Background: an optimization exercise with open tools, aiming at small area and a short achievable clock period. Do not read the settings as production practice. RTL that was checked went through simulation tests only; none was proved equivalent to the original. The series may have gaps, and a smaller design here may also do less where the tests do not look. Only the layout flow was run in run 2; the RTL was not checked for function there.

File: flow/constraint.sdc
create_clock -name core_clock -period 120.0 [get_ports {clk}]
set_input_delay 24.0000 -clock core_clock [delete_from_list [all_inputs] [get_ports {clk}]]
set_output_delay 24.0000 -clock core_clock [all_outputs]
set_load 0.01 [all_outputs]
File: flow/run.sh
#!/bin/bash
# synth_recipe.tcl (not shown) runs the flow's synth.tcl, then flattens the netlist and writes it again
# the make line also repeats each setting of config.mk as NAME=value (left out here)
make -C /OpenROAD-flow-scripts/flow DESIGN_CONFIG=/design/flow/config.mk WORK_HOME=/design/flow/orfs CLKGATE_MAP_FILE= SYNTH_SCRIPT=/design/flow/synth_recipe.tcl finish
File: flow/design.v
module mux2x1 (
    input [31:0]in1,
    input [31:0]in2,
    input select,
    output reg [31:0] out
);
always @(*) begin
    if (!select) begin
        out<=in1;
    end else begin
        out<=in2;
    end
end
endmodule
module mux4x1 (
    input [31:0]in1,
    input [31:0]in2,
    input [31:0]in3,
    input [31:0]in4,
    input [1:0]select,
    output reg [31:0] out
);
always @(*) begin
    case (select)
        2'b00:begin
            out<=in1;
        end
        2'b01:begin
            out<=in2;
        end
        2'b10:begin
            out<=in3;
        end
        2'b11:begin
            out<=in4;
        end
    endcase
end
endmodule
module mux5x1 (
    input [31:0]in1,
    input [31:0]in2,
    input [31:0]in3,
    input [31:0]in4,
    input [31:0]in5,
    input [2:0]select,
    output reg [31:0] out
);
always @(*) begin
    case (select)
        3'b000:begin
            out<=in1;
        end
        3'b001:begin
            out<=in2;
        end
        3'b010:begin
            out<=in3;
        end
        3'b011:begin
            out<=in4;
        end
        3'b100:begin
            out<=in5;
        end
        default:begin
            out<=in5;
        end
    endcase
end
endmodule
module complementer (
    input [31:0]in,
    output [31:0]out
);
wire [31:0]notout;
assign notout=in^32'b11111111111111111111111111111111;
assign out=notout+1;
endmodule
module alu(RESULT, DATA1, DATA2, SELECT, ROTATE,zero_signal,sign_bit_signal,sltu_bit_signal);		 
	input [31:0] DATA1,DATA2;
	output reg [31:0] RESULT;
	input [2:0] SELECT;
    input ROTATE;
    output zero_signal,sign_bit_signal,sltu_bit_signal;
	wire[31:0] ADD,AND,OR,XOR,SLL,SRL,SRA,SLT,SLTU;
	assign  ADD=DATA1 + DATA2;
	assign  AND=DATA1 & DATA2;
	assign  OR=DATA1 | DATA2;
	assign  XOR=DATA1 ^ DATA2;
	assign  SLL = DATA1 << DATA2; 
	assign  SRL = DATA1 >> DATA2;						  
    assign  SRA = DATA1 >>> DATA2;	
	assign  SLT = ($signed(DATA1) < $signed(DATA2)) ? 32'd1 : 32'd0; 
	assign  SLTU = ($unsigned(DATA1) < $unsigned(DATA2)) ? 32'd1 : 32'd0;
	always @ (*)
	begin
		case(SELECT)
			3'd0 : 
        	begin						
				RESULT <= ADD;
			end
			3'd1 : 
        	begin			
          		RESULT <= SLL;
        	end
			3'd2 : 
       		begin
				RESULT <= SLT;
			end
			3'd3 : 
        	begin
				RESULT <= SLTU;
			end
      		3'd4 : 
        	begin
				RESULT <= XOR;
			end
      		3'd5 : 
        	begin
				case(ROTATE)
            		1'b0:                       
              			RESULT <= SRL;
            		1'b1:                        
              			RESULT <= SRA;
				endcase
				end
			3'd6 :
        	begin
				RESULT <= OR;
			end
			3'd7 :
        	begin
				RESULT <= AND;
			end
		endcase
  end
  assign zero_signal= ~(|RESULT);                                       
  assign sign_bit_signal=RESULT[31];                                    
  assign sltu_bit_signal=SLTU[0];	
endmodule
module mul(RESULT, DATA1, DATA2, SELECT);
  input [31:0] DATA1, DATA2;
  input [2:0] SELECT;
  output reg [31:0] RESULT;
  wire [63:0] MUL,MULH,MULHU,MULHSU;
  wire [31:0] DIV,DIVU,REM,REMU;
	assign MUL = $signed(DATA1) * $signed(DATA2);                       
  assign MULHU = $unsigned(DATA1) * $unsigned(DATA2);     
  assign MULHSU = $signed(DATA1) * $unsigned(DATA2);      
  wire DIV_ZERO = (DATA2 == 32'd0);
  wire DIV_OVF = (DATA1 == 32'h80000000) && (DATA2 == 32'hffffffff);
  wire [31:0] DIV_S = $signed(DATA1) / $signed(DATA2);
  wire [31:0] REM_S = $signed(DATA1) % $signed(DATA2);
	assign DIV = DIV_ZERO ? 32'hffffffff : DIV_OVF ? 32'h80000000 : DIV_S;    
  assign DIVU = DIV_ZERO ? 32'hffffffff : $unsigned(DATA1) / $unsigned(DATA2);     
  assign REM = DIV_ZERO ? DATA1 : DIV_OVF ? 32'd0 : REM_S;    
  assign REMU = DIV_ZERO ? DATA1 : DATA1 % DATA2;                           
  always @(*) 
  begin
    case (SELECT)
      3'd0: RESULT <= MUL[31:0];  
      3'd1: RESULT <= MUL[63:32];   
      3'd2: RESULT <= MULHSU[63:32];   
      3'd3: RESULT <= MULHU[63:32];  
      3'd4: RESULT <= DIV;
      3'd5: RESULT <= DIVU;
      3'd6: RESULT <= REM;
      3'd7: RESULT <= REMU;
    endcase
  end
endmodule
module Branch_jump_controller (
    Branch_address,
    Alu_Jump_imm,
    func_3,
    branch_signal,
    jump_signal,
    zero_signal,
    sign_bit_signal,
    sltu_bit_signal,
    Branch_jump_PC_OUT,
    branch_jump_mux_signal
);
input [31:0] Branch_address,Alu_Jump_imm;
input [2:0] func_3;
input branch_signal,jump_signal,zero_signal,sign_bit_signal,sltu_bit_signal;
output reg branch_jump_mux_signal;
output reg [31:0] Branch_jump_PC_OUT;
wire beq,bge,bne,blt,bltu,bgeu;
assign  beq= (~func_3[2]) & (~func_3[1]) &  (~func_3[0]) & zero_signal;
assign  bne= (~func_3[2]) & (~func_3[1]) &  (func_3[0]) & (~zero_signal);
assign  bge= (func_3[2]) & (~func_3[1]) &  (func_3[0]) & (~sign_bit_signal);
assign  blt= (func_3[2]) & (~func_3[1]) &  (~func_3[0]) & (~zero_signal) & sign_bit_signal;
assign  bltu= (func_3[2]) & (func_3[1]) &  (~func_3[0]) & (~zero_signal) & sltu_bit_signal;
assign  bgeu= (func_3[2]) & (func_3[1]) &  (func_3[0]) & (~sltu_bit_signal);
always @(*)begin
    branch_jump_mux_signal<=(branch_signal &(beq|bge|bne|blt|bltu|bgeu)) | (jump_signal) | 1'b0;
end
always @(*) begin
    if (jump_signal==1'b1) begin
        Branch_jump_PC_OUT<=Alu_Jump_imm;
    end
    else begin
        Branch_jump_PC_OUT<=Branch_address;
    end
end
endmodule
module Wire_module (
    Instruction,
    B_imm,
    J_imm,
    S_imm,
    U_imm,
    I_imm
);
input  [31:0] Instruction;
output [31:0] B_imm,J_imm,S_imm,U_imm,I_imm;
assign B_imm={{20{Instruction[31]}},Instruction[7],Instruction[30:25],Instruction[11:8],1'b0};
assign J_imm={{12{Instruction[31]}},Instruction[19:12],Instruction[20],Instruction[30:21],1'b0};
assign S_imm={{21{Instruction[31]}},Instruction[30:25],Instruction[11:7]};
assign U_imm={Instruction[31:12],{12{1'b0}}};
assign I_imm={{21{Instruction[31]}},Instruction[30:20]};
endmodule
module control(
	d_mem_r, 
	d_mem_w,
	jump, 
	branch, 
	wrten_reg,
	mux_d_mem,
	mux_result,
	mux_inp_2,
	mux_complmnt, 
	mux_inp_1,
	mux_wire_module, 
	alu_op, 
	opcode, 
	fun_3, 
	fun_7
	);
	input [6:0] opcode;
	input [2:0] fun_3;
	input [6:0] fun_7;
	output reg [2:0] alu_op;
	output reg mux_complmnt, mux_inp_1, mux_inp_2, mux_d_mem, wrten_reg, branch, jump, d_mem_r, d_mem_w;
	output reg [2:0] mux_wire_module;
	output reg [1:0] mux_result;
	always @ (*)
	begin
		case(opcode)
			7'b0110111: begin
				d_mem_r <= 1'd0;
				d_mem_w <= 1'd0;
				jump <= 1'd0;
				branch <= 1'd0;
				wrten_reg <= 1'd1;
				mux_complmnt <= 1'd0;
				mux_d_mem <= 1'd1;
				mux_result <= 1'd1;
				mux_inp_2 <= 1'd0;
				mux_inp_1 <= 1'd0;
				mux_wire_module <= 3'd3;
				alu_op <= 3'd0;
			end
			7'b0010111: begin
				d_mem_r <= 1'd0;
				d_mem_w <= 1'd0;
				jump <= 1'd0;
				branch <= 1'd0;
				wrten_reg <= 1'd1;
				mux_complmnt <= 1'd0;
				mux_d_mem <= 1'd1;
				mux_result <= 2'd2;
				mux_inp_2 <= 1'd1;
				mux_inp_1 <= 1'd1;
				mux_wire_module <= 3'd3;
				alu_op <= 3'd0;
			end
			7'b1101111: begin
				d_mem_r <= 1'd0;
				d_mem_w <= 1'd0;
				jump <= 1'd1;
				branch <= 1'd0;
				wrten_reg <= 1'd1;
				mux_complmnt <= 1'd0;
				mux_d_mem <= 1'd1;
				mux_result <= 2'd3;
				mux_inp_2 <= 1'd1;
				mux_inp_1 <= 1'd1;
				mux_wire_module <= 3'd1;
				alu_op <= 3'd0;
			end
			7'b1100111: begin
				d_mem_r <= 1'd0;
				d_mem_w <= 1'd0;
				jump <= 1'd1;
				branch <= 1'd0;
				wrten_reg <= 1'd1;
				mux_complmnt <= 1'd0;
				mux_d_mem <= 1'd1;
				mux_result <= 2'd3;
				mux_inp_2 <= 1'd1;
				mux_inp_1 <= 1'd0;
				mux_wire_module <= 3'd4;
				alu_op <= 3'd0;
			end
			7'b1100011: begin
				d_mem_r <= 1'd0;
				d_mem_w <= 1'd0;
				jump <= 1'd0;
				branch <= 1'd1;
				wrten_reg <= 1'd0;
				mux_complmnt <= 1'd1;
				mux_d_mem <= 1'd0;
				mux_result <= 1'd0;
				mux_inp_2 <= 1'd0;
				mux_inp_1 <= 1'd0;
				mux_wire_module <= 3'd0;
				alu_op <= 3'd0;
			end
			7'b0000011: begin
				d_mem_r <= 1'd1;
				d_mem_w <= 1'd0;
				jump <= 1'd0;
				branch <= 1'd0;
				wrten_reg <= 1'd1;
				mux_complmnt <= 1'd0;
				mux_d_mem <= 1'd0;
				mux_result <= 2'd2;
				mux_inp_2 <= 1'd1;
				mux_inp_1 <= 1'd0;
				mux_wire_module <= 3'd4;
				alu_op <= 3'd0;
			end
			7'b0100011: begin
				d_mem_r <= 1'd0;
				d_mem_w <= 1'd1;
				jump <= 1'd0;
				branch <= 1'd0;
				wrten_reg <= 1'd0;
				mux_complmnt <= 1'd0;
				mux_d_mem <= 1'd0;
				mux_result <= 2'd2;
				mux_inp_2 <= 1'd1;
				mux_inp_1 <= 1'd0;
				mux_wire_module <= 3'd2;
				alu_op <= 3'd0;
			end
			7'b0010011: begin
				d_mem_r <= 1'd0;
				d_mem_w <= 1'd0;
				jump <= 1'd0;
				branch <= 1'd0;
				wrten_reg <= 1'd1;
				mux_complmnt <= 1'd0;
				mux_d_mem <= 1'd1;
				mux_result <= 2'd2;
				mux_inp_2 <= 1'd1;
				mux_inp_1 <= 1'd0;
				mux_wire_module <= 3'd4;
				alu_op <= fun_3;
			end
			7'b0110011: begin
				d_mem_r <= 1'd0;
				d_mem_w <= 1'd0;
				jump <= 1'd0;
				branch <= 1'd0;
				wrten_reg <= 1'd1;
				mux_complmnt <= fun_7[5] ? 1'd1 : 1'd0;
				mux_d_mem <= 1'd1;
				mux_result <= (fun_7 == 7'b0000001) ? 2'd0 : 2'd2;
				mux_inp_2 <= 1'd0;
				mux_inp_1 <= 1'd0;
				mux_wire_module <= 3'd0;
				alu_op <= fun_3;
			end
			default: begin
				d_mem_r <= 1'd0;
				d_mem_w <= 1'd0;
				jump <= 1'd0;
				branch <= 1'd0;
				wrten_reg <= 1'd0;
				mux_complmnt <= 1'd0;
				mux_d_mem <= 1'd0;
				mux_result <= 1'd0;
				mux_inp_2 <= 1'd0;
				mux_inp_1 <= 1'd0;
				mux_wire_module <= 3'd0;
				alu_op <= fun_3;
			end
		endcase
	end
endmodule
module reg_file (OUT1, OUT2, IN, INADDRESS, OUT1ADDRESS, OUT2ADDRESS, WRITE, CLK, RESET,reg0_output,reg1_output,reg2_output,reg3_output,reg4_output,reg5_output,reg6_output);
	input [31:0] IN;								 
	input [4:0] OUT1ADDRESS, OUT2ADDRESS;		 
	input [4:0] INADDRESS;						 
	input  WRITE, CLK, RESET;					 
	output reg [31:0] OUT1, OUT2;				 
	reg [31:0] Register [31:0];					 
	integer j;									 
	output [31:0] reg0_output,reg1_output,reg2_output,reg3_output,reg4_output,reg5_output,reg6_output;
	always @ (posedge CLK,posedge RESET)			
	begin
		if(RESET)
		begin
				for(j = 0; j <= 31; j = j +1 )
				begin
					Register[j] <= 32'b00000000000000000000000000000000;			 
				end
		end
		else if(WRITE)
		begin
			Register[INADDRESS] <= IN;		 
		end
	end
	always @ (*)
	begin
		OUT1 <= Register[OUT1ADDRESS];		 
		OUT2 <= Register[OUT2ADDRESS];		 
	end
	assign reg0_output=Register[0];
	assign reg1_output=Register[1];
	assign reg2_output=Register[2];
	assign reg3_output=Register[3];
	assign reg4_output=Register[4];
	assign reg5_output=Register[5];
	assign reg6_output=Register[6];
endmodule
module Data_load_controller (
    func3,
    data_mem_in,
    data_out
);
input [2:0] func3;
input [31:0] data_mem_in;
output reg [31:0] data_out;
wire [31:0] lb,lbu,lh,lhu;
assign lb ={{24{data_mem_in[7]}},data_mem_in[7:0]};
assign lbu ={{24{1'b0}},data_mem_in[7:0]};
assign lh ={{16{data_mem_in[15]}},data_mem_in[15:0]};
assign lhu ={{16{1'b0}},data_mem_in[15:0]};
always @(*) begin
    case(func3)
        3'b000:begin
            data_out<=lb;
        end
        3'b001:begin
            data_out<=lh;
        end
        3'b010:begin
            data_out<=data_mem_in;
        end
        3'b100:begin
            data_out<=lbu;
        end
        3'b101:begin
            data_out<=lhu;
        end
		  default: begin
				data_out <= 32'd0;
			end
    endcase
end
endmodule
module Data_store_controller (
    func3,
    to_data_memory,
    data2
);
input [2:0] func3;
input [31:0] data2;
output reg [31:0] to_data_memory;
wire [31:0] sh,sb;
assign sb ={{24{1'b0}},data2[7:0]};
assign sh ={{16{1'b0}},data2[15:0]};
always @(*)begin
    case(func3)
        3'b000: begin     
            to_data_memory <= sb;
        end
        3'b001: begin    
            to_data_memory <= sh;
        end
        3'b010:begin        
            to_data_memory <= data2;
        end
		  default: begin
				to_data_memory <= data2;
			end
    endcase
end
endmodule
module instruction_fetch_unit (
    input [31:0] branch_jump_addres,
    input branch_or_jump_signal,
    input data_memory_busywait,
    input reset,
    input clock,
    input instruction_mem_busywait,
    output reg [31:0] PC,INCREMENTED_PC_by_four,
    output busywait
);
wire [31:0]mux6out;
or(busywait,instruction_mem_busywait,data_memory_busywait);
mux2x1 mux6(INCREMENTED_PC_by_four,branch_jump_addres,branch_or_jump_signal,mux6out);
always @(*) begin
    INCREMENTED_PC_by_four <=PC+4;
end
always @(posedge clock,posedge reset) begin  
	 if(reset)begin
		PC <= -4;
	 end
    else if(busywait == 1'b0)begin  
        PC <= mux6out;
    end
end  
endmodule
module IF(pc_in, pc_4_in, instration_in, reset, clk,busywait,branch_jump_signal,pc_out, pc_4_out, instration_out);
  input [31:0] pc_in, pc_4_in, instration_in;
  output reg [31:0] pc_out, pc_4_out, instration_out;
  input busywait,branch_jump_signal;
  input  reset, clk;
  always @(posedge clk,posedge reset)
  begin
    if(reset)begin
      pc_out <=32'd0;
      pc_4_out <=32'd0;
      instration_out <=32'd0;
    end else if (branch_jump_signal)begin
      pc_out <=32'd0;
      pc_4_out <=32'd0;
      instration_out <=32'd0;
    end else if (!busywait) begin
      pc_out <=pc_in;
      pc_4_out <=pc_4_in;
      instration_out <=instration_in;
    end
  end
endmodule
module instruction_decode_unit (
  reg0_output,reg1_output,reg2_output,reg3_output,reg4_output,reg5_output,reg6_output,
  write_address_for_current_instruction,
  rotate_signal,
  d_mem_r, 
	d_mem_w,
  branch,
  jump,
  write_reg_en,
  mux_d_mem,
	mux_result,
	mux_inp_2, 
  mux_complmnt,
	mux_inp_1,
  alu_op,
  fun_3,
  data_1,
  data_2,
  mux_1_out,
  instration,
  data_in,
  write_reg_enable_signal_from_pre,
  write_address_from_pre,
  clk, 
  reset
  );
  output [4:0] write_address_for_current_instruction;
  output [31:0] data_1, data_2, mux_1_out;
  output mux_complmnt, mux_inp_2, mux_inp_1, mux_d_mem, write_reg_en,d_mem_r, d_mem_w, branch, jump,rotate_signal;
  output [2:0] alu_op, fun_3;
  output [1:0] mux_result;
  input [31:0] instration, data_in;
  input write_reg_enable_signal_from_pre, clk, reset;
  input [4:0] write_address_from_pre;
  wire [2:0] mux_wire_module;
  wire [31:0] B_imm, J_imm, S_imm, U_imm, I_imm;
  output [31:0] reg0_output,reg1_output,reg2_output,reg3_output,reg4_output,reg5_output,reg6_output;
  assign write_address_for_current_instruction=instration[11:7];
  assign fun_3=instration[14:12];
  assign rotate_signal=instration[30];
  control control_unit(d_mem_r, d_mem_w, jump, branch, write_reg_en, mux_d_mem, mux_result, mux_inp_2, mux_complmnt, mux_inp_1, mux_wire_module, alu_op, instration[6:0], instration[14:12], instration[31:25]); 
  reg_file register_file(data_1, data_2, data_in, write_address_from_pre, instration[19:15], instration[24:20], write_reg_enable_signal_from_pre, clk, reset,reg0_output,reg1_output,reg2_output,reg3_output,reg4_output,reg5_output,reg6_output);
  Wire_module wire_module(instration,B_imm, J_imm, S_imm, U_imm, I_imm);
  mux5x1 mux_1(B_imm, J_imm, S_imm, U_imm, I_imm, mux_wire_module, mux_1_out);
endmodule
module ID(
  rotate_signal_in,
  d_mem_r_in, 
	d_mem_w_in,
  branch_in,
  jump_in,
  write_reg_en_in,
  mux_d_mem_in,
	mux_result_in,
	mux_inp_2_in, 
  mux_complmnt_in,
	mux_inp_1_in,
  alu_op_in,
  fun_3_in,
  write_address_in,
  data_1_in,
  data_2_in,
  mux_1_out_in,
  pc_in,
  pc_4_in,
  reset,
  clk,
  busywait,
  branch_jump_signal,
  rotate_signal_out, mux_complmnt_out, mux_inp_2_out, mux_inp_1_out, mux_d_mem_out, write_reg_en_out,d_mem_r_out, d_mem_w_out, branch_out, jump_out,
  pc_4_out, pc_out, data_1_out, data_2_out, mux_1_out_out,mux_result_out,write_address_out,
  alu_op_out, fun_3_out
  );
  input [31:0] pc_4_in, pc_in, data_1_in, data_2_in, mux_1_out_in;
  output reg [31:0] pc_4_out, pc_out, data_1_out, data_2_out, mux_1_out_out;
  input rotate_signal_in, mux_complmnt_in, mux_inp_2_in, mux_inp_1_in, mux_d_mem_in, write_reg_en_in, reset, clk, d_mem_r_in, d_mem_w_in, branch_in, jump_in;
  output reg rotate_signal_out, mux_complmnt_out, mux_inp_2_out, mux_inp_1_out, mux_d_mem_out, write_reg_en_out,d_mem_r_out, d_mem_w_out, branch_out, jump_out;
  input [2:0] alu_op_in, fun_3_in;
  output reg [2:0] alu_op_out, fun_3_out;
  input busywait,branch_jump_signal;
  input [1:0] mux_result_in;
  output reg [1:0] mux_result_out;
  input [4:0] write_address_in;
  output reg [4:0] write_address_out;
  always @(posedge clk)
  begin
    if (!reset && !branch_jump_signal && !busywait)
      mux_result_out <= mux_result_in;
  end
  always @(posedge clk,posedge reset)
  begin
    if(reset)begin
      rotate_signal_out <=  1'b0;
      mux_complmnt_out <=  1'b0;
      mux_inp_2_out <= 1'b0;
      mux_inp_1_out <= 1'b0;
      mux_d_mem_out <=  1'b0;
      write_reg_en_out <= 1'b0;
      d_mem_r_out <= 1'b0;
      d_mem_w_out <=1'b0;
      branch_out <=1'b0;
      jump_out <=1'b0;
      alu_op_out <= 3'b000;
      fun_3_out <= 3'b000;
      pc_4_out <= 31'd0;
      pc_out <= 31'd0;
      data_1_out <= 31'd0;
      data_2_out <= 31'd0;
      mux_1_out_out <= 31'd0;
      write_address_out <= 5'd0;
    end else if(branch_jump_signal)begin
      rotate_signal_out <=  1'b0;
      mux_complmnt_out <=  1'b0;
      mux_inp_2_out <= 1'b0;
      mux_inp_1_out <= 1'b0;
      mux_d_mem_out <=  1'b0;
      write_reg_en_out <= 1'b0;
      d_mem_r_out <= 1'b0;
      d_mem_w_out <=1'b0;
      branch_out <=1'b0;
      jump_out <=1'b0;
      alu_op_out <= 3'b000;
      fun_3_out <= 3'b000;
      pc_4_out <= 31'd0;
      pc_out <= 31'd0;
      data_1_out <= 31'd0;
      data_2_out <= 31'd0;
      mux_1_out_out <= 31'd0;
      write_address_out <= 5'd0;
    end else if (!busywait) begin
      rotate_signal_out <=rotate_signal_in;
      mux_complmnt_out <=mux_complmnt_in;
      mux_inp_2_out <= mux_inp_2_in;
      mux_inp_1_out <=mux_inp_1_in;
      mux_d_mem_out <=  mux_d_mem_in;
      write_reg_en_out <= write_reg_en_in;
      d_mem_r_out <= d_mem_r_in;
      d_mem_w_out <=d_mem_w_in;
      branch_out <=branch_in;
      jump_out <=jump_in;
      pc_4_out <=pc_4_in;
      pc_out <= pc_in;
      data_1_out <=data_1_in;
      data_2_out <=data_2_in;
      mux_1_out_out <=mux_1_out_in;
      write_address_out <=write_address_in;
      alu_op_out <=alu_op_in;
      fun_3_out <=fun_3_in;
    end
  end
endmodule
module instruction_execute_unit (
    input [31:0] data1,data2,PC,INCREMENTED_PC_by_four,mux1out,
    input [1:0]mux4signal,
    input mux2signal,mux3signal,muxComplentsignal,rotate_signal,branch_signal,jump_signal,
    input [2:0]func3,aluop,
    output [31:0] branch_jump_addres,
    output [31:0] result,
    output branch_or_jump_signal
);
wire [31:0]input1,input2,alu_result,mul_div_result,input2Complement,complemtMuxOut;
wire zero_signal,sign_bit_signal,sltu_bit_signal;
reg [31:0] branch_adress;
mux2x1 mux2(data1,PC,mux2signal,input1);
mux2x1 mux3(data2,mux1out,mux3signal,input2);
complementer cmpl(input2,input2Complement);
mux2x1 muxComplent(input2,input2Complement,muxComplentsignal,complemtMuxOut);
mul mul_unit(mul_div_result,input1,input2,func3);
alu alu_unit(alu_result,input1,complemtMuxOut,aluop,rotate_signal,zero_signal,sign_bit_signal,sltu_bit_signal);
mux4x1 mux4(mul_div_result,mux1out,alu_result,INCREMENTED_PC_by_four,mux4signal,result);
Branch_jump_controller bjunit(branch_adress,alu_result,func3,branch_signal,jump_signal,zero_signal,sign_bit_signal,sltu_bit_signal,branch_jump_addres,branch_or_jump_signal);
always @(*) begin
    branch_adress<=PC+mux1out;
end
endmodule
module EX(
  d_mem_r_in, 
	d_mem_w_in,
  mux_d_mem_in,
  write_reg_en_in,
  write_address_in,
  fun_3_in,
  data_2_in,
  result_mux_4_in,
  reset,
  clk,
  busywait,
  data_2_out, 
  result_mux_4_out,
  mux_d_mem_out, 
  write_reg_en_out, 
  d_mem_r_out, 
  d_mem_w_out,
  fun_3_out,
  write_address_out
  );
  input [31:0] data_2_in, result_mux_4_in;
  output reg [31:0] data_2_out, result_mux_4_out;
  input mux_d_mem_in, write_reg_en_in, reset, clk, d_mem_r_in, d_mem_w_in,busywait;
  output reg mux_d_mem_out, write_reg_en_out, d_mem_r_out, d_mem_w_out;
  input [2:0] fun_3_in;
  output reg [2:0] fun_3_out;
  input [4:0] write_address_in;
  output reg [4:0] write_address_out;
  always @(posedge clk,posedge reset)
  begin
    if(reset)begin
      data_2_out <= 31'd0;
      result_mux_4_out <= 31'd0;
      mux_d_mem_out <= 1'b0;
      write_reg_en_out <= 1'b0;
      d_mem_r_out <= 1'b0;
      d_mem_w_out <= 1'b0;
      fun_3_out<= 3'b000;
      write_address_out <= 5'd0;
    end else if (!busywait) begin
      data_2_out <=data_2_in;
      result_mux_4_out <=result_mux_4_in;
      mux_d_mem_out <=mux_d_mem_in;
      write_reg_en_out <=write_reg_en_in;
      d_mem_r_out <= d_mem_r_in;
      d_mem_w_out <= d_mem_w_in;
      fun_3_out<=fun_3_in;
      write_address_out <=write_address_in;
    end
  end
endmodule
module memory_access_unit (
    input clock,reset,
    input mem_read_signal,mem_write_signal,mux5signal,
    input [31:0] mux4_out_result,data2,
    input [2:0] func3,
    input [31:0] data_from_dcache,
    input busywait_from_dcache,
    output data_memory_busywait,
    output [31:0] mux5_out_write_data,
    output dcache_read,dcache_write,
    output [31:0] dcache_address,dcache_writedata
);
    wire [31:0] load_data,store_data;
    wire [31:0] from_data_cache_out;
    assign from_data_cache_out = data_from_dcache;
    assign data_memory_busywait = busywait_from_dcache;
    assign dcache_read = mem_read_signal;
    assign dcache_write = mem_write_signal;
    assign dcache_address = mux4_out_result;
    assign dcache_writedata = store_data;
    Data_store_controller dsc(func3,store_data,data2);
    Data_load_controller dlc(func3,from_data_cache_out,load_data);
    mux2x1 mux5(load_data,mux4_out_result,mux5signal,mux5_out_write_data);
endmodule
module cpu(
    input clk,
    input reset,
    input [31:0] instruction_from_icache,
    input busywait_from_icache,
    input [31:0] data_from_dcache,
    input busywait_from_dcache,
    output [31:0] address_to_icache,
    output [31:0] reg0_output,reg1_output,reg2_output,reg3_output,reg4_output,reg5_output,reg6_output,
    output dcache_read,
    output dcache_write,
    output [31:0] dcache_address,
    output [31:0] dcache_writedata
  );
  wire d_mem_r_id_unit_out, d_mem_w_id_unit_out,branch_id_unit_out,jump_id_unit_out,write_reg_en_id_unit_out,mux_d_mem_id_unit_out,mux_inp_2_id_unit_out,mux_complmnt_id_unit_out,mux_inp_1_id_unit_out, rotate_signal_id_unit_out;
  wire branch_or_jump_signal,data_memory_busywait,busywait;
  wire [31:0] pc_instruction_fetch_unit_out,pc_4_instruction_fetch_unit_out,branch_jump_addres;
  wire [31:0]instruction_instruction_fetch_unit_out,pc_if_reg_out, pc_4_if_reg_out, instration_if_reg_out;
  wire [31:0] write_data,data_1_id_unit_out,data_2_id_unit_out,mux_1_out_id_unit_out;
  wire [4:0] write_address_for_current_instruction_id_unit_out;
  wire [1:0]mux_result_id_unit_out;
  wire [2:0] alu_op_id_unit_out,fun_3_id_unit_out,alu_op_id_reg_out,fun_3_id_reg_out,fun_3_ex_reg_out;
  wire rotate_signal_id_reg_out,mux_complmnt_id_reg_out,mux_inp_2_id_reg_out,mux_inp_1_id_reg_out,mux_d_mem_id_reg_out,write_reg_en_id_reg_out,d_mem_r_id_reg_out,d_mem_w_id_reg_out,branch_id_reg_out,jump_id_reg_out;
  wire [31:0] pc_4_id_reg_out,pc_id_reg_out,data_1_id_reg_out,data_2_id_reg_out,mux_1_out_id_reg_out;
  wire [1:0] mux_result_id_reg_out;
  wire [4:0] write_address_id_reg_out,write_address_ex_reg_out;
  wire [31:0]result_iex_unit_out,data_2_ex_reg_out,result_mux_4_ex_reg_out;
  wire mux_d_mem_ex_reg_out,write_reg_en_ex_reg_out,d_mem_r_ex_reg_out,d_mem_w_ex_reg_out;
  wire [31:0] Register_value_output_wires [31:0];
  assign address_to_icache = pc_instruction_fetch_unit_out;
  instruction_fetch_unit if_unit(
    branch_jump_addres, 
    branch_or_jump_signal, 
    data_memory_busywait, 
    reset, 
    clk, 
    busywait_from_icache,
    pc_instruction_fetch_unit_out, 
    pc_4_instruction_fetch_unit_out,
    busywait
    );
  IF if_reg(
    pc_instruction_fetch_unit_out, 
    pc_4_instruction_fetch_unit_out, 
    instruction_from_icache, 
    reset, 
    clk,
    busywait,
    branch_or_jump_signal,
    pc_if_reg_out, 
    pc_4_if_reg_out, 
    instration_if_reg_out
    );
  instruction_decode_unit id_unit(
    reg0_output,reg1_output,reg2_output,reg3_output,reg4_output,reg5_output,reg6_output,
    write_address_for_current_instruction_id_unit_out,
    rotate_signal_id_unit_out,
    d_mem_r_id_unit_out, 
    d_mem_w_id_unit_out,
    branch_id_unit_out,
    jump_id_unit_out,
    write_reg_en_id_unit_out,
    mux_d_mem_id_unit_out,
    mux_result_id_unit_out,
    mux_inp_2_id_unit_out, 
    mux_complmnt_id_unit_out,
    mux_inp_1_id_unit_out,
    alu_op_id_unit_out,
    fun_3_id_unit_out,
    data_1_id_unit_out,
    data_2_id_unit_out,
    mux_1_out_id_unit_out,
    instration_if_reg_out,
    write_data,
    write_reg_en_ex_reg_out,
    write_address_ex_reg_out,
    clk, 
    reset
    );
  ID id_reg(
  rotate_signal_id_unit_out,
  d_mem_r_id_unit_out, 
	d_mem_w_id_unit_out,
  branch_id_unit_out,
  jump_id_unit_out,
  write_reg_en_id_unit_out,
  mux_d_mem_id_unit_out,
	mux_result_id_unit_out,
	mux_inp_2_id_unit_out, 
  mux_complmnt_id_unit_out,
	mux_inp_1_id_unit_out,
  alu_op_id_unit_out,
  fun_3_id_unit_out,
  write_address_for_current_instruction_id_unit_out,
  data_1_id_unit_out,
  data_2_id_unit_out,
  mux_1_out_id_unit_out,
  pc_if_reg_out,
  pc_4_if_reg_out,
  reset,
  clk,
  busywait,
  branch_or_jump_signal,
  rotate_signal_id_reg_out, 
  mux_complmnt_id_reg_out, 
  mux_inp_2_id_reg_out, 
  mux_inp_1_id_reg_out, 
  mux_d_mem_id_reg_out, 
  write_reg_en_id_reg_out,
  d_mem_r_id_reg_out, 
  d_mem_w_id_reg_out, 
  branch_id_reg_out, 
  jump_id_reg_out,
  pc_4_id_reg_out, 
  pc_id_reg_out, 
  data_1_id_reg_out, 
  data_2_id_reg_out, 
  mux_1_out_id_reg_out,
  mux_result_id_reg_out,
  write_address_id_reg_out,
  alu_op_id_reg_out, 
  fun_3_id_reg_out
  );
  instruction_execute_unit iex_unit(
    data_1_id_reg_out,
    data_2_id_reg_out,
    pc_id_reg_out,
    pc_4_id_reg_out,
    mux_1_out_id_reg_out,
    mux_result_id_reg_out,
    mux_inp_1_id_reg_out,
    mux_inp_2_id_reg_out,
    mux_complmnt_id_reg_out,
    rotate_signal_id_reg_out,
    branch_id_reg_out,
    jump_id_reg_out,
    fun_3_id_reg_out,
    alu_op_id_reg_out,
    branch_jump_addres,
    result_iex_unit_out,
    branch_or_jump_signal
  );
  EX ex_reg(
    d_mem_r_id_reg_out, 
	  d_mem_w_id_reg_out,
    mux_d_mem_id_reg_out,
    write_reg_en_id_reg_out,
    write_address_id_reg_out,
    fun_3_id_reg_out,
    data_2_id_reg_out,
    result_iex_unit_out,
    reset,
    clk,
    busywait,
    data_2_ex_reg_out, 
    result_mux_4_ex_reg_out,
    mux_d_mem_ex_reg_out, 
    write_reg_en_ex_reg_out, 
    d_mem_r_ex_reg_out, 
    d_mem_w_ex_reg_out,
    fun_3_ex_reg_out,
    write_address_ex_reg_out
  );
  memory_access_unit mem_access_unit(
    clk,
    reset,
    d_mem_r_ex_reg_out,
    d_mem_w_ex_reg_out,
    mux_d_mem_ex_reg_out,
    result_mux_4_ex_reg_out,
    data_2_ex_reg_out,
    fun_3_ex_reg_out,
    data_from_dcache,
    busywait_from_dcache,
    data_memory_busywait,
    write_data,
    dcache_read,
    dcache_write,
    dcache_address,
    dcache_writedata
    );
endmodule
File: flow/config.mk
export PLATFORM = sky130hd
export DESIGN_NAME = cpu
export DESIGN_NICKNAME = cpu
export VERILOG_FILES = /design/flow/design.v
export SDC_FILE = /design/flow/constraint.sdc
export NUM_CORES = 8
export LEC_CHECK = 0
export CAP_MARGIN = 35
export CORE_MARGIN = 2
export CORE_UTILIZATION = 40
export SLEW_MARGIN = 35
==> run summary, run 1 <==
Worst-Margin Slew: 1.129 ns
Critical Path Most Common Cell: ha_1
Number of maximum-capacitance violations: 0
Max transition margin: 0.2379
Area growth syn-to-layout: 10.53%
Final setup fails: 0
Top_reg_cell synth: dfrtp_1
DR iter-0 viols: 28824
Sequential area share after synthesis: 0.1858
Final instance area: 0.2096 mm^2
EDFF count, synth: 2
Core Rows: 252
Leading area contributor after synthesis: dfrtp_1
Reg with most FFs: id_unit.register_file.Register
Async SR Flop Fraction: 0.9986
Area of the multi-input gates: 0.1442 mm^2
Clock-cell share of area: 0.02446
Largest stage delay on the critical path: 0.81 ns
# fillers: 47289
Reg-to-reg slack, setup: 14.21 ns
Signal buffers: 1127
Crit-path slowest cell: nor2_1
Clock-pin slew on the worst setup and hold paths: 0.08 ns
Clock buffer depth: 4
Most frequent cells in the layout: nand2_1, nor2_1, a21oi_1
Min Hold Slack: 0.4655 ns
Non-filler instance count after layout: 30006
CTS tree: built
Residual DRC: 0
Antenna Nets Post-Route: 0
Compound-Gate Fraction of Synth Area: 0.2342
Tcrit/Tclk final: 0.8816
Hold buffer count at CTS: 0
Synth area leaders: dfrtp_1, fa_1, ha_1
I/O pins: 390
Initial Util: 0.4020
Unrepaired setup endpoints after global routing: no
Gp weighted congestion: 1.120
WS Path Type: reg2reg
Largest cell class: multi-input gates
Synthesized Nets: 26791
Max reg flops: 1024
DIE WIDTH: 692.6 um
Comb_multi_in: 19006
Worst Slack Setup Final: 14.21 ns
Critical Path RT: 120.67 ns
Highest clock rate: 9.452 MHz
Synth warn: 16
Mapped Cells: 23665
Maximum fanout along the worst path: 79
H-tree Lvls: 4
Post-Synth Adder-Cell Area: 0.2602
Final #Nets: 26709
Num CTS Buffers: 156
Root buf cell: clkbuf_16
Signal buf overhead: 0.04721
Vias per cell: 6.672
HPWL Detailed: 848.3 mm
Post-CTS Setup Inserts: 0
Area of placed instances: 0.2040 mm^2
Pre-CTS WS: 17.41 ns
Setup Total Neg Slack: 0 ns
Worst Hold Class: reg2reg
Crit path launch type: flip-flop
Final core occ: 0.4444
First-pass GRT wire length: 1535 mm
Crit path buffers/inverters: 28
Clock sinks: 1406
Fraction of area in multi-input gates: 0.6881
Most common cell after layout, fill and taps aside: nand2_1
Final min period: 105.79 ns
Inverters excl. clock: 1886
Syn_area_per_cell: 8.013 um^2
Busiest grt layer: met2
Post-CTS sizing: 0
Share of layout cells above drive strength 1: 0.07837
Die Y: 692.6 um
Seq Cell Count: 1406
Pins over their slew limit: 0
Xor/xnor share of the synthesized area: 0.04540
Post-Synth Simple-Gate Area: 0.1859
Crit end category: flip-flop
Global route overflow: 0
Ant diodes: 88
Mux contribution to synthesized area: 0.02265
Later-pin clock latency in the skew report: 0.86 ns
TritonRoute pass-1 iters: 9
Placed Cells: 29643
Tap cells: 6223
Synth cell types: 137
IO buf count: 389
Met2 Usage GRT: 0.6399
Status: finished clean
Initial antenna violation count: 141
Largest family of logic cells by synthesized area: adder cells
CP Data Arrival Time: 106.47 ns
FF+latch count, synth: 1406
Setup Skew: 0.1065 ns
Clk_buf instances: 225
Largest net degree at the start of global routing: 187
run 1: per-layer routing:
metal	part of all wire	vias to the layer above
li1	-	83411
met3	0.13	4150
met2	0.40	14245
met5	0.00085	-
met1	0.37	98309
met4	0.098	90
run 1: worst paths after layout:
kind / start / end / cells after the start
setup reg to reg: id_reg.mux_inp_2_out$_DFFE_PP0P_ / ex_reg.result_mux_4_out[23]$_DFFE_PP0P_ / 344
setup / recovery: id_reg.mux_inp_2_out$_DFFE_PP0P_ / ex_reg.result_mux_4_out[23]$_DFFE_PP0P_ / 344
max in group asynchronous: reset / id_reg.alu_op_out[0]$_DFFE_PP0P_ / 6
hold reg to reg: id_reg.write_address_out[3]$_DFFE_PP0P_ / ex_reg.write_address_out[3]$_DFFE_PP0P_ / 2
hold / removal: id_reg.write_address_out[3]$_DFFE_PP0P_ / ex_reg.write_address_out[3]$_DFFE_PP0P_ / 2
min in group asynchronous: reset / id_unit.register_file.Register[28][14]$_DFFE_PP0P_ / 2
run 1: tightest hold or removal path, cell delays in order, from the launching register on:
cell and delay [ns]:
dfrtp_1 0.34, nand2_1 0.05, nand2_1 0.04
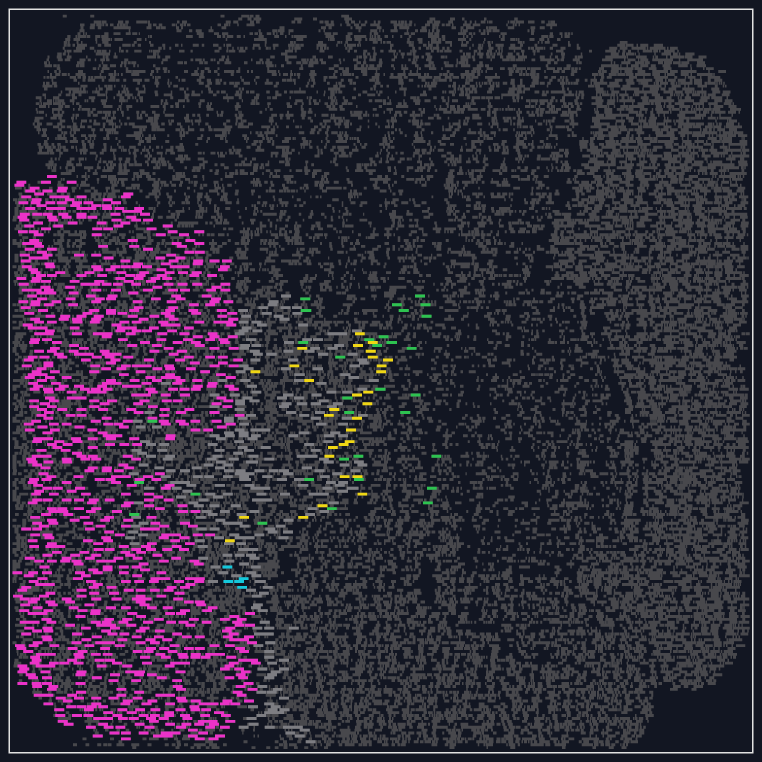
*Sequential cells coloured by netlist name, run 1*
| signal | colour | flops |
|---|---|---|
| id_reg.pc_4_out | yellow | 30 |
| ex_reg.result_mux_4_out | green | 32 |
| id_unit.register_file.Register | magenta | 1024 |
| ex_reg.write_address_out | cyan | 5 |
not coloured: 315
FF/Latch Area: 0.03525 mm^2
Seq/total area: 0.1682

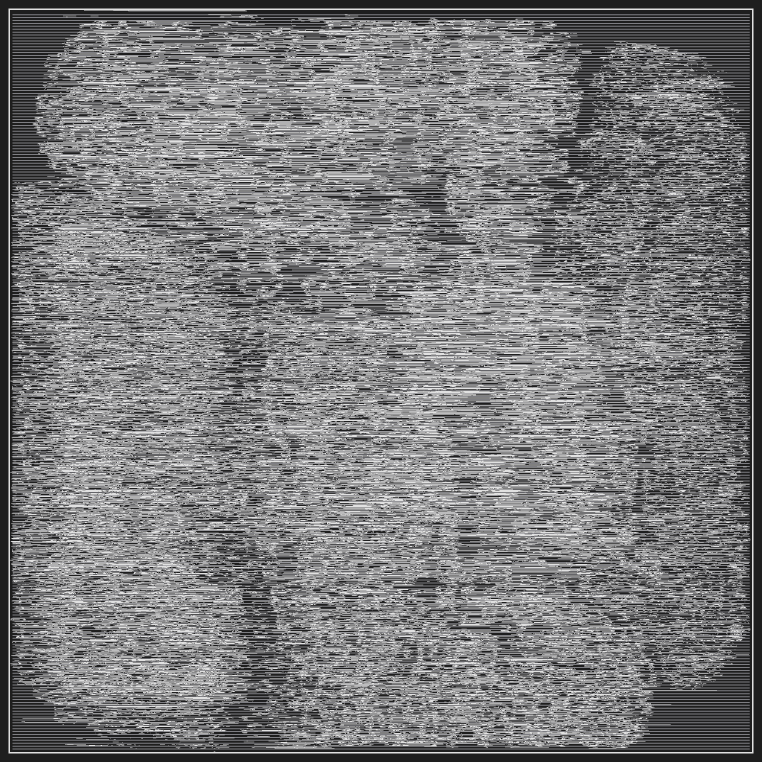
*M1 wires, run 1*
Supply wires on this layer in grey.
wire length on this layer: 419 mm
main direction: horizontal
share of all routed wire: 37%
longest straight run: 188 um
nets with wire on the layer: 25344
drt total wl: 1121 mm
vias: 200205
GR Util met1: 0.5611

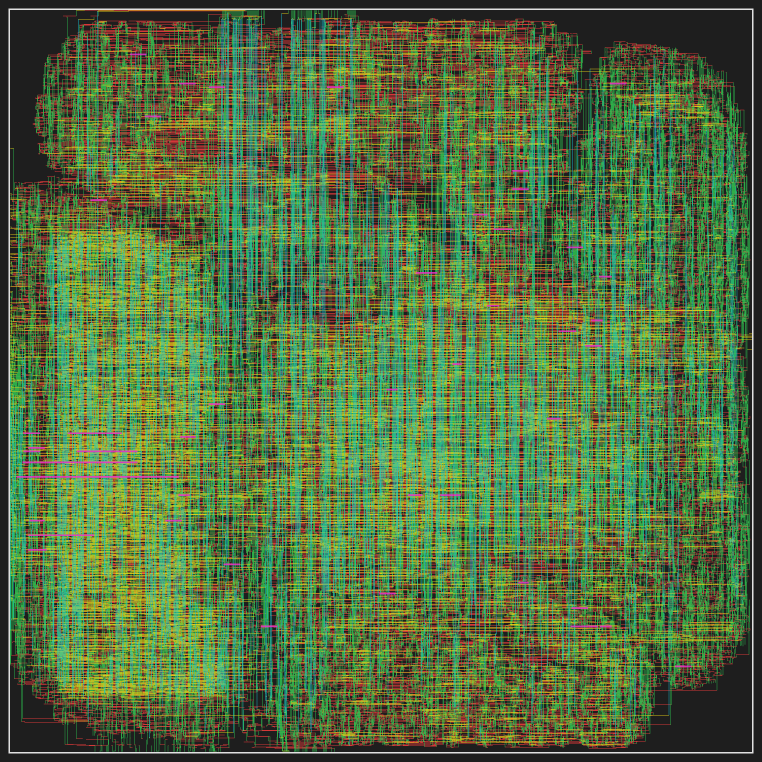
*Routed metal, one colour a layer, run 1*
| layer | colour | wire length |
|---|---|---|
| M5 | magenta | 950 um |
| M4 | cyan | 110 mm |
| M3 | yellow | 143 mm |
| M1 | red | 419 mm |
| M2 | green | 448 mm |
DR WL/cell: 37.35 um
total track usage: 0.4531

### Ports around the boundary, run 1

The bar under the picture is 200 um long. Pins as bars across the die edge, other pins in grey.
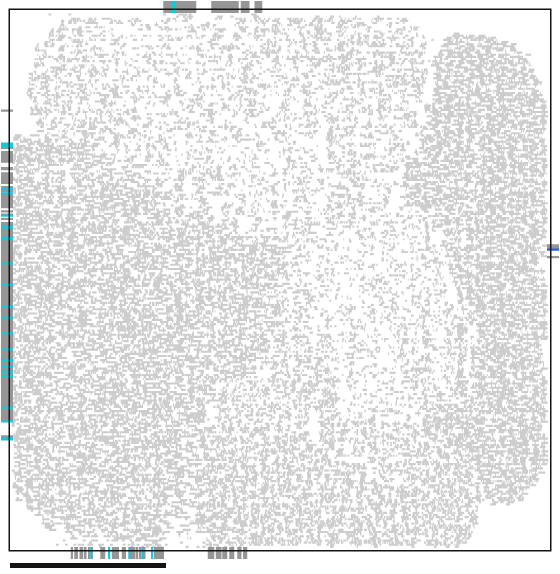

==> run 2: too many edits to list; what changed since run 1 <==
flow/design.v: 974 -> 1578 lines; modules unchanged: 0
  div_pre: new, 37 lines
  srt_step: new, 28 lines
  srt_iters: new, 28 lines
  div_post: new, 28 lines
  mul33: new, 1193 lines
  reg_file: edited, 36 -> 39 lines
  cpu: edited, 182 -> 225 lines
  removed: mux2x1, mux4x1, mux5x1, complementer, alu, mul, Branch_jump_controller, Wire_module, control, Data_load_controller, Data_store_controller, instruction_fetch_unit, IF, instruction_decode_unit, ID, instruction_execute_unit, EX, memory_access_unit
==> module srt_step as of run 2 <==
module srt_step(
  input  [34:0] si, ci,
  input  [31:0] dp,
  output [34:0] so, co,
  output [2:0]  q
);
  wire [6:0] y = si[34:28] + ci[34:28];
  wire hi = dp[30];
  reg [6:0] m2;
  always @(*)
    case (dp[30:28])
      3'd0: m2 = 7'd12; 3'd1: m2 = 7'd14; 3'd2: m2 = 7'd15; 3'd3: m2 = 7'd16;
      3'd4: m2 = 7'd18; 3'd5: m2 = 7'd19; 3'd6: m2 = 7'd20; default: m2 = 7'd22;
    endcase
  wire ge2 = $signed(y) >= $signed(m2);
  wire ge1 = $signed(y) >= $signed(hi ? 7'd6 : 7'd4);
  wire ge0 = $signed(y) >= $signed(hi ? 7'h79 : 7'h7b);
  wire gem1 = $signed(~y) <= $signed(m2);
  wire pos = ge1;
  wire two = ge2 | ~gem1;
  wire one = (ge1 & ~ge2) | (gem1 & ~ge0);
  assign q = {~ge0, two, one};
  wire [34:0] m = ({35{one}} & {3'b000, dp}) | ({35{two}} & {2'b00, dp, 1'b0});
  wire [34:0] x = m ^ {35{pos}};
  assign so = si ^ ci ^ x;
  wire [34:0] mj = (si & ci) | (si & x) | (ci & x);
  assign co = {mj[33:0], pos};
endmodule
==> module div_post as of run 2 <==
module div_post(
  input  [34:0] rs, rc,
  input  [47:0] qd,
  input  [31:0] dp,
  input  [4:0]  s,
  input         qneg, rneg, dz, one, selr,
  output [31:0] res
);
  wire [34:0] r = rs + rc;
  wire [34:0] r2 = rs + rc + {3'b000, dp};
  wire neg = r[34];
  wire [31:0] rf = neg ? r2[31:0] : r[31:0];
  reg [31:0] p, n;
  integer k;
  always @(*) begin
    for (k = 0; k < 16; k = k + 1) begin
      p[2*k +: 2] = qd[3*k+2] ? 2'b00 : qd[3*k +: 2] & 2'b11;
      n[2*k +: 2] = qd[3*k+2] ? qd[3*k +: 2] : 2'b00;
    end
  end
  wire [31:0] qv = p + ~n + {31'd0, ~neg};
  wire [31:0] ru = rf >> s;
  wire [31:0] qu = one ? ru : qv;
  wire [31:0] rr = one ? 32'd0 : ru;
  wire [31:0] qs = qneg ? -qu : qu;
  wire [31:0] rsg = rneg ? -rr : rr;
  assign res = selr ? rsg : (dz ? 32'hffffffff : qs);
endmodule
==> module srt_iters as of run 2 <==
module srt_iters #(parameter J0 = 0, parameter J1 = 16) (
  input  [34:0] si, ci,
  input  [31:0] dp,
  input  [29:0] wl,
  output [34:0] so, co,
  output [3*(J1-J0)-1:0] qd
);
  wire [34:0] ss [J0:J1];
  wire [34:0] cc [J0:J1];
  assign ss[J0] = si;
  assign cc[J0] = ci;
  genvar j;
  generate
    for (j = J0; j < J1; j = j + 1) begin : it
      wire [34:0] sm, cy;
      srt_step st(.si(ss[j]), .ci(cc[j]), .dp(dp), .so(sm), .co(cy), .q(qd[3*(J1-1-j) +: 3]));
      if (j == 15) begin : last
        assign ss[j+1] = sm;
        assign cc[j+1] = cy;
      end else begin : mid
        assign ss[j+1] = {sm[32:0], wl[29-2*j -: 2]};
        assign cc[j+1] = {cy[32:0], 2'b00};
      end
    end
  endgenerate
  assign so = ss[J1];
  assign co = cc[J1];
endmodule
==> module div_pre as of run 2 <==
module div_pre(
  input  [31:0] a, b,
  input         sgn,
  output [61:0] w,
  output [31:0] dp,
  output [4:0]  s,
  output        qneg, rneg, dz, one
);
  wire xs = sgn & a[31];
  wire ds = sgn & b[31];
  wire [31:0] xu = xs ? -a : a;
  wire [31:0] du = ds ? -b : b;
  wire le1 = ~|du[31:1];
  assign dz = le1 & ~du[0];
  assign one = le1 & du[0];
  assign qneg = xs ^ ds;
  assign rneg = xs;
  wire [31:0] d0 = du;
  wire s4 = ~|d0[31:16];
  wire [31:0] d1 = s4 ? {d0[15:0], 16'd0} : d0;
  wire s3 = ~|d1[31:24];
  wire [31:0] d2 = s3 ? {d1[23:0], 8'd0} : d1;
  wire s2 = ~|d2[31:28];
  wire [31:0] d3 = s2 ? {d2[27:0], 4'd0} : d2;
  wire s1 = ~|d3[31:30];
  wire [31:0] d4 = s1 ? {d3[29:0], 2'd0} : d3;
  wire s0 = ~d4[31];
  wire [31:0] d5 = s0 ? {d4[30:0], 1'd0} : d4;
  assign s = le1 ? 5'd0 : {s4, s3, s2, s1, s0};
  assign dp = le1 ? 32'd0 : d5;
  wire [61:0] x0 = {30'd0, xu};
  wire [61:0] x1 = (s4 & ~le1) ? {x0[45:0], 16'd0} : x0;
  wire [61:0] x2 = (s3 & ~le1) ? {x1[53:0], 8'd0} : x1;
  wire [61:0] x3 = (s2 & ~le1) ? {x2[57:0], 4'd0} : x2;
  wire [61:0] x4 = (s1 & ~le1) ? {x3[59:0], 2'd0} : x3;
  assign w = (s0 & ~le1) ? {x4[60:0], 1'd0} : x4;
endmodule
==> module reg_file as of run 2 <==
module reg_file(
  input clk, input reset,
  input [4:0] ra1, ra2,
  output [31:0] rd1, rd2,
  input we, input [4:0] wa, input [31:0] wd,
  output [31:0] r0, r1, r2, r3, r4, r5, r6
);
  wire [31:0] q [0:31];
  reg [31:7] v;
  genvar i;
  generate
    for (i = 0; i < 7; i = i + 1) begin : lo
      reg [31:0] r;
      always @(posedge clk or posedge reset)
        if (reset) r <= 32'd0;
        else if (we && wa == i) r <= wd;
      assign q[i] = r;
    end
    for (i = 7; i < 32; i = i + 1) begin : hi
      reg [31:0] r;
      always @(posedge clk)
        if (we && wa == i) r <= wd;
      assign q[i] = r;
    end
  endgenerate
  always @(posedge clk or posedge reset)
    if (reset) v <= 25'd0;
    else if (we && wa >= 5'd7) v[wa] <= 1'b1;
  wire [31:0] vall = {v, 7'b1111111};
  assign rd1 = q[ra1] & {32{vall[ra1]}};
  assign rd2 = q[ra2] & {32{vall[ra2]}};
  assign r0 = q[0];
  assign r1 = q[1];
  assign r2 = q[2];
  assign r3 = q[3];
  assign r4 = q[4];
  assign r5 = q[5];
  assign r6 = q[6];
endmodule
==> module cpu as of run 2 <==
module cpu(
    input clk,
    input reset,
    input [31:0] instruction_from_icache,
    input busywait_from_icache,
    input [31:0] data_from_dcache,
    input busywait_from_dcache,
    output [31:0] address_to_icache,
    output [31:0] reg0_output,reg1_output,reg2_output,reg3_output,reg4_output,reg5_output,reg6_output,
    output dcache_read,
    output dcache_write,
    output [31:0] dcache_address,
    output [31:0] dcache_writedata
  );
  localparam K1 = 5;
  localparam K2 = 6;
  wire stall = busywait_from_icache | busywait_from_dcache;
  wire bj;
  wire [31:0] bj_addr;
  reg [31:0] pc;
  always @(posedge clk or posedge reset)
    if (reset) pc <= 32'hFFFFFFFC;
    else if (!stall) pc <= bj ? bj_addr : pc + 32'd4;
  assign address_to_icache = pc;
  reg [31:0] ir;
  reg ir_v;
  always @(posedge clk or posedge reset)
    if (reset) ir_v <= 1'b0;
    else if (bj) ir_v <= 1'b0;
    else if (!stall) ir_v <= 1'b1;
  always @(posedge clk)
    if (!stall) ir <= instruction_from_icache;
  wire [6:0] opc = ir[6:0];
  wire [2:0] f3 = ir[14:12];
  wire [6:0] f7 = ir[31:25];
  wire is_lui   = opc == 7'b0110111;
  wire is_auipc = opc == 7'b0010111;
  wire is_jal   = opc == 7'b1101111;
  wire is_jalr  = opc == 7'b1100111;
  wire is_br    = opc == 7'b1100011;
  wire is_ld    = opc == 7'b0000011;
  wire is_st    = opc == 7'b0100011;
  wire is_opi   = opc == 7'b0010011;
  wire is_op    = opc == 7'b0110011;
  wire is_m     = is_op & (f7 == 7'b0000001);
  wire is_div   = is_m & f3[2];
  wire d_we = ir_v & (is_lui | is_auipc | is_jal | is_jalr | is_ld | is_opi | is_op);
  wire d_mr = ir_v & is_ld;
  wire d_mw = ir_v & is_st;
  wire d_br = ir_v & is_br;
  wire d_jp = ir_v & (is_jal | is_jalr);
  wire [1:0] d_rsel = is_lui ? 2'd1 : (is_jal | is_jalr) ? 2'd3 : (is_op & is_m) ? 2'd0 : 2'd2;
  wire d_in1 = is_auipc | is_jal;
  wire d_in2 = is_auipc | is_jal | is_jalr | is_ld | is_st | is_opi;
  wire d_cpl = is_br | (is_op & f7[5]);
  wire [2:0] d_aluop = (is_opi | is_op) ? f3 : 3'd0;
  wire [31:0] imm_i = {{21{ir[31]}}, ir[30:20]};
  wire [31:0] imm_s = {{21{ir[31]}}, ir[30:25], ir[11:7]};
  wire [31:0] imm_b = {{20{ir[31]}}, ir[7], ir[30:25], ir[11:8], 1'b0};
  wire [31:0] imm_u = {ir[31:12], 12'd0};
  wire [31:0] imm_j = {{12{ir[31]}}, ir[19:12], ir[20], ir[30:21], 1'b0};
  wire [31:0] d_imm = (is_lui | is_auipc) ? imm_u : is_jal ? imm_j : is_st ? imm_s : is_br ? imm_b : imm_i;
  wire [31:0] rs1v, rs2v, wdata;
  reg we_m;
  reg [4:0] rd_m;
  reg_file rf(
    .clk(clk), .reset(reset),
    .ra1(ir[19:15]), .ra2(ir[24:20]), .rd1(rs1v), .rd2(rs2v),
    .we(we_m), .wa(rd_m), .wd(wdata),
    .r0(reg0_output), .r1(reg1_output), .r2(reg2_output), .r3(reg3_output),
    .r4(reg4_output), .r5(reg5_output), .r6(reg6_output)
  );
  wire [61:0] dv_w;
  wire [31:0] dv_dp;
  wire [4:0]  dv_s;
  wire dv_qneg, dv_rneg, dv_dz, dv_one;
  div_pre dpre(.a(rs1v), .b(rs2v), .sgn(~f3[0]), .w(dv_w), .dp(dv_dp), .s(dv_s),
               .qneg(dv_qneg), .rneg(dv_rneg), .dz(dv_dz), .one(dv_one));
  wire [34:0] d_ds, d_dc;
  wire [3*K1-1:0] d_dq;
  srt_iters #(.J0(0), .J1(K1)) dit1(.si({3'b000, dv_w[61:30]}), .ci(35'd0), .dp(dv_dp),
               .wl(dv_w[29:0]), .so(d_ds), .co(d_dc), .qd(d_dq));
  reg we_x, mr_x, mw_x, br_x, jp_x;
  always @(posedge clk or posedge reset)
    if (reset) {we_x, mr_x, mw_x, br_x, jp_x} <= 5'd0;
    else if (bj) {we_x, mr_x, mw_x, br_x, jp_x} <= 5'd0;
    else if (!stall) {we_x, mr_x, mw_x, br_x, jp_x} <= {d_we, d_mr, d_mw, d_br, d_jp};
  reg [4:0] rd_x;
  reg [2:0] f3_x, aluop_x;
  reg [1:0] rsel_x;
  reg in1_x, in2_x, cpl_x, ld_x;
  reg [31:0] d1_x, d2_x, imm_x;
  reg [2:0] dsh_x, dch_x;
  reg [3*K1-1:0] dq_x;
  reg [29:0] dw_x;
  reg [4:0] dvs_x;
  reg qneg_x, rneg_x, dz_x, one_x;
  always @(posedge clk)
    if (!stall) begin
      rd_x <= ir[11:7];
      f3_x <= f3;
      aluop_x <= d_aluop;
      rsel_x <= d_rsel;
      in1_x <= d_in1;
      in2_x <= d_in2;
      cpl_x <= d_cpl;
      ld_x <= is_ld;
      d1_x <= is_div ? d_ds[31:0] : rs1v;
      d2_x <= is_div ? dv_dp : rs2v;
      imm_x <= is_div ? d_dc[31:0] : d_imm;
      dsh_x <= d_ds[34:32];
      dch_x <= d_dc[34:32];
      dq_x <= d_dq;
      dw_x <= dv_w[29:0];
      dvs_x <= dv_s;
      {qneg_x, rneg_x, dz_x, one_x} <= {dv_qneg, dv_rneg, dv_dz, dv_one};
    end
  wire [31:0] pc_x = pc - 32'd8;       
  wire [31:0] op1 = in1_x ? pc_x : d1_x;
  wire [31:0] op2 = in2_x ? imm_x : d2_x;
  wire [31:0] op2c = cpl_x ? -op2 : op2;
  wire [31:0] sum = op1 + op2c;
  wire ltu = op1 < op2c;
  wire lts = (op1[31] ^ op2c[31]) ? op1[31] : ltu;
  wire big = |op2c[31:5];
  wire [31:0] sll = big ? 32'd0 : op1 << op2c[4:0];
  wire [31:0] srl = big ? 32'd0 : op1 >> op2c[4:0];
  reg [31:0] alu;
  always @(*)
    case (aluop_x)
      3'd0: alu = sum;
      3'd1: alu = sll;
      3'd2: alu = {31'd0, lts};
      3'd3: alu = {31'd0, ltu};
      3'd4: alu = op1 ^ op2c;
      3'd5: alu = srl;
      3'd6: alu = op1 | op2c;
      default: alu = op1 & op2c;
    endcase
  wire zero = ~|sum;
  wire sign = sum[31];
  reg cond;
  always @(*)
    case (f3_x)
      3'b000: cond = zero;
      3'b001: cond = ~zero;
      3'b100: cond = ~zero & sign;
      3'b101: cond = ~sign;
      3'b110: cond = ~zero & ltu;
      3'b111: cond = ~ltu;
      default: cond = 1'b0;
    endcase
  assign bj = (br_x & cond) | jp_x;
  assign bj_addr = jp_x ? sum : pc_x + imm_x;
  wire msg = f3_x[1:0] == 2'b01;
  wire [63:0] prod;
  mul33 mu(.a({msg & d1_x[31], d1_x}), .b({msg & d2_x[31], d2_x}), .p(prod));
  wire [31:0] mres = (f3_x[1:0] == 2'b00) ? prod[31:0] : prod[63:32];
  reg [31:0] res;
  always @(*)
    case (rsel_x)
      2'd0: res = mres;
      2'd1: res = imm_x;
      2'd2: res = alu;
      default: res = pc - 32'd4;
    endcase
  wire [34:0] x_ds, x_dc;
  wire [3*K2-1:0] x_dq;
  wire [31:0] dp_x = d2_x;
  srt_iters #(.J0(K1), .J1(K1+K2)) dit2(.si({dsh_x, d1_x}), .ci({dch_x, imm_x}), .dp(dp_x),
               .wl(dw_x), .so(x_ds), .co(x_dc), .qd(x_dq));
  wire div_x = (rsel_x == 2'd0) & f3_x[2];
  reg mr_m, mw_m;
  always @(posedge clk or posedge reset)
    if (reset) {we_m, mr_m, mw_m} <= 3'd0;
    else if (!stall) {we_m, mr_m, mw_m} <= {we_x, mr_x, mw_x};
  reg [2:0] f3_m;
  reg ld_m, dv_m;
  reg [31:0] res_m, sd_m;
  reg [2:0] dsh_m;
  reg [34:0] dc_m;
  reg [3*(K1+K2)-1:0] dq_m;
  reg [29:0] dw_m;
  reg [4:0] dvs_m;
  reg qneg_m, rneg_m, dz_m, one_m;
  always @(posedge clk)
    if (!stall) begin
      rd_m <= rd_x;
      f3_m <= f3_x;
      ld_m <= ld_x;
      dv_m <= div_x;
      res_m <= div_x ? x_ds[31:0] : res;
      sd_m <= d2_x;
      dsh_m <= x_ds[34:32];
      dc_m <= x_dc;
      dq_m <= {dq_x, x_dq};
      dw_m <= dw_x;
      dvs_m <= dvs_x;
      {qneg_m, rneg_m, dz_m, one_m} <= {qneg_x, rneg_x, dz_x, one_x};
    end
  assign dcache_read = mr_m;
  assign dcache_write = mw_m;
  assign dcache_address = res_m;
  assign dcache_writedata = (f3_m == 3'b000) ? {24'd0, sd_m[7:0]} :
                            (f3_m == 3'b001) ? {16'd0, sd_m[15:0]} : sd_m;
  reg [31:0] ldv;
  always @(*)
    case (f3_m)
      3'b000: ldv = {{24{data_from_dcache[7]}}, data_from_dcache[7:0]};
      3'b001: ldv = {{16{data_from_dcache[15]}}, data_from_dcache[15:0]};
      3'b010: ldv = data_from_dcache;
      3'b100: ldv = {24'd0, data_from_dcache[7:0]};
      3'b101: ldv = {16'd0, data_from_dcache[15:0]};
      default: ldv = 32'd0;
    endcase
  wire [34:0] m_ds, m_dc;
  wire [3*(16-K1-K2)-1:0] m_dq;
  wire [31:0] dp_m = sd_m;
  srt_iters #(.J0(K1+K2), .J1(16)) dit3(.si({dsh_m, res_m}), .ci(dc_m), .dp(dp_m),
               .wl(dw_m), .so(m_ds), .co(m_dc), .qd(m_dq));
  wire [31:0] dres;
  div_post dpost(.rs(m_ds), .rc(m_dc), .qd({dq_m, m_dq}), .dp(dp_m), .s(dvs_m),
                 .qneg(qneg_m), .rneg(rneg_m), .dz(dz_m), .one(one_m), .selr(f3_m[1]), .res(dres));
  assign wdata = ld_m ? ldv : dv_m ? dres : res_m;
endmodule
--- a/flow/config.mk
+++ b/flow/config.mk
@@ -8,4 +8,4 @@
 export CAP_MARGIN = 35
 export CORE_MARGIN = 2
-export CORE_UTILIZATION = 40
+export CORE_UTILIZATION = 30
 export SLEW_MARGIN = 35
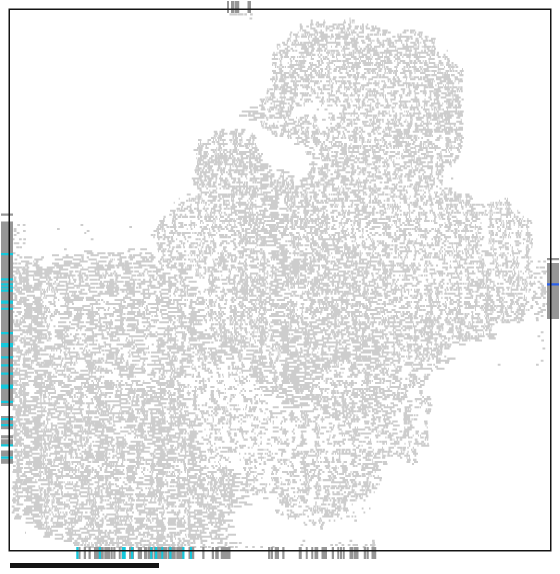
*Ports around the boundary, run 2*
The bar under the picture is 200 um long. Pins as bars across the die edge, other pins in grey.
| port | colour | pins | direction | edge |
|---|---|---|---|---|
| reg5_output | cyan | 32 | output | 21 left, 11 bottom |
| busywait_from_dcache | blue | 1 | input | right |
IO buf count: 389
DIE WIDTH: 725.3 um
Die Y: 725.3 um

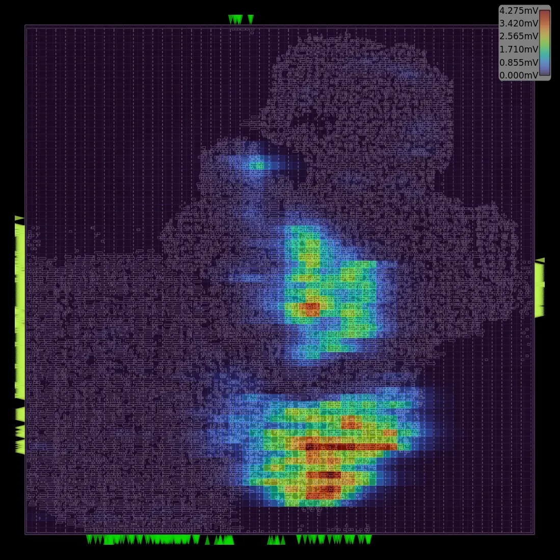
*IR drop map, run 2*

==> run 2 against run 1 <==
Still clean on timing, DRC and antenna. Worst setup slack gained 71 ns. Sequential share of layout area is 7.1 points higher. Synthesized area fell by 18%. Largest cell class unchanged.
==> run summary, run 2 <==
Synthesized Nets: 20018 (was 26791)
Pins over their slew limit: 0 (unchanged)
Reg-to-reg slack, setup: 85.01 ns (was 14.21 ns)
Final min period: 34.99 ns (was 105.79 ns)
Post-Synth Adder-Cell Area: 0.1831 (was 0.2602)
Initial Util: 0.3016 (was 0.4020)
Area growth syn-to-layout: 12.14% (was 10.53%)
Vias per cell: 6.387 (was 6.672)
Antenna Nets Post-Route: 0 (unchanged)
Gp weighted congestion: 1.029 (was 1.120)
Final setup fails: 0 (unchanged)
Number of maximum-capacitance violations: 0 (unchanged)
First-pass GRT wire length: 1154 mm (was 1535 mm)
Hold buffer count at CTS: 0 (unchanged)
Most frequent cells in the layout: nand2_1, nor2_1, inv_1 (was nand2_1, nor2_1, a21oi_1)
CP Data Arrival Time: 35.58 ns (was 106.47 ns)
Largest net degree at the start of global routing: 167 (was 187)
Synth cell types: 119 (was 137)
Clock buffer depth: 4 (unchanged)
Mux contribution to synthesized area: 0.03537 (was 0.02265)
R2R depth: 125 (was 344)
Initial antenna violation count: 89 (was 141)
Global route overflow: 0 (unchanged)
Final instance area: 0.1750 mm^2 (was 0.2096 mm^2)
DR iter-0 viols: 27992 (was 28824)
Non-filler instance count after layout: 25007 (was 30006)
Synth area leaders: edfxtp_1, fa_1, ha_1 (was dfrtp_1, fa_1, ha_1)
Max reg flops: 800 (was 1024)
Share of layout cells above drive strength 1: 0.08262 (was 0.07837)
Sequential area share after synthesis: 0.2686 (was 0.1858)
Number of global-route vias before repair: 146865 (was 189037)
Final core occ: 0.3382 (was 0.4444)
Root buf cell: clkbuf_16 (unchanged)
Hold Path Sink: dvs_m[1]$_DFFE_PN_ (was ex_reg.write_address_out[3]$_DFFE_PP0P_)
Worst Hold Class: reg2reg (unchanged)
Worst Hold Depth: 0 (was 2)
Worst hold start: dvs_x[1]$_SDFFCE_PN0N_ (was id_reg.write_address_out[3]$_DFFE_PP0P_)
Max transition margin: 0.2521 (was 0.2379)
Xor/xnor share of the synthesized area: 0.05828 (was 0.04540)
TritonRoute pass-1 iters: 13 (was 9)
Synth warn: 7 (was 16)
Placed Cells: 24607 (was 29643)
# fillers: 53494 (was 47289)
Clock-pin slew on the worst setup and hold paths: 0.06 ns (was 0.08 ns)
Setup Skew: 0.1746 ns (was 0.1065 ns)
Leading area contributor after synthesis: edfxtp_1 (was dfrtp_1)
CORE AREA: 0.5176 mm^2 (was 0.4717 mm^2)
Compound-Gate Fraction of Synth Area: 0.2210 (was 0.2342)
Final #Nets: 19547 (was 26709)
Instance count on the critical path: 125 (was 344)
Reg2Reg Launch Point: res_m[29]$_DFFE_PN_ (was id_reg.mux_inp_2_out$_DFFE_PP0P_)
Reg with most FFs: rf.hi.r (was id_unit.register_file.Register)
Async SR Flop Fraction: 0.2010 (was 0.9986)
Top_reg_cell synth: edfxtp_1 (was dfrtp_1)
Setup Total Neg Slack: 0 ns (unchanged)
Highest clock rate: 28.58 MHz (was 9.452 MHz)
Post-CTS sizing: 0 (unchanged)
H-tree Lvls: 4 (unchanged)
Syn_area_per_cell: 8.510 um^2 (was 8.013 um^2)
Num CTS Buffers: 168 (was 156)
Worst Slack Setup Final: 85.01 ns (was 14.21 ns)
CTS tree: built (unchanged)
Pre-CTS WS: 85.70 ns (was 17.41 ns)
Crit-path slowest cell: or4_1 (was nor2_1)
Largest family of logic cells by synthesized area: compound AO/OA/AOI/OAI gates (was adder cells)
Maximum fanout along the worst path: 36 (was 79)
FF+latch count, synth: 1443 (was 1406)
Critical Path RT: 120.59 ns (was 120.67 ns)
I/O pins: 390 (unchanged)
Critical R2R Capture: rf.hi[23].r[21]$_DFFE_PP_ (was ex_reg.result_mux_4_out[23]$_DFFE_PP0P_)
CP Capture Point: rf.hi[23].r[21]$_DFFE_PP_ (was ex_reg.result_mux_4_out[23]$_DFFE_PP0P_)
Tcrit/Tclk final: 0.2916 (was 0.8816)
CP startpoint: res_m[29]$_DFFE_PN_ (was id_reg.mux_inp_2_out$_DFFE_PP0P_)
Crit end category: flip-flop (unchanged)
DR WL/cell: 33.51 um (was 37.35 um)
Worst-Margin Slew: 1.122 ns (was 1.129 ns)
Critical Path Most Common Cell: xnor2_1 (was ha_1)
Largest stage delay on the critical path: 0.95 ns (was 0.81 ns)
Most common cell after layout, fill and taps aside: nand2_1 (unchanged)
Status: finished clean (unchanged)
Later-pin clock latency in the skew report: 1.03 ns (was 0.86 ns)
Core Rows: 264 (was 252)
Residual DRC: 0 (unchanged)
Area of placed instances: 0.1688 mm^2 (was 0.2040 mm^2)
Unrepaired setup endpoints after global routing: no (unchanged)
HPWL Detailed: 584.5 mm (was 848.3 mm)
WS Path Type: reg2reg (unchanged)
Crit path buffers/inverters: 16 (was 28)
Post-Synth Simple-Gate Area: 0.1585 (was 0.1859)
Clock sinks: 1443 (was 1406)
Min Hold Slack: 0.4180 ns (was 0.4655 ns)
Crit path launch type: flip-flop (unchanged)
Post-CTS Setup Inserts: 0 (unchanged)
EDFF count, synth: 1153 (was 2)
Mapped Cells: 18341 (was 23665)
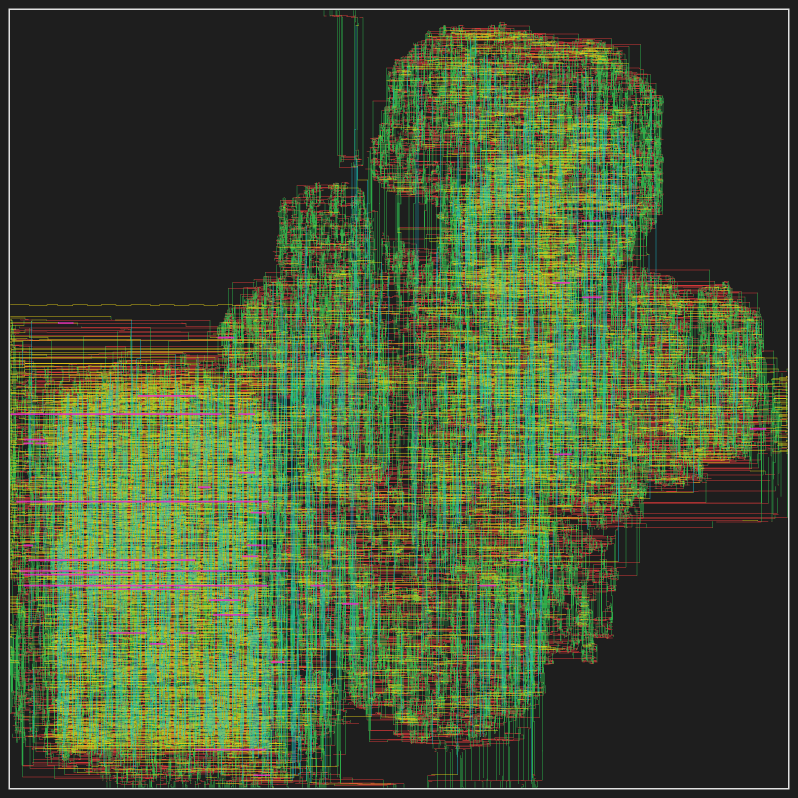
*Routed metal, one colour a layer, run 2*
| layer | colour | wire length |
|---|---|---|
| M4 | cyan | 71.9 mm |
| M1 | red | 301 mm |
| M2 | green | 335 mm |
| M5 | magenta | 1810 um |
| M3 | yellow | 128 mm |
total track usage: 0.3028
drt total wl: 838.0 mm
vias: 159711

-- run 2: cell types whose count changed after synthesis, sizes merged, moves of 514 or more --
cell / delta
a22oi: +916
dfrtp: -1114
edfxtp: +1151
fa: -530
ha: -919
nand3: +514
nand2: -1532
inv: -525
a21oi: -896
nor2: -956
-- run 2: final cells by class --
| cell class | instances | area (um^2) | area share |
|---|---|---|---|
| Antenna cell | 81 | 202.7 | 0.001158 |
| Clock buffer | 224 | 4733 | 0.02704 |
| Clock inverter | 86 | 1060 | 0.006054 |
| Inverter | 1352 | 5094 | 0.02910 |
| Multi-Input combinational cell | 13860 | 103900 | 0.5937 |
| Sequential cell | 1443 | 41920 | 0.2395 |
| Tap cell | 6916 | 8653 | 0.04944 |
| Timing Repair Buffer | 1045 | 9459 | 0.05404 |
-- run 2: per-layer routing --
layer  vias up  part of all wire  track usage
met2     13562              0.40       0.4263
met1     77458              0.36       0.3706
met5         -            0.0022      0.01261
li1      65086                 -            -
met4        79             0.086       0.2085
met3      3526              0.15       0.1292
### Wires after detailed routing, run 2

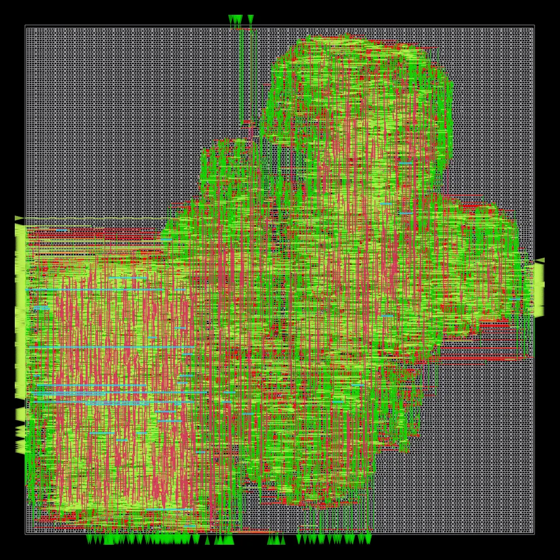

==> run 2 -> run 3 <==
--- a/flow/design.v
+++ b/flow/design.v
@@ -3,10 +3,9 @@
   input         sgn,
-  output [61:0] w,
+  output [62:0] w,
   output [31:0] dp,
   output [4:0]  s,
-  output        qneg, rneg, dz, one
+  output        xneg, ds, dz, one
 );
-  wire xs = sgn & a[31];
-  wire ds = sgn & b[31];
-  wire [31:0] xu = xs ? -a : a;
+  assign xneg = sgn & a[31];
+  assign ds = sgn & b[31];
   wire [31:0] du = ds ? -b : b;
@@ -15,4 +14,4 @@
   assign one = le1 & du[0];
-  assign qneg = xs ^ ds;
-  assign rneg = xs;
+  wire [32:0] xe = {xneg, a};
+  wire [32:0] xi = (one & ds) ? -xe : xe;
   wire [31:0] d0 = du;
@@ -30,13 +29,12 @@
   assign dp = le1 ? 32'd0 : d5;
-  wire [61:0] x0 = {30'd0, xu};
-  wire [61:0] x1 = (s4 & ~le1) ? {x0[45:0], 16'd0} : x0;
-  wire [61:0] x2 = (s3 & ~le1) ? {x1[53:0], 8'd0} : x1;
-  wire [61:0] x3 = (s2 & ~le1) ? {x2[57:0], 4'd0} : x2;
-  wire [61:0] x4 = (s1 & ~le1) ? {x3[59:0], 2'd0} : x3;
-  assign w = (s0 & ~le1) ? {x4[60:0], 1'd0} : x4;
+  wire [62:0] x0 = {{30{xi[32]}}, xi};
+  wire [62:0] x1 = (s4 & ~le1) ? {x0[46:0], 16'd0} : x0;
+  wire [62:0] x2 = (s3 & ~le1) ? {x1[54:0], 8'd0} : x1;
+  wire [62:0] x3 = (s2 & ~le1) ? {x2[58:0], 4'd0} : x2;
+  wire [62:0] x4 = (s1 & ~le1) ? {x3[60:0], 2'd0} : x3;
+  assign w = (s0 & ~le1) ? {x4[61:0], 1'd0} : x4;
 endmodule
-module srt_step(
+module srt_sel(
   input  [34:0] si, ci,
   input  [31:0] dp,
-  output [34:0] so, co,
   output [2:0]  q
@@ -55,3 +53,2 @@
   wire gem1 = $signed(~y) <= $signed(m2);
-  wire pos = ge1;
   wire two = ge2 | ~gem1;
@@ -59,3 +56,11 @@
   assign q = {~ge0, two, one};
-  wire [34:0] m = ({35{one}} & {3'b000, dp}) | ({35{two}} & {2'b00, dp, 1'b0});
+endmodule
+module srt_csa(
+  input  [34:0] si, ci,
+  input  [31:0] dp,
+  input  [2:0]  q,
+  output [34:0] so, co
+);
+  wire pos = ~q[2] & (q[1] | q[0]);
+  wire [34:0] m = ({35{q[0]}} & {3'b000, dp}) | ({35{q[1]}} & {2'b00, dp, 1'b0});
   wire [34:0] x = m ^ {35{pos}};
@@ -65,3 +70,3 @@
 endmodule
-module srt_iters #(parameter J0 = 0, parameter J1 = 16) (
+module srt_iters #(parameter J0 = 0, parameter J1 = 16, parameter QI = 0, parameter QO = 0) (
   input  [34:0] si, ci,
@@ -69,4 +74,6 @@
   input  [29:0] wl,
+  input  [2:0]  qi,
   output [34:0] so, co,
-  output [3*(J1-J0)-1:0] qd
+  output [3*(J1-J0)-1:0] qd,
+  output [2:0]  qo
 );
@@ -80,3 +87,10 @@
       wire [34:0] sm, cy;
-      srt_step st(.si(ss[j]), .ci(cc[j]), .dp(dp), .so(sm), .co(cy), .q(qd[3*(J1-1-j) +: 3]));
+      wire [2:0] q;
+      if (QI && j == J0) begin : qin
+        assign q = qi;
+      end else begin : qsel
+        srt_sel sl(.si(ss[j]), .ci(cc[j]), .dp(dp), .q(q));
+      end
+      srt_csa st(.si(ss[j]), .ci(cc[j]), .dp(dp), .q(q), .so(sm), .co(cy));
+      assign qd[3*(J1-1-j) +: 3] = q;
       if (j == 15) begin : last
@@ -89,2 +103,7 @@
     end
+    if (QO) begin : qout
+      srt_sel sl(.si(ss[J1]), .ci(cc[J1]), .dp(dp), .q(qo));
+    end else begin : noqout
+      assign qo = 3'b000;
+    end
   endgenerate
@@ -98,9 +117,11 @@
   input  [4:0]  s,
-  input         qneg, rneg, dz, one, selr,
+  input         xneg, ds, dz, one, selr,
   output [31:0] res
 );
-  wire [34:0] r = rs + rc;
-  wire [34:0] r2 = rs + rc + {3'b000, dp};
-  wire neg = r[34];
-  wire [31:0] rf = neg ? r2[31:0] : r[31:0];
+  wire [34:0] r1 = rs + rc;
+  wire [34:0] r2 = rs + rc + (xneg ? ~{3'b000, dp} + 35'd1 : {3'b000, dp});
+  wire zero = ~|r1;
+  wire corr = xneg ? (~r1[34] & ~zero) : r1[34];
+  wire [34:0] rf = corr ? r2 : r1;
+  wire [34:0] rsh = $signed(rf) >>> s;
   reg [31:0] p, n;
@@ -109,3 +130,3 @@
     for (k = 0; k < 16; k = k + 1) begin
-      p[2*k +: 2] = qd[3*k+2] ? 2'b00 : qd[3*k +: 2] & 2'b11;
+      p[2*k +: 2] = qd[3*k+2] ? 2'b00 : qd[3*k +: 2];
       n[2*k +: 2] = qd[3*k+2] ? qd[3*k +: 2] : 2'b00;
@@ -113,9 +134,10 @@
   end
-  wire [31:0] qv = p + ~n + {31'd0, ~neg};
-  wire [31:0] ru = rf >> s;
-  wire [31:0] qu = one ? ru : qv;
-  wire [31:0] rr = one ? 32'd0 : ru;
-  wire [31:0] qs = qneg ? -qu : qu;
-  wire [31:0] rsg = rneg ? -rr : rr;
-  assign res = selr ? rsg : (dz ? 32'hffffffff : qs);
+  wire [31:0] qa = ds ? n : p;
+  wire [31:0] qb = ds ? p : n;
+  wire [31:0] q0 = qa - qb;
+  wire [31:0] qc = (xneg ^ ds) ? qa - qb + 32'd1 : qa - qb - 32'd1;
+  wire [31:0] qf = corr ? qc : q0;
+  wire [31:0] qv = dz ? 32'hffffffff : one ? rf[31:0] : qf;
+  wire [31:0] rv = one ? 32'd0 : rsh[31:0];
+  assign res = selr ? rv : qv;
 endmodule
@@ -1367,4 +1389,6 @@
   );
-  localparam K1 = 5;
-  localparam K2 = 6;
+  localparam K1 = 4;
+  localparam K2 = 7;
+  localparam Q1 = 1;
+  localparam Q2 = 1;
   wire stall = busywait_from_icache | busywait_from_dcache;
@@ -1425,12 +1449,13 @@
   );
-  wire [61:0] dv_w;
+  wire [62:0] dv_w;
   wire [31:0] dv_dp;
   wire [4:0]  dv_s;
-  wire dv_qneg, dv_rneg, dv_dz, dv_one;
+  wire dv_xneg, dv_ds, dv_dz, dv_one;
   div_pre dpre(.a(rs1v), .b(rs2v), .sgn(~f3[0]), .w(dv_w), .dp(dv_dp), .s(dv_s),
-               .qneg(dv_qneg), .rneg(dv_rneg), .dz(dv_dz), .one(dv_one));
+               .xneg(dv_xneg), .ds(dv_ds), .dz(dv_dz), .one(dv_one));
   wire [34:0] d_ds, d_dc;
   wire [3*K1-1:0] d_dq;
-  srt_iters #(.J0(0), .J1(K1)) dit1(.si({3'b000, dv_w[61:30]}), .ci(35'd0), .dp(dv_dp),
-               .wl(dv_w[29:0]), .so(d_ds), .co(d_dc), .qd(d_dq));
+  wire [2:0] d_qo;
+  srt_iters #(.J0(0), .J1(K1), .QI(0), .QO(Q1)) dit1(.si({{2{dv_w[62]}}, dv_w[62:30]}), .ci(35'd0),
+               .dp(dv_dp), .wl(dv_w[29:0]), .qi(3'b000), .so(d_ds), .co(d_dc), .qd(d_dq), .qo(d_qo));
   reg we_x, mr_x, mw_x, br_x, jp_x;
@@ -1447,5 +1472,6 @@
   reg [3*K1-1:0] dq_x;
+  reg [2:0] qo_x;
   reg [29:0] dw_x;
   reg [4:0] dvs_x;
-  reg qneg_x, rneg_x, dz_x, one_x;
+  reg xneg_x, ds_x, dz_x, one_x;
   always @(posedge clk)
@@ -1466,5 +1492,6 @@
       dq_x <= d_dq;
+      qo_x <= d_qo;
       dw_x <= dv_w[29:0];
       dvs_x <= dv_s;
-      {qneg_x, rneg_x, dz_x, one_x} <= {dv_qneg, dv_rneg, dv_dz, dv_one};
+      {xneg_x, ds_x, dz_x, one_x} <= {dv_xneg, dv_ds, dv_dz, dv_one};
     end
@@ -1522,4 +1549,5 @@
   wire [31:0] dp_x = d2_x;
-  srt_iters #(.J0(K1), .J1(K1+K2)) dit2(.si({dsh_x, d1_x}), .ci({dch_x, imm_x}), .dp(dp_x),
-               .wl(dw_x), .so(x_ds), .co(x_dc), .qd(x_dq));
+  wire [2:0] x_qo;
+  srt_iters #(.J0(K1), .J1(K1+K2), .QI(Q1), .QO(Q2)) dit2(.si({dsh_x, d1_x}), .ci({dch_x, imm_x}),
+               .dp(dp_x), .wl(dw_x), .qi(qo_x), .so(x_ds), .co(x_dc), .qd(x_dq), .qo(x_qo));
   wire div_x = (rsel_x == 2'd0) & f3_x[2];
@@ -1535,5 +1563,6 @@
   reg [3*(K1+K2)-1:0] dq_m;
+  reg [2:0] qo_m;
   reg [29:0] dw_m;
   reg [4:0] dvs_m;
-  reg qneg_m, rneg_m, dz_m, one_m;
+  reg xneg_m, ds_m, dz_m, one_m;
   always @(posedge clk)
@@ -1549,5 +1578,6 @@
       dq_m <= {dq_x, x_dq};
+      qo_m <= x_qo;
       dw_m <= dw_x;
       dvs_m <= dvs_x;
-      {qneg_m, rneg_m, dz_m, one_m} <= {qneg_x, rneg_x, dz_x, one_x};
+      {xneg_m, ds_m, dz_m, one_m} <= {xneg_x, ds_x, dz_x, one_x};
     end
@@ -1571,7 +1601,8 @@
   wire [31:0] dp_m = sd_m;
-  srt_iters #(.J0(K1+K2), .J1(16)) dit3(.si({dsh_m, res_m}), .ci(dc_m), .dp(dp_m),
-               .wl(dw_m), .so(m_ds), .co(m_dc), .qd(m_dq));
+  wire [2:0] m_qo;
+  srt_iters #(.J0(K1+K2), .J1(16), .QI(Q2), .QO(0)) dit3(.si({dsh_m, res_m}), .ci(dc_m),
+               .dp(dp_m), .wl(dw_m), .qi(qo_m), .so(m_ds), .co(m_dc), .qd(m_dq), .qo(m_qo));
   wire [31:0] dres;
   div_post dpost(.rs(m_ds), .rc(m_dc), .qd({dq_m, m_dq}), .dp(dp_m), .s(dvs_m),
-                 .qneg(qneg_m), .rneg(rneg_m), .dz(dz_m), .one(one_m), .selr(f3_m[1]), .res(dres));
+                 .xneg(xneg_m), .ds(ds_m), .dz(dz_m), .one(one_m), .selr(f3_m[1]), .res(dres));
   assign wdata = ld_m ? ldv : dv_m ? dres : res_m;
--- a/flow/config.mk
+++ b/flow/config.mk
@@ -7,2 +7,3 @@
 export LEC_CHECK = 0
+export ABC_AREA = 1
 export CAP_MARGIN = 35
@@ -10,2 +11,3 @@
 export CORE_UTILIZATION = 30
+export PLACE_DENSITY = 0.5
 export SLEW_MARGIN = 35
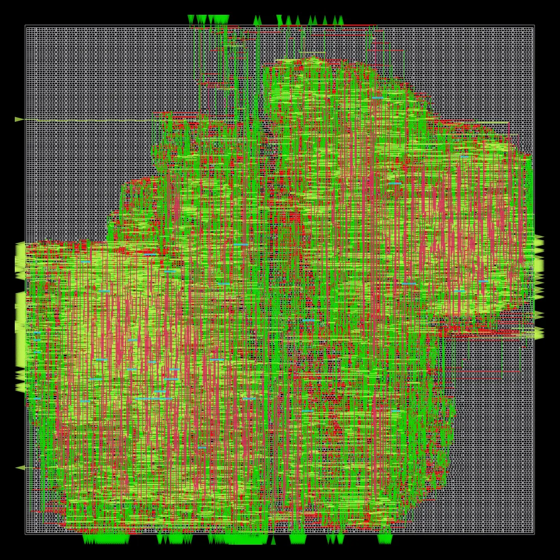
*Wires after detailed routing, run 3*
DR WL/cell: 31.66 um
metal2 WL: 350.0 mm
total track usage: 0.3156
drt total wl: 822.3 mm

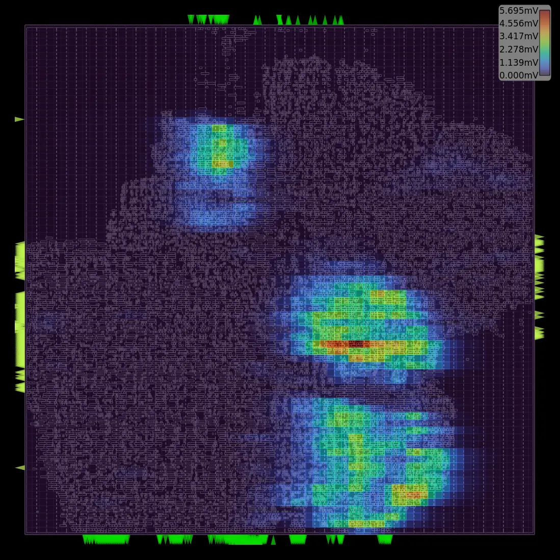
*IR drop map, run 3*

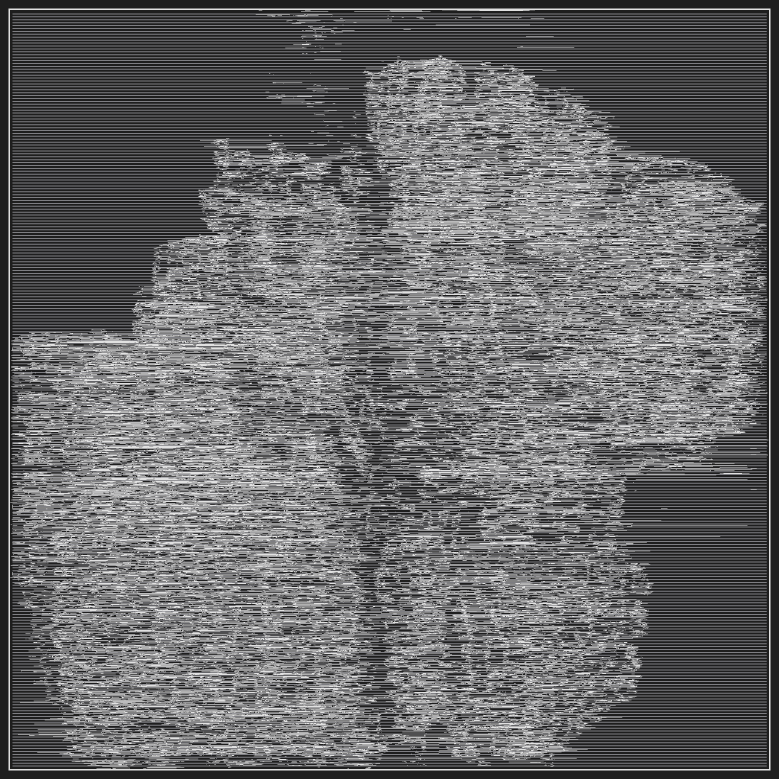
*M1 wires, run 3*
Supply wires on this layer in grey.
share of all routed wire: 37%
wire length on this layer: 306 mm
vias: 149322
GR Util met1: 0.3890

==> run 3 against run 2 <==
Final cell count grew 3.9%. Global-route usage grew 1.3 points. Critical path depth is the same. First-iteration DRC count shrank 23%. Non-clock buffer count shrank 110. Sequential share of layout area grew 1.1 points. Fmax grew 23%. Count of clock-buffer cells in the layout grew 2. Largest cell class unchanged.
==> run summary, run 3 <==
Pre-CTS WS: 91.72 ns (was 85.70 ns)
Post-Synth Adder-Cell Area: 0.1891 (was 0.1831)
Final instance area: 0.1675 mm^2 (was 0.1750 mm^2)
Max transition margin: 0.2523 (was 0.2521)
Residual DRC: 0 (unchanged)
Later-pin clock latency in the skew report: 1.01 ns (was 1.03 ns)
Critical Path RT: 120.63 ns (was 120.59 ns)
Met2 Usage GRT: 0.4765 (was 0.4263)
Status: finished clean (unchanged)
Mux contribution to synthesized area: 0.001615 (was 0.03537)
Largest family of logic cells by synthesized area: simple AND/OR/NAND/NOR gates (was compound AO/OA/AOI/OAI gates)
Reg with most FFs: rf.hi.r (unchanged)
Min Hold Slack: 0.4113 ns (was 0.4180 ns)
Syn_area_per_cell: 7.720 um^2 (was 8.510 um^2)
Largest stage delay on the critical path: 0.65 ns (was 0.95 ns)
Clock sinks: 1442 (was 1443)
Num CTS Buffers: 174 (was 168)
Reg2Reg Launch Point: d2_x[25]$_DFFE_PN_ (was res_m[29]$_DFFE_PN_)
Clock-pin slew on the worst setup and hold paths: 0.07 ns (was 0.06 ns)
Busiest grt layer: met2 (unchanged)
WS Path Type: reg2reg (unchanged)
Core Rows: 258 (was 264)
Top_reg_cell synth: edfxtp_1 (unchanged)
Unrepaired setup endpoints after global routing: no (unchanged)
M1 wire length: 306.3 mm (was 301.2 mm)
Crit end category: flip-flop (unchanged)
Number of global-route vias before repair: 141397 (was 146865)
TritonRoute pass-1 iters: 9 (was 13)
Clock buffer depth: 4 (unchanged)
HPWL Detailed: 596.1 mm (was 584.5 mm)
Post-CTS Setup Inserts: 0 (unchanged)
Antenna Nets Post-Route: 0 (unchanged)
FF+latch count, synth: 1442 (was 1443)
Compound-Gate Fraction of Synth Area: 0.1372 (was 0.2210)
Final #Nets: 21032 (was 19547)
Area growth syn-to-layout: 12.63% (was 12.14%)
Most frequent cells in the layout: nand2_1, inv_1, xor2_1 (was nand2_1, nor2_1, inv_1)
EDFF count, synth: 1152 (was 1153)
Synth warn: 7 (unchanged)
DIE WIDTH: 708.1 um (was 725.3 um)
Max layer used: met5 (unchanged)
Synth cell types: 76 (was 119)
IO buf count: 389 (unchanged)
Pins over their slew limit: 0 (unchanged)
Final core occ: 0.3392 (was 0.3382)
DR iter-0 viols: 21680 (was 27992)
Synthesized Nets: 21016 (was 20018)
CORE AREA: 0.4939 mm^2 (was 0.5176 mm^2)
CTS tree: built (unchanged)
Maximum fanout along the worst path: 31 (was 36)
R2R depth: 125 (unchanged)
Leading area contributor after synthesis: edfxtp_1 (unchanged)
CP Data Arrival Time: 28.97 ns (was 35.58 ns)
Die Y: 708.1 um (was 725.3 um)
Setup Total Neg Slack: 0 ns (unchanged)
Instance count on the critical path: 125 (unchanged)
Async SR Flop Fraction: 0.2011 (was 0.2010)
Crit path launch type: flip-flop (unchanged)
Mapped Cells: 19268 (was 18341)
Hold buffer count at CTS: 0 (unchanged)
Root buf cell: clkbuf_16 (unchanged)
Critical R2R Capture: qo_m[0]$_DFFE_PN_ (was rf.hi[23].r[21]$_DFFE_PP_)
Area of placed instances: 0.1615 mm^2 (was 0.1688 mm^2)
Highest clock rate: 35.28 MHz (was 28.58 MHz)
Global route overflow: 0 (unchanged)
Sequential area share after synthesis: 0.2816 (was 0.2686)
## run 3: cell count changes in the layout (fill, tap and decap cells not counted), moves of 235 or more
cell,delta
a21oi_1,-373
a22oi_1,-949
inv_1,+859
mux2i_1,-277
nand2_1,+3287
nor2_1,-235
o22ai_1,+574
xnor2_1,-523
xor2_1,+938
## run 3: how the worst max path moves through the flow
stage	startpoint	endpoint
floorplan	busywait_from_dcache	aluop_x[0]$_SDFFCE_PN0N_
global placement	qo_x[0]$_DFFE_PN_	qo_m[0]$_DFFE_PN_
detailed placement	qo_x[0]$_DFFE_PN_	qo_m[0]$_DFFE_PN_
CTS	qo_x[0]$_DFFE_PN_	qo_m[0]$_DFFE_PN_
global route	qo_x[0]$_DFFE_PN_	qo_m[0]$_DFFE_PN_
finish	d2_x[25]$_DFFE_PN_	qo_m[0]$_DFFE_PN_
## run 3: final cells by class
cell class	instances	area (um^2)
timing repair buffer	935	8325
clock buffer	226	4870
multi-input combinational	14423	94620
fill	52472	326400
sequential	1442	41890
inverter	2308	8691
tap	6500	8133
antenna	47	117.6
clock inverter	92	887.1
### Ports around the boundary, run 3

The bar under the picture is 200 um long. Pins as bars across the die edge, other pins in grey.
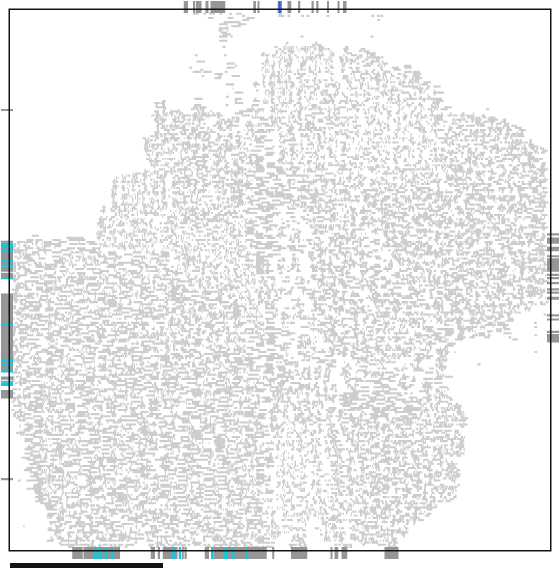

==> run 3 -> run 4 <==
--- a/flow/design.v
+++ b/flow/design.v
@@ -1338,3 +1338,3 @@
   input clk, input reset,
-  input [4:0] ra1, ra2,
+  input [31:0] ra1, ra2,
   output [31:0] rd1, rd2,
@@ -1365,4 +1365,16 @@
   wire [31:0] vall = {v, 7'b1111111};
-  assign rd1 = q[ra1] & {32{vall[ra1]}};
-  assign rd2 = q[ra2] & {32{vall[ra2]}};
+  wire [31:0] s1 = ra1 & vall;
+  wire [31:0] s2 = ra2 & vall;
+  reg [31:0] o1, o2;
+  integer k;
+  always @(*) begin
+    o1 = 32'd0;
+    o2 = 32'd0;
+    for (k = 0; k < 32; k = k + 1) begin
+      o1 = o1 | (q[k] & {32{s1[k]}});
+      o2 = o2 | (q[k] & {32{s2[k]}});
+    end
+  end
+  assign rd1 = o1;
+  assign rd2 = o2;
   assign r0 = q[0];
@@ -1407,4 +1419,9 @@
     else if (!stall) ir_v <= 1'b1;
+  reg [31:0] ra1_oh, ra2_oh;
   always @(posedge clk)
-    if (!stall) ir <= instruction_from_icache;
+    if (!stall) begin
+      ir <= instruction_from_icache;
+      ra1_oh <= 32'd1 << instruction_from_icache[19:15];
+      ra2_oh <= 32'd1 << instruction_from_icache[24:20];
+    end
   wire [6:0] opc = ir[6:0];
@@ -1444,3 +1461,3 @@
     .clk(clk), .reset(reset),
-    .ra1(ir[19:15]), .ra2(ir[24:20]), .rd1(rs1v), .rd2(rs2v),
+    .ra1(ra1_oh), .ra2(ra2_oh), .rd1(rs1v), .rd2(rs2v),
     .we(we_m), .wa(rd_m), .wd(wdata),
@@ -1505,4 +1522,11 @@
   wire big = |op2c[31:5];
-  wire [31:0] sll = big ? 32'd0 : op1 << op2c[4:0];
-  wire [31:0] srl = big ? 32'd0 : op1 >> op2c[4:0];
+  wire shl = ~aluop_x[2];
+  reg [31:0] shin, shout, shres;
+  integer b;
+  always @(*) begin
+    for (b = 0; b < 32; b = b + 1) shin[b] = shl ? op1[31-b] : op1[b];
+    shout = shin >> op2c[4:0];
+    for (b = 0; b < 32; b = b + 1) shres[b] = shl ? shout[31-b] : shout[b];
+  end
+  wire [31:0] sh = big ? 32'd0 : shres;
   reg [31:0] alu;
@@ -1511,3 +1535,3 @@
       3'd0: alu = sum;
-      3'd1: alu = sll;
+      3'd1: alu = sh;
       3'd2: alu = {31'd0, lts};
@@ -1515,3 +1539,3 @@
       3'd4: alu = op1 ^ op2c;
-      3'd5: alu = srl;
+      3'd5: alu = sh;
       3'd6: alu = op1 | op2c;
@@ -1574,3 +1598,4 @@
       res_m <= div_x ? x_ds[31:0] : res;
-      sd_m <= d2_x;
+      sd_m <= (f3_x == 3'b000) ? {24'd0, d2_x[7:0]} :
+              (f3_x == 3'b001) ? {16'd0, d2_x[15:0]} : d2_x;
       dsh_m <= x_ds[34:32];
@@ -1586,4 +1611,3 @@
   assign dcache_address = res_m;
-  assign dcache_writedata = (f3_m == 3'b000) ? {24'd0, sd_m[7:0]} :
-                            (f3_m == 3'b001) ? {16'd0, sd_m[15:0]} : sd_m;
+  assign dcache_writedata = sd_m;
   reg [31:0] ldv;
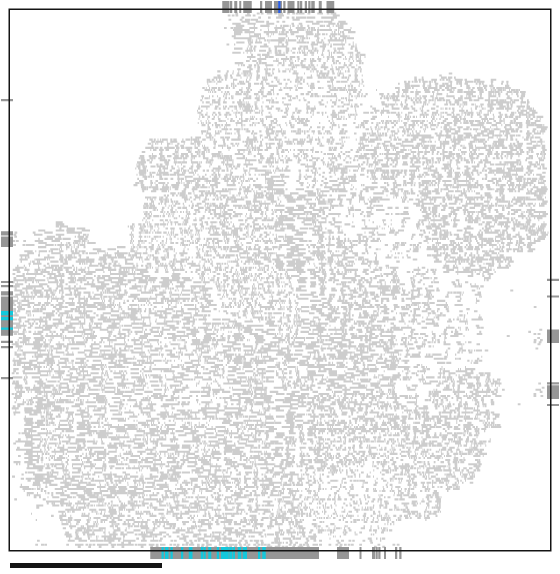
*Ports around the boundary, run 4*
The bar under the picture is 200 um long. Pins as bars across the die edge, other pins in grey.
| port | colour | pins | direction | edge |
|---|---|---|---|---|
| reg5_output | cyan | 32 | output | 27 bottom, 5 left |
| busywait_from_dcache | blue | 1 | input | top |
all pins by edge: 258 bottom, 53 top, 52 left, 27 right
Die Y: 710.5 um
DIE WIDTH: 710.5 um

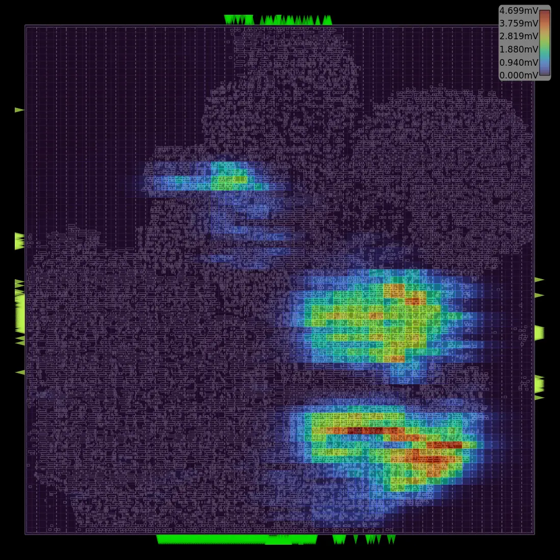
*IR drop map, run 4*

==> run 4 against run 3 <==
Count of clock-buffer cells in the layout is 20 lower. Synthesized area is 0.66% higher. Hold slack worse by 0.019 ns. Synthesized cell count is 1.6% lower. Sequential cell count is 64 higher. Via count is 1.3% lower. Still clean on timing, DRC and antenna. Critical path type unchanged. Final cell count is 0.44% lower. Critical path depth is 2 lower.
==> run summary, run 4 <==
Sequential area share after synthesis: 0.2926 (was 0.2816)
Mapped Cells: 18966 (was 19268)
Max transition margin: 0.2548 (was 0.2523)
Placed Cells: 25484 (was 25603)
Synth area leaders: edfxtp_1, fa_1, nand2_1 (unchanged)
Number of global-route vias before repair: 138200 (was 141397)
CTS tree: built (unchanged)
Final core occ: 0.3390 (was 0.3392)
WS Path Type: reg2reg (unchanged)
FF/Latch Area: 0.04381 mm^2 (was 0.04189 mm^2)
Vias: 147444 (was 149322)
Critical Path Most Common Cell: inv_1 (unchanged)
Synth cell types: 79 (was 76)
Worst-Margin Slew: 1.118 ns (was 1.110 ns)
Post-Synth Simple-Gate Area: 0.2087 (was 0.2190)
Async SR Flop Fraction: 0.1926 (was 0.2011)
Final setup fails: 0 (unchanged)
Initial antenna violation count: 73 (was 83)
Worst Slack Setup Final: 89.41 ns (was 91.66 ns)
Crit-path slowest cell: clkinv_1 (was inv_2)
Crit end category: flip-flop (unchanged)
Drt total wl: 831.3 mm (was 822.3 mm)
Worst hold start: dit2.wl[5]$_DFFE_PN_ (was xneg_x$_DFFE_PN_)
Min Hold Slack: 0.3925 ns (was 0.4113 ns)
Synth warn: 7 (unchanged)
Core Rows: 259 (was 258)
Later-pin clock latency in the skew report: 1.00 ns (was 1.01 ns)
Tcrit/Tclk final: 0.2549 (was 0.2362)
Global route overflow: 0 (unchanged)
Compound-Gate Fraction of Synth Area: 0.1356 (was 0.1372)
EDFF count, synth: 1216 (was 1152)
Pre-CTS WS: 89.53 ns (was 91.72 ns)
Area growth syn-to-layout: 12.62% (was 12.63%)
Final min period: 30.59 ns (was 28.34 ns)
Share of layout cells above drive strength 1: 0.06450 (was 0.06327)
Instance count on the critical path: 123 (was 125)
Largest net degree at the start of global routing: 103 (was 156)
Clock sinks: 1506 (was 1442)
Mux contribution to synthesized area: 0.002816 (was 0.001615)
Post-CTS sizing: 0 (unchanged)
# fillers: 52708 (was 52472)
Largest family of logic cells by synthesized area: simple AND/OR/NAND/NOR gates (unchanged)
Status: finished clean (unchanged)
HPWL Detailed: 606.1 mm (was 596.1 mm)
IO buf count: 389 (unchanged)
Worst Hold Class: reg2reg (unchanged)
Crit path launch type: flip-flop (unchanged)
I/O pins: 390 (unchanged)
Final instance area: 0.1686 mm^2 (was 0.1675 mm^2)
Critical Path RT: 120.66 ns (was 120.63 ns)
Number of maximum-capacitance violations: 0 (unchanged)
Leading area contributor after synthesis: edfxtp_1 (unchanged)
Final #Nets: 20765 (was 21032)
DR iter-0 viols: 21161 (was 21680)
Total track usage: 0.3183 (was 0.3156)
Vias per cell: 5.702 (was 5.749)
Xor/xnor share of the synthesized area: 0.08453 (was 0.08391)
Antenna Nets Post-Route: 0 (unchanged)
Critical R2R Capture: qo_m[0]$_DFFE_PN_ (unchanged)
Top_reg_cell synth: edfxtp_1 (unchanged)
Non-filler instance count after layout: 25859 (was 25973)
TritonRoute pass-1 iters: 9 (unchanged)
Clock buffer depth: 4 (unchanged)
Initial Util: 0.3010 (was 0.3012)
Hold buffer count at CTS: 0 (unchanged)
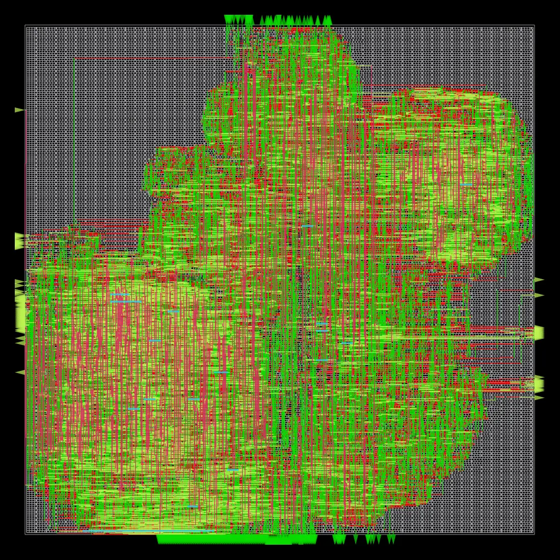
*Wires after detailed routing, run 4*
met3 WL: 95.14 mm
M1 wire length: 317.3 mm
max layer used: met5
DR WL/cell: 32.15 um

run 4: cell count changes after synthesis, moves of 31 or more:
cell / previous run / this run
nand2_1: 4869 / 4492
o21ai_0: 1107 / 926
nand4_1: 298 / 187
nand3_1: 1107 / 1174
edfxtp_1: 1152 / 1216
nor2_1: 1195 / 1259
a221oi_1: 96 / 33
a21oi_1: 630 / 570
a31oi_1: 93 / 139
a22o_1: 42 / 84
or2_2: 86 / 51
o2111ai_1: 32 / 65
o21ai_2: 5 / 36
run 4: cell type report:
cell class / instances / share of cell area
Multi-Input combinational cell: 14047 / 0.5535
Sequential cell: 1506 / 0.2598
Inverter: 2348 / 0.05238
Tap cell: 6655 / 0.04938
Timing Repair Buffer: 931 / 0.04809
Clock buffer: 206 / 0.02772
Clock inverter: 125 / 0.008467
Antenna cell: 41 / 0.0006085
run 4: metal layers:
metal  wire length, um  GRT usage  vias up
met4             73850     0.2273       34
met2            344500     0.4658     9843
met3             95140    0.08503     2442
li1                  -          -    63149
met5               442   0.002570        -
met1            317300     0.4047    71976
### M1 wires, run 4

Supply wires on this layer in grey.
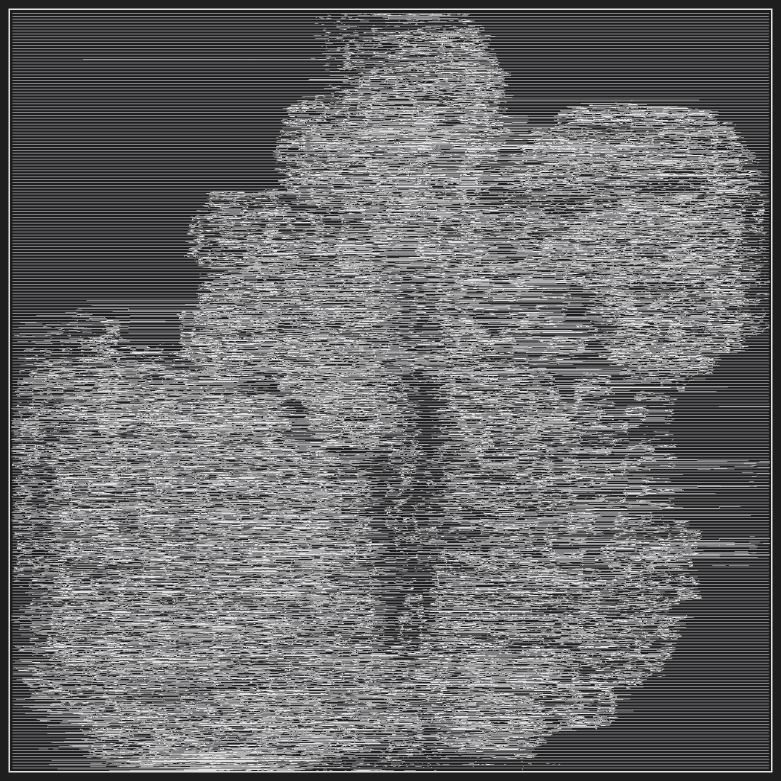

==> run 4 -> run 5 <==
--- a/flow/design.v
+++ b/flow/design.v
@@ -1401,4 +1401,4 @@
   );
-  localparam K1 = 4;
-  localparam K2 = 7;
+  localparam K1 = 5;
+  localparam K2 = 6;
   localparam Q1 = 1;
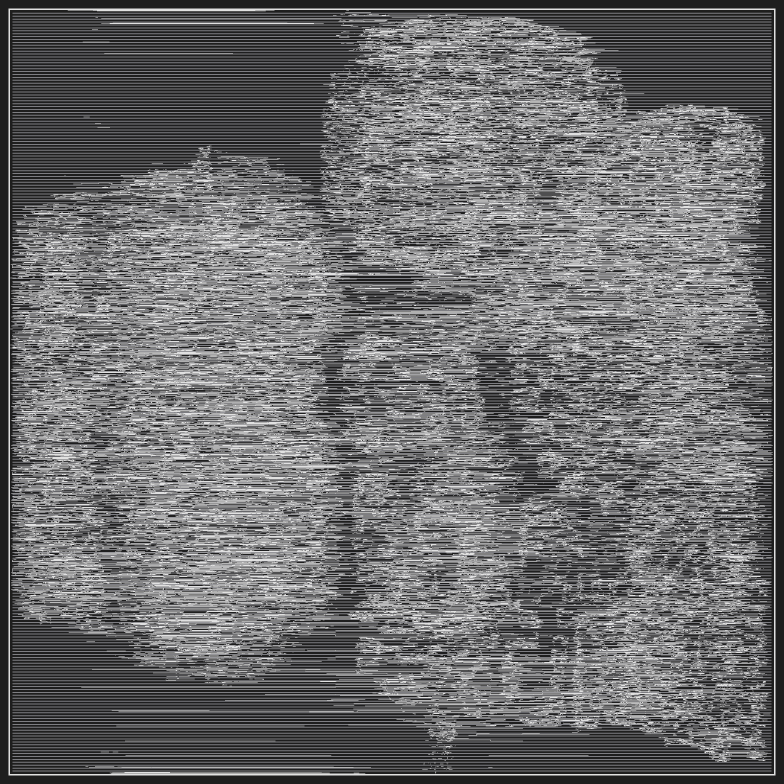
*M1 wires, run 5*
Supply wires on this layer in grey.
wire length on this layer: 338 mm
nets with wire on the layer: 19482
GR Util met1: 0.4170
drt total wl: 859.5 mm
vias: 148042

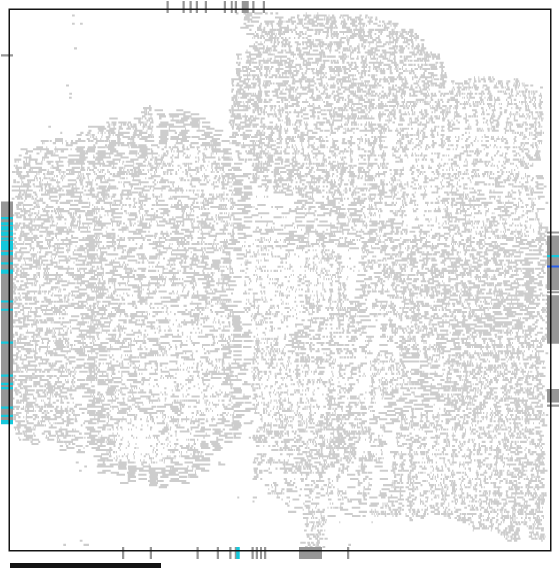
*Ports around the boundary, run 5*
The bar under the picture is 200 um long. Pins as bars across the die edge, other pins in grey.
| port | colour | pins | direction | edge |
|---|---|---|---|---|
| busywait_from_dcache | blue | 1 | input | right |
| reg5_output | cyan | 32 | output | 29 left, 2 bottom, 1 right |
DIE WIDTH: 713.0 um
Die Y: 713.0 um

==> run 5 against run 4 <==
Still clean. Die area rose by 0.72%. First-iteration DRC count decreased by 5.1%. Core utilization about the same. Final cell count rose by 0.89%. Global-route usage increased by 0.80 points. Hold slack better by 0.025 ns. Worst setup slack improved by 0.95 ns. Sequential cell count up 1. Via count up 0.41%. Clock skew decreased by 0.032 ns.
==> run summary, run 5 <==
R2R depth: 134 (was 123)
Number of global-route vias before repair: 139894 (was 138200)
Pins over their slew limit: 0 (unchanged)
CP startpoint: ra2_oh[15]$_SDFFCE_PP0N_ (was qo_x[0]$_DFFE_PN_)
Maximum fanout along the worst path: 35 (was 32)
Gp weighted congestion: 1.040 (was 1.073)
Top_reg_cell synth: edfxtp_1 (unchanged)
Synth area leaders: edfxtp_1, fa_1, nand2_1 (unchanged)
CTS tree: built (unchanged)
Clock-pin slew on the worst setup and hold paths: 0.06 ns (was 0.08 ns)
Worst Hold Depth: 0 (unchanged)
Num CTS Buffers: 185 (was 180)
Largest net degree at the start of global routing: 130 (was 103)
Worst-Margin Slew: 1.111 ns (was 1.118 ns)
Worst hold start: dz_x$_DFFE_PN_ (was dit2.wl[5]$_DFFE_PN_)
Non-filler instance count after layout: 26089 (was 25859)
Setup Total Neg Slack: 0 ns (unchanged)
TritonRoute pass-1 iters: 7 (was 9)
Clock buffer depth: 4 (unchanged)
FF+latch count, synth: 1507 (was 1506)
DR iter-0 viols: 20085 (was 21161)
Final min period: 29.64 ns (was 30.59 ns)
Post-CTS Setup Inserts: 0 (unchanged)
Max reg flops: 800 (unchanged)
Crit path buffers/inverters: 31 (was 30)
M1 wire length: 337.8 mm (was 317.3 mm)
Worst Slack Setup Final: 90.36 ns (was 89.41 ns)
Reg-to-reg slack, setup: 90.36 ns (was 89.41 ns)
CORE AREA: 0.5010 mm^2 (was 0.4974 mm^2)
Sequential area share after synthesis: 0.2907 (was 0.2926)
Global route overflow: 0 (unchanged)
Clock sinks: 1507 (was 1506)
Crit path launch type: flip-flop (unchanged)
Unrepaired setup endpoints after global routing: no (unchanged)
Pre-CTS WS: 90.51 ns (was 89.53 ns)
Critical Path Most Common Cell: inv_1 (unchanged)
Initial antenna violation count: 61 (was 73)
CP Data Arrival Time: 30.36 ns (was 31.25 ns)
Synthesized Nets: 20956 (was 20717)
EDFF count, synth: 1217 (was 1216)
HPWL Detailed: 659.0 mm (was 606.1 mm)
Met3 Use GR: 0.08802 (was 0.08503)
Number of maximum-capacitance violations: 0 (unchanged)
Met2 Usage GRT: 0.4989 (was 0.4658)
H-tree Lvls: 4 (unchanged)
IO buf count: 389 (unchanged)
Placed Cells: 25711 (was 25484)
Async SR Flop Fraction: 0.1924 (was 0.1926)
Status: finished clean (unchanged)
Reg with most FFs: rf.hi.r (unchanged)
Setup Skew: 0.1171 ns (was 0.1489 ns)
Final #Nets: 20974 (was 20765)
Hold buffer count at CTS: 0 (unchanged)
WS Path Type: reg2reg (unchanged)
Antenna Nets Post-Route: 0 (unchanged)
Most frequent cells in the layout: nand2_1, inv_1, nand3_1 (was nand2_1, inv_1, xor2_1)
Max layer used: met5 (unchanged)
Residual DRC: 0 (unchanged)
FF/Latch Area: 0.04384 mm^2 (was 0.04381 mm^2)
Root buf cell: clkbuf_16 (unchanged)
Mapped Cells: 19205 (was 18966)
# fillers: 53285 (was 52708)
Core Rows: 260 (was 259)
First-pass GRT wire length: 1168 mm (was 1131 mm)
Critical R2R Capture: qo_x[0]$_DFFE_PN_ (was qo_m[0]$_DFFE_PN_)
Leading area contributor after synthesis: edfxtp_1 (unchanged)
Synth cell types: 78 (was 79)
Final instance area: 0.1697 mm^2 (was 0.1686 mm^2)
Largest stage delay on the critical path: 0.71 ns (about the same)
Area growth syn-to-layout: 12.50% (was 12.62%)
Tcrit/Tclk final: 0.2470 (was 0.2549)
Final core occ: 0.3387 (was 0.3390)
Highest clock rate: 33.74 MHz (was 32.69 MHz)
Synth warn: 7 (unchanged)
Hold Path Sink: dz_m$_DFFE_PN_ (was dw_m[5]$_DFFE_PN_)
Initial Util: 0.3010 (about the same)
Most common cell after layout, fill and taps aside: nand2_1 (unchanged)
Share of layout cells above drive strength 1: 0.06528 (was 0.06450)
Max transition margin: 0.2596 (was 0.2548)
Post-CTS sizing: 0 (unchanged)
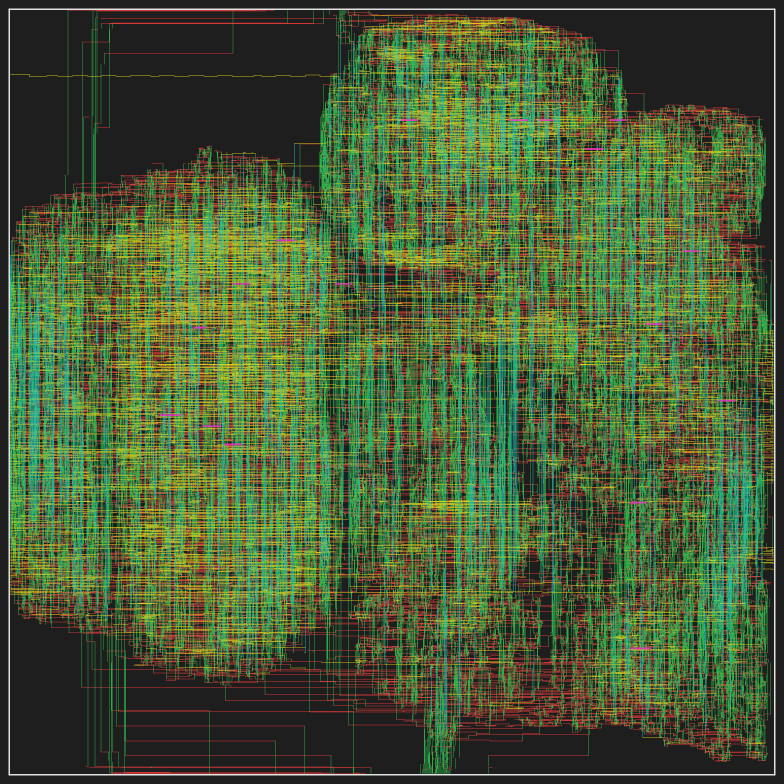
*Routed metal, one colour a layer, run 5*
| layer | colour | wire length |
|---|---|---|
| M3 | yellow | 91.7 mm |
| M5 | magenta | 248 um |
| M2 | green | 371 mm |
| M4 | cyan | 58.8 mm |
| M1 | red | 338 mm |
DR WL/cell: 32.94 um
total track usage: 0.3262

==> run 5: cell count changes after synthesis, sizes merged, moves of 20 or more <==
cell    previous run  this run
nand2           4549      4495
o21bai            57        35
buf              256       313
o21ai           1078      1122
clkbuf           809       776
nand3           1185      1350
a31oi            139       118
a21oi            570       606
inv             2306      2383
nor2            1285      1308
a22o              84       104
nand4            187       208
==> run 5: worst reg2reg max path: cells and delay by family (launching register included) <==
family                   cells  cell delay (ns)
adder cells (fa/ha/maj)     21             8.06
AO/OA/AOI/OAI               33             5.92
buffers and inverters       31             6.00
AND/OR/NAND/NOR             40             6.64
XOR/XNOR                     9             2.18
flip-flops                   1             0.71
==> run 5: cell families after synthesis <==
family,share of synthesized area
fa+ha+maj,0.1868
buf+inv,0.09053
mux,0.002862
simple gates,0.2126
compound gates,0.1331
xor+xnor,0.08339
flops,0.2907
==> run 5: cell type report <==
| cell class | instances | area share |
|---|---|---|
| multi-input combinational | 14175 | 0.5538 |
| sequential | 1507 | 0.2584 |
| inverter | 2434 | 0.05393 |
| tap | 6681 | 0.04927 |
| timing repair buffer | 920 | 0.04726 |
| clock buffer | 225 | 0.02888 |
| clock inverter | 116 | 0.008001 |
| antenna | 31 | 0.0004572 |

-- static timing again, ports no longer ideal --
The results above use ideal ports. As a check the final layouts listed here were re-extracted and re-timed, cells and wires unchanged. Step 1, drivers: a clkbuf_16 drives clk and a buf_2 each remaining input, both assumed. Step 2 moves the port delays by t, midway between the first and last clock arrival at a register: inputs arrive t later, outputs are due t later. That takes back most of the time a late clock gives input paths. a / b / c = no drivers / after step 1 / after step 2; a / b = the first two.
run | shift t [ns] | setup WS [ns] | pins driven straight from the clock port
run 1 | 0.921 | 14.207 / 14.207 / 14.207 | 1
run 2 | 1.048 | 85.006 / 85.006 / 85.006 | 1
run 3 | 1.024 | 91.656 / 91.656 / 91.656 | 1
run 4 | 1.012 | 89.413 / 89.413 / 89.413 | 1
run 5 | 1.014 | 90.359 / 90.359 / 90.359 | 1
After both steps every run listed still meets setup and hold.
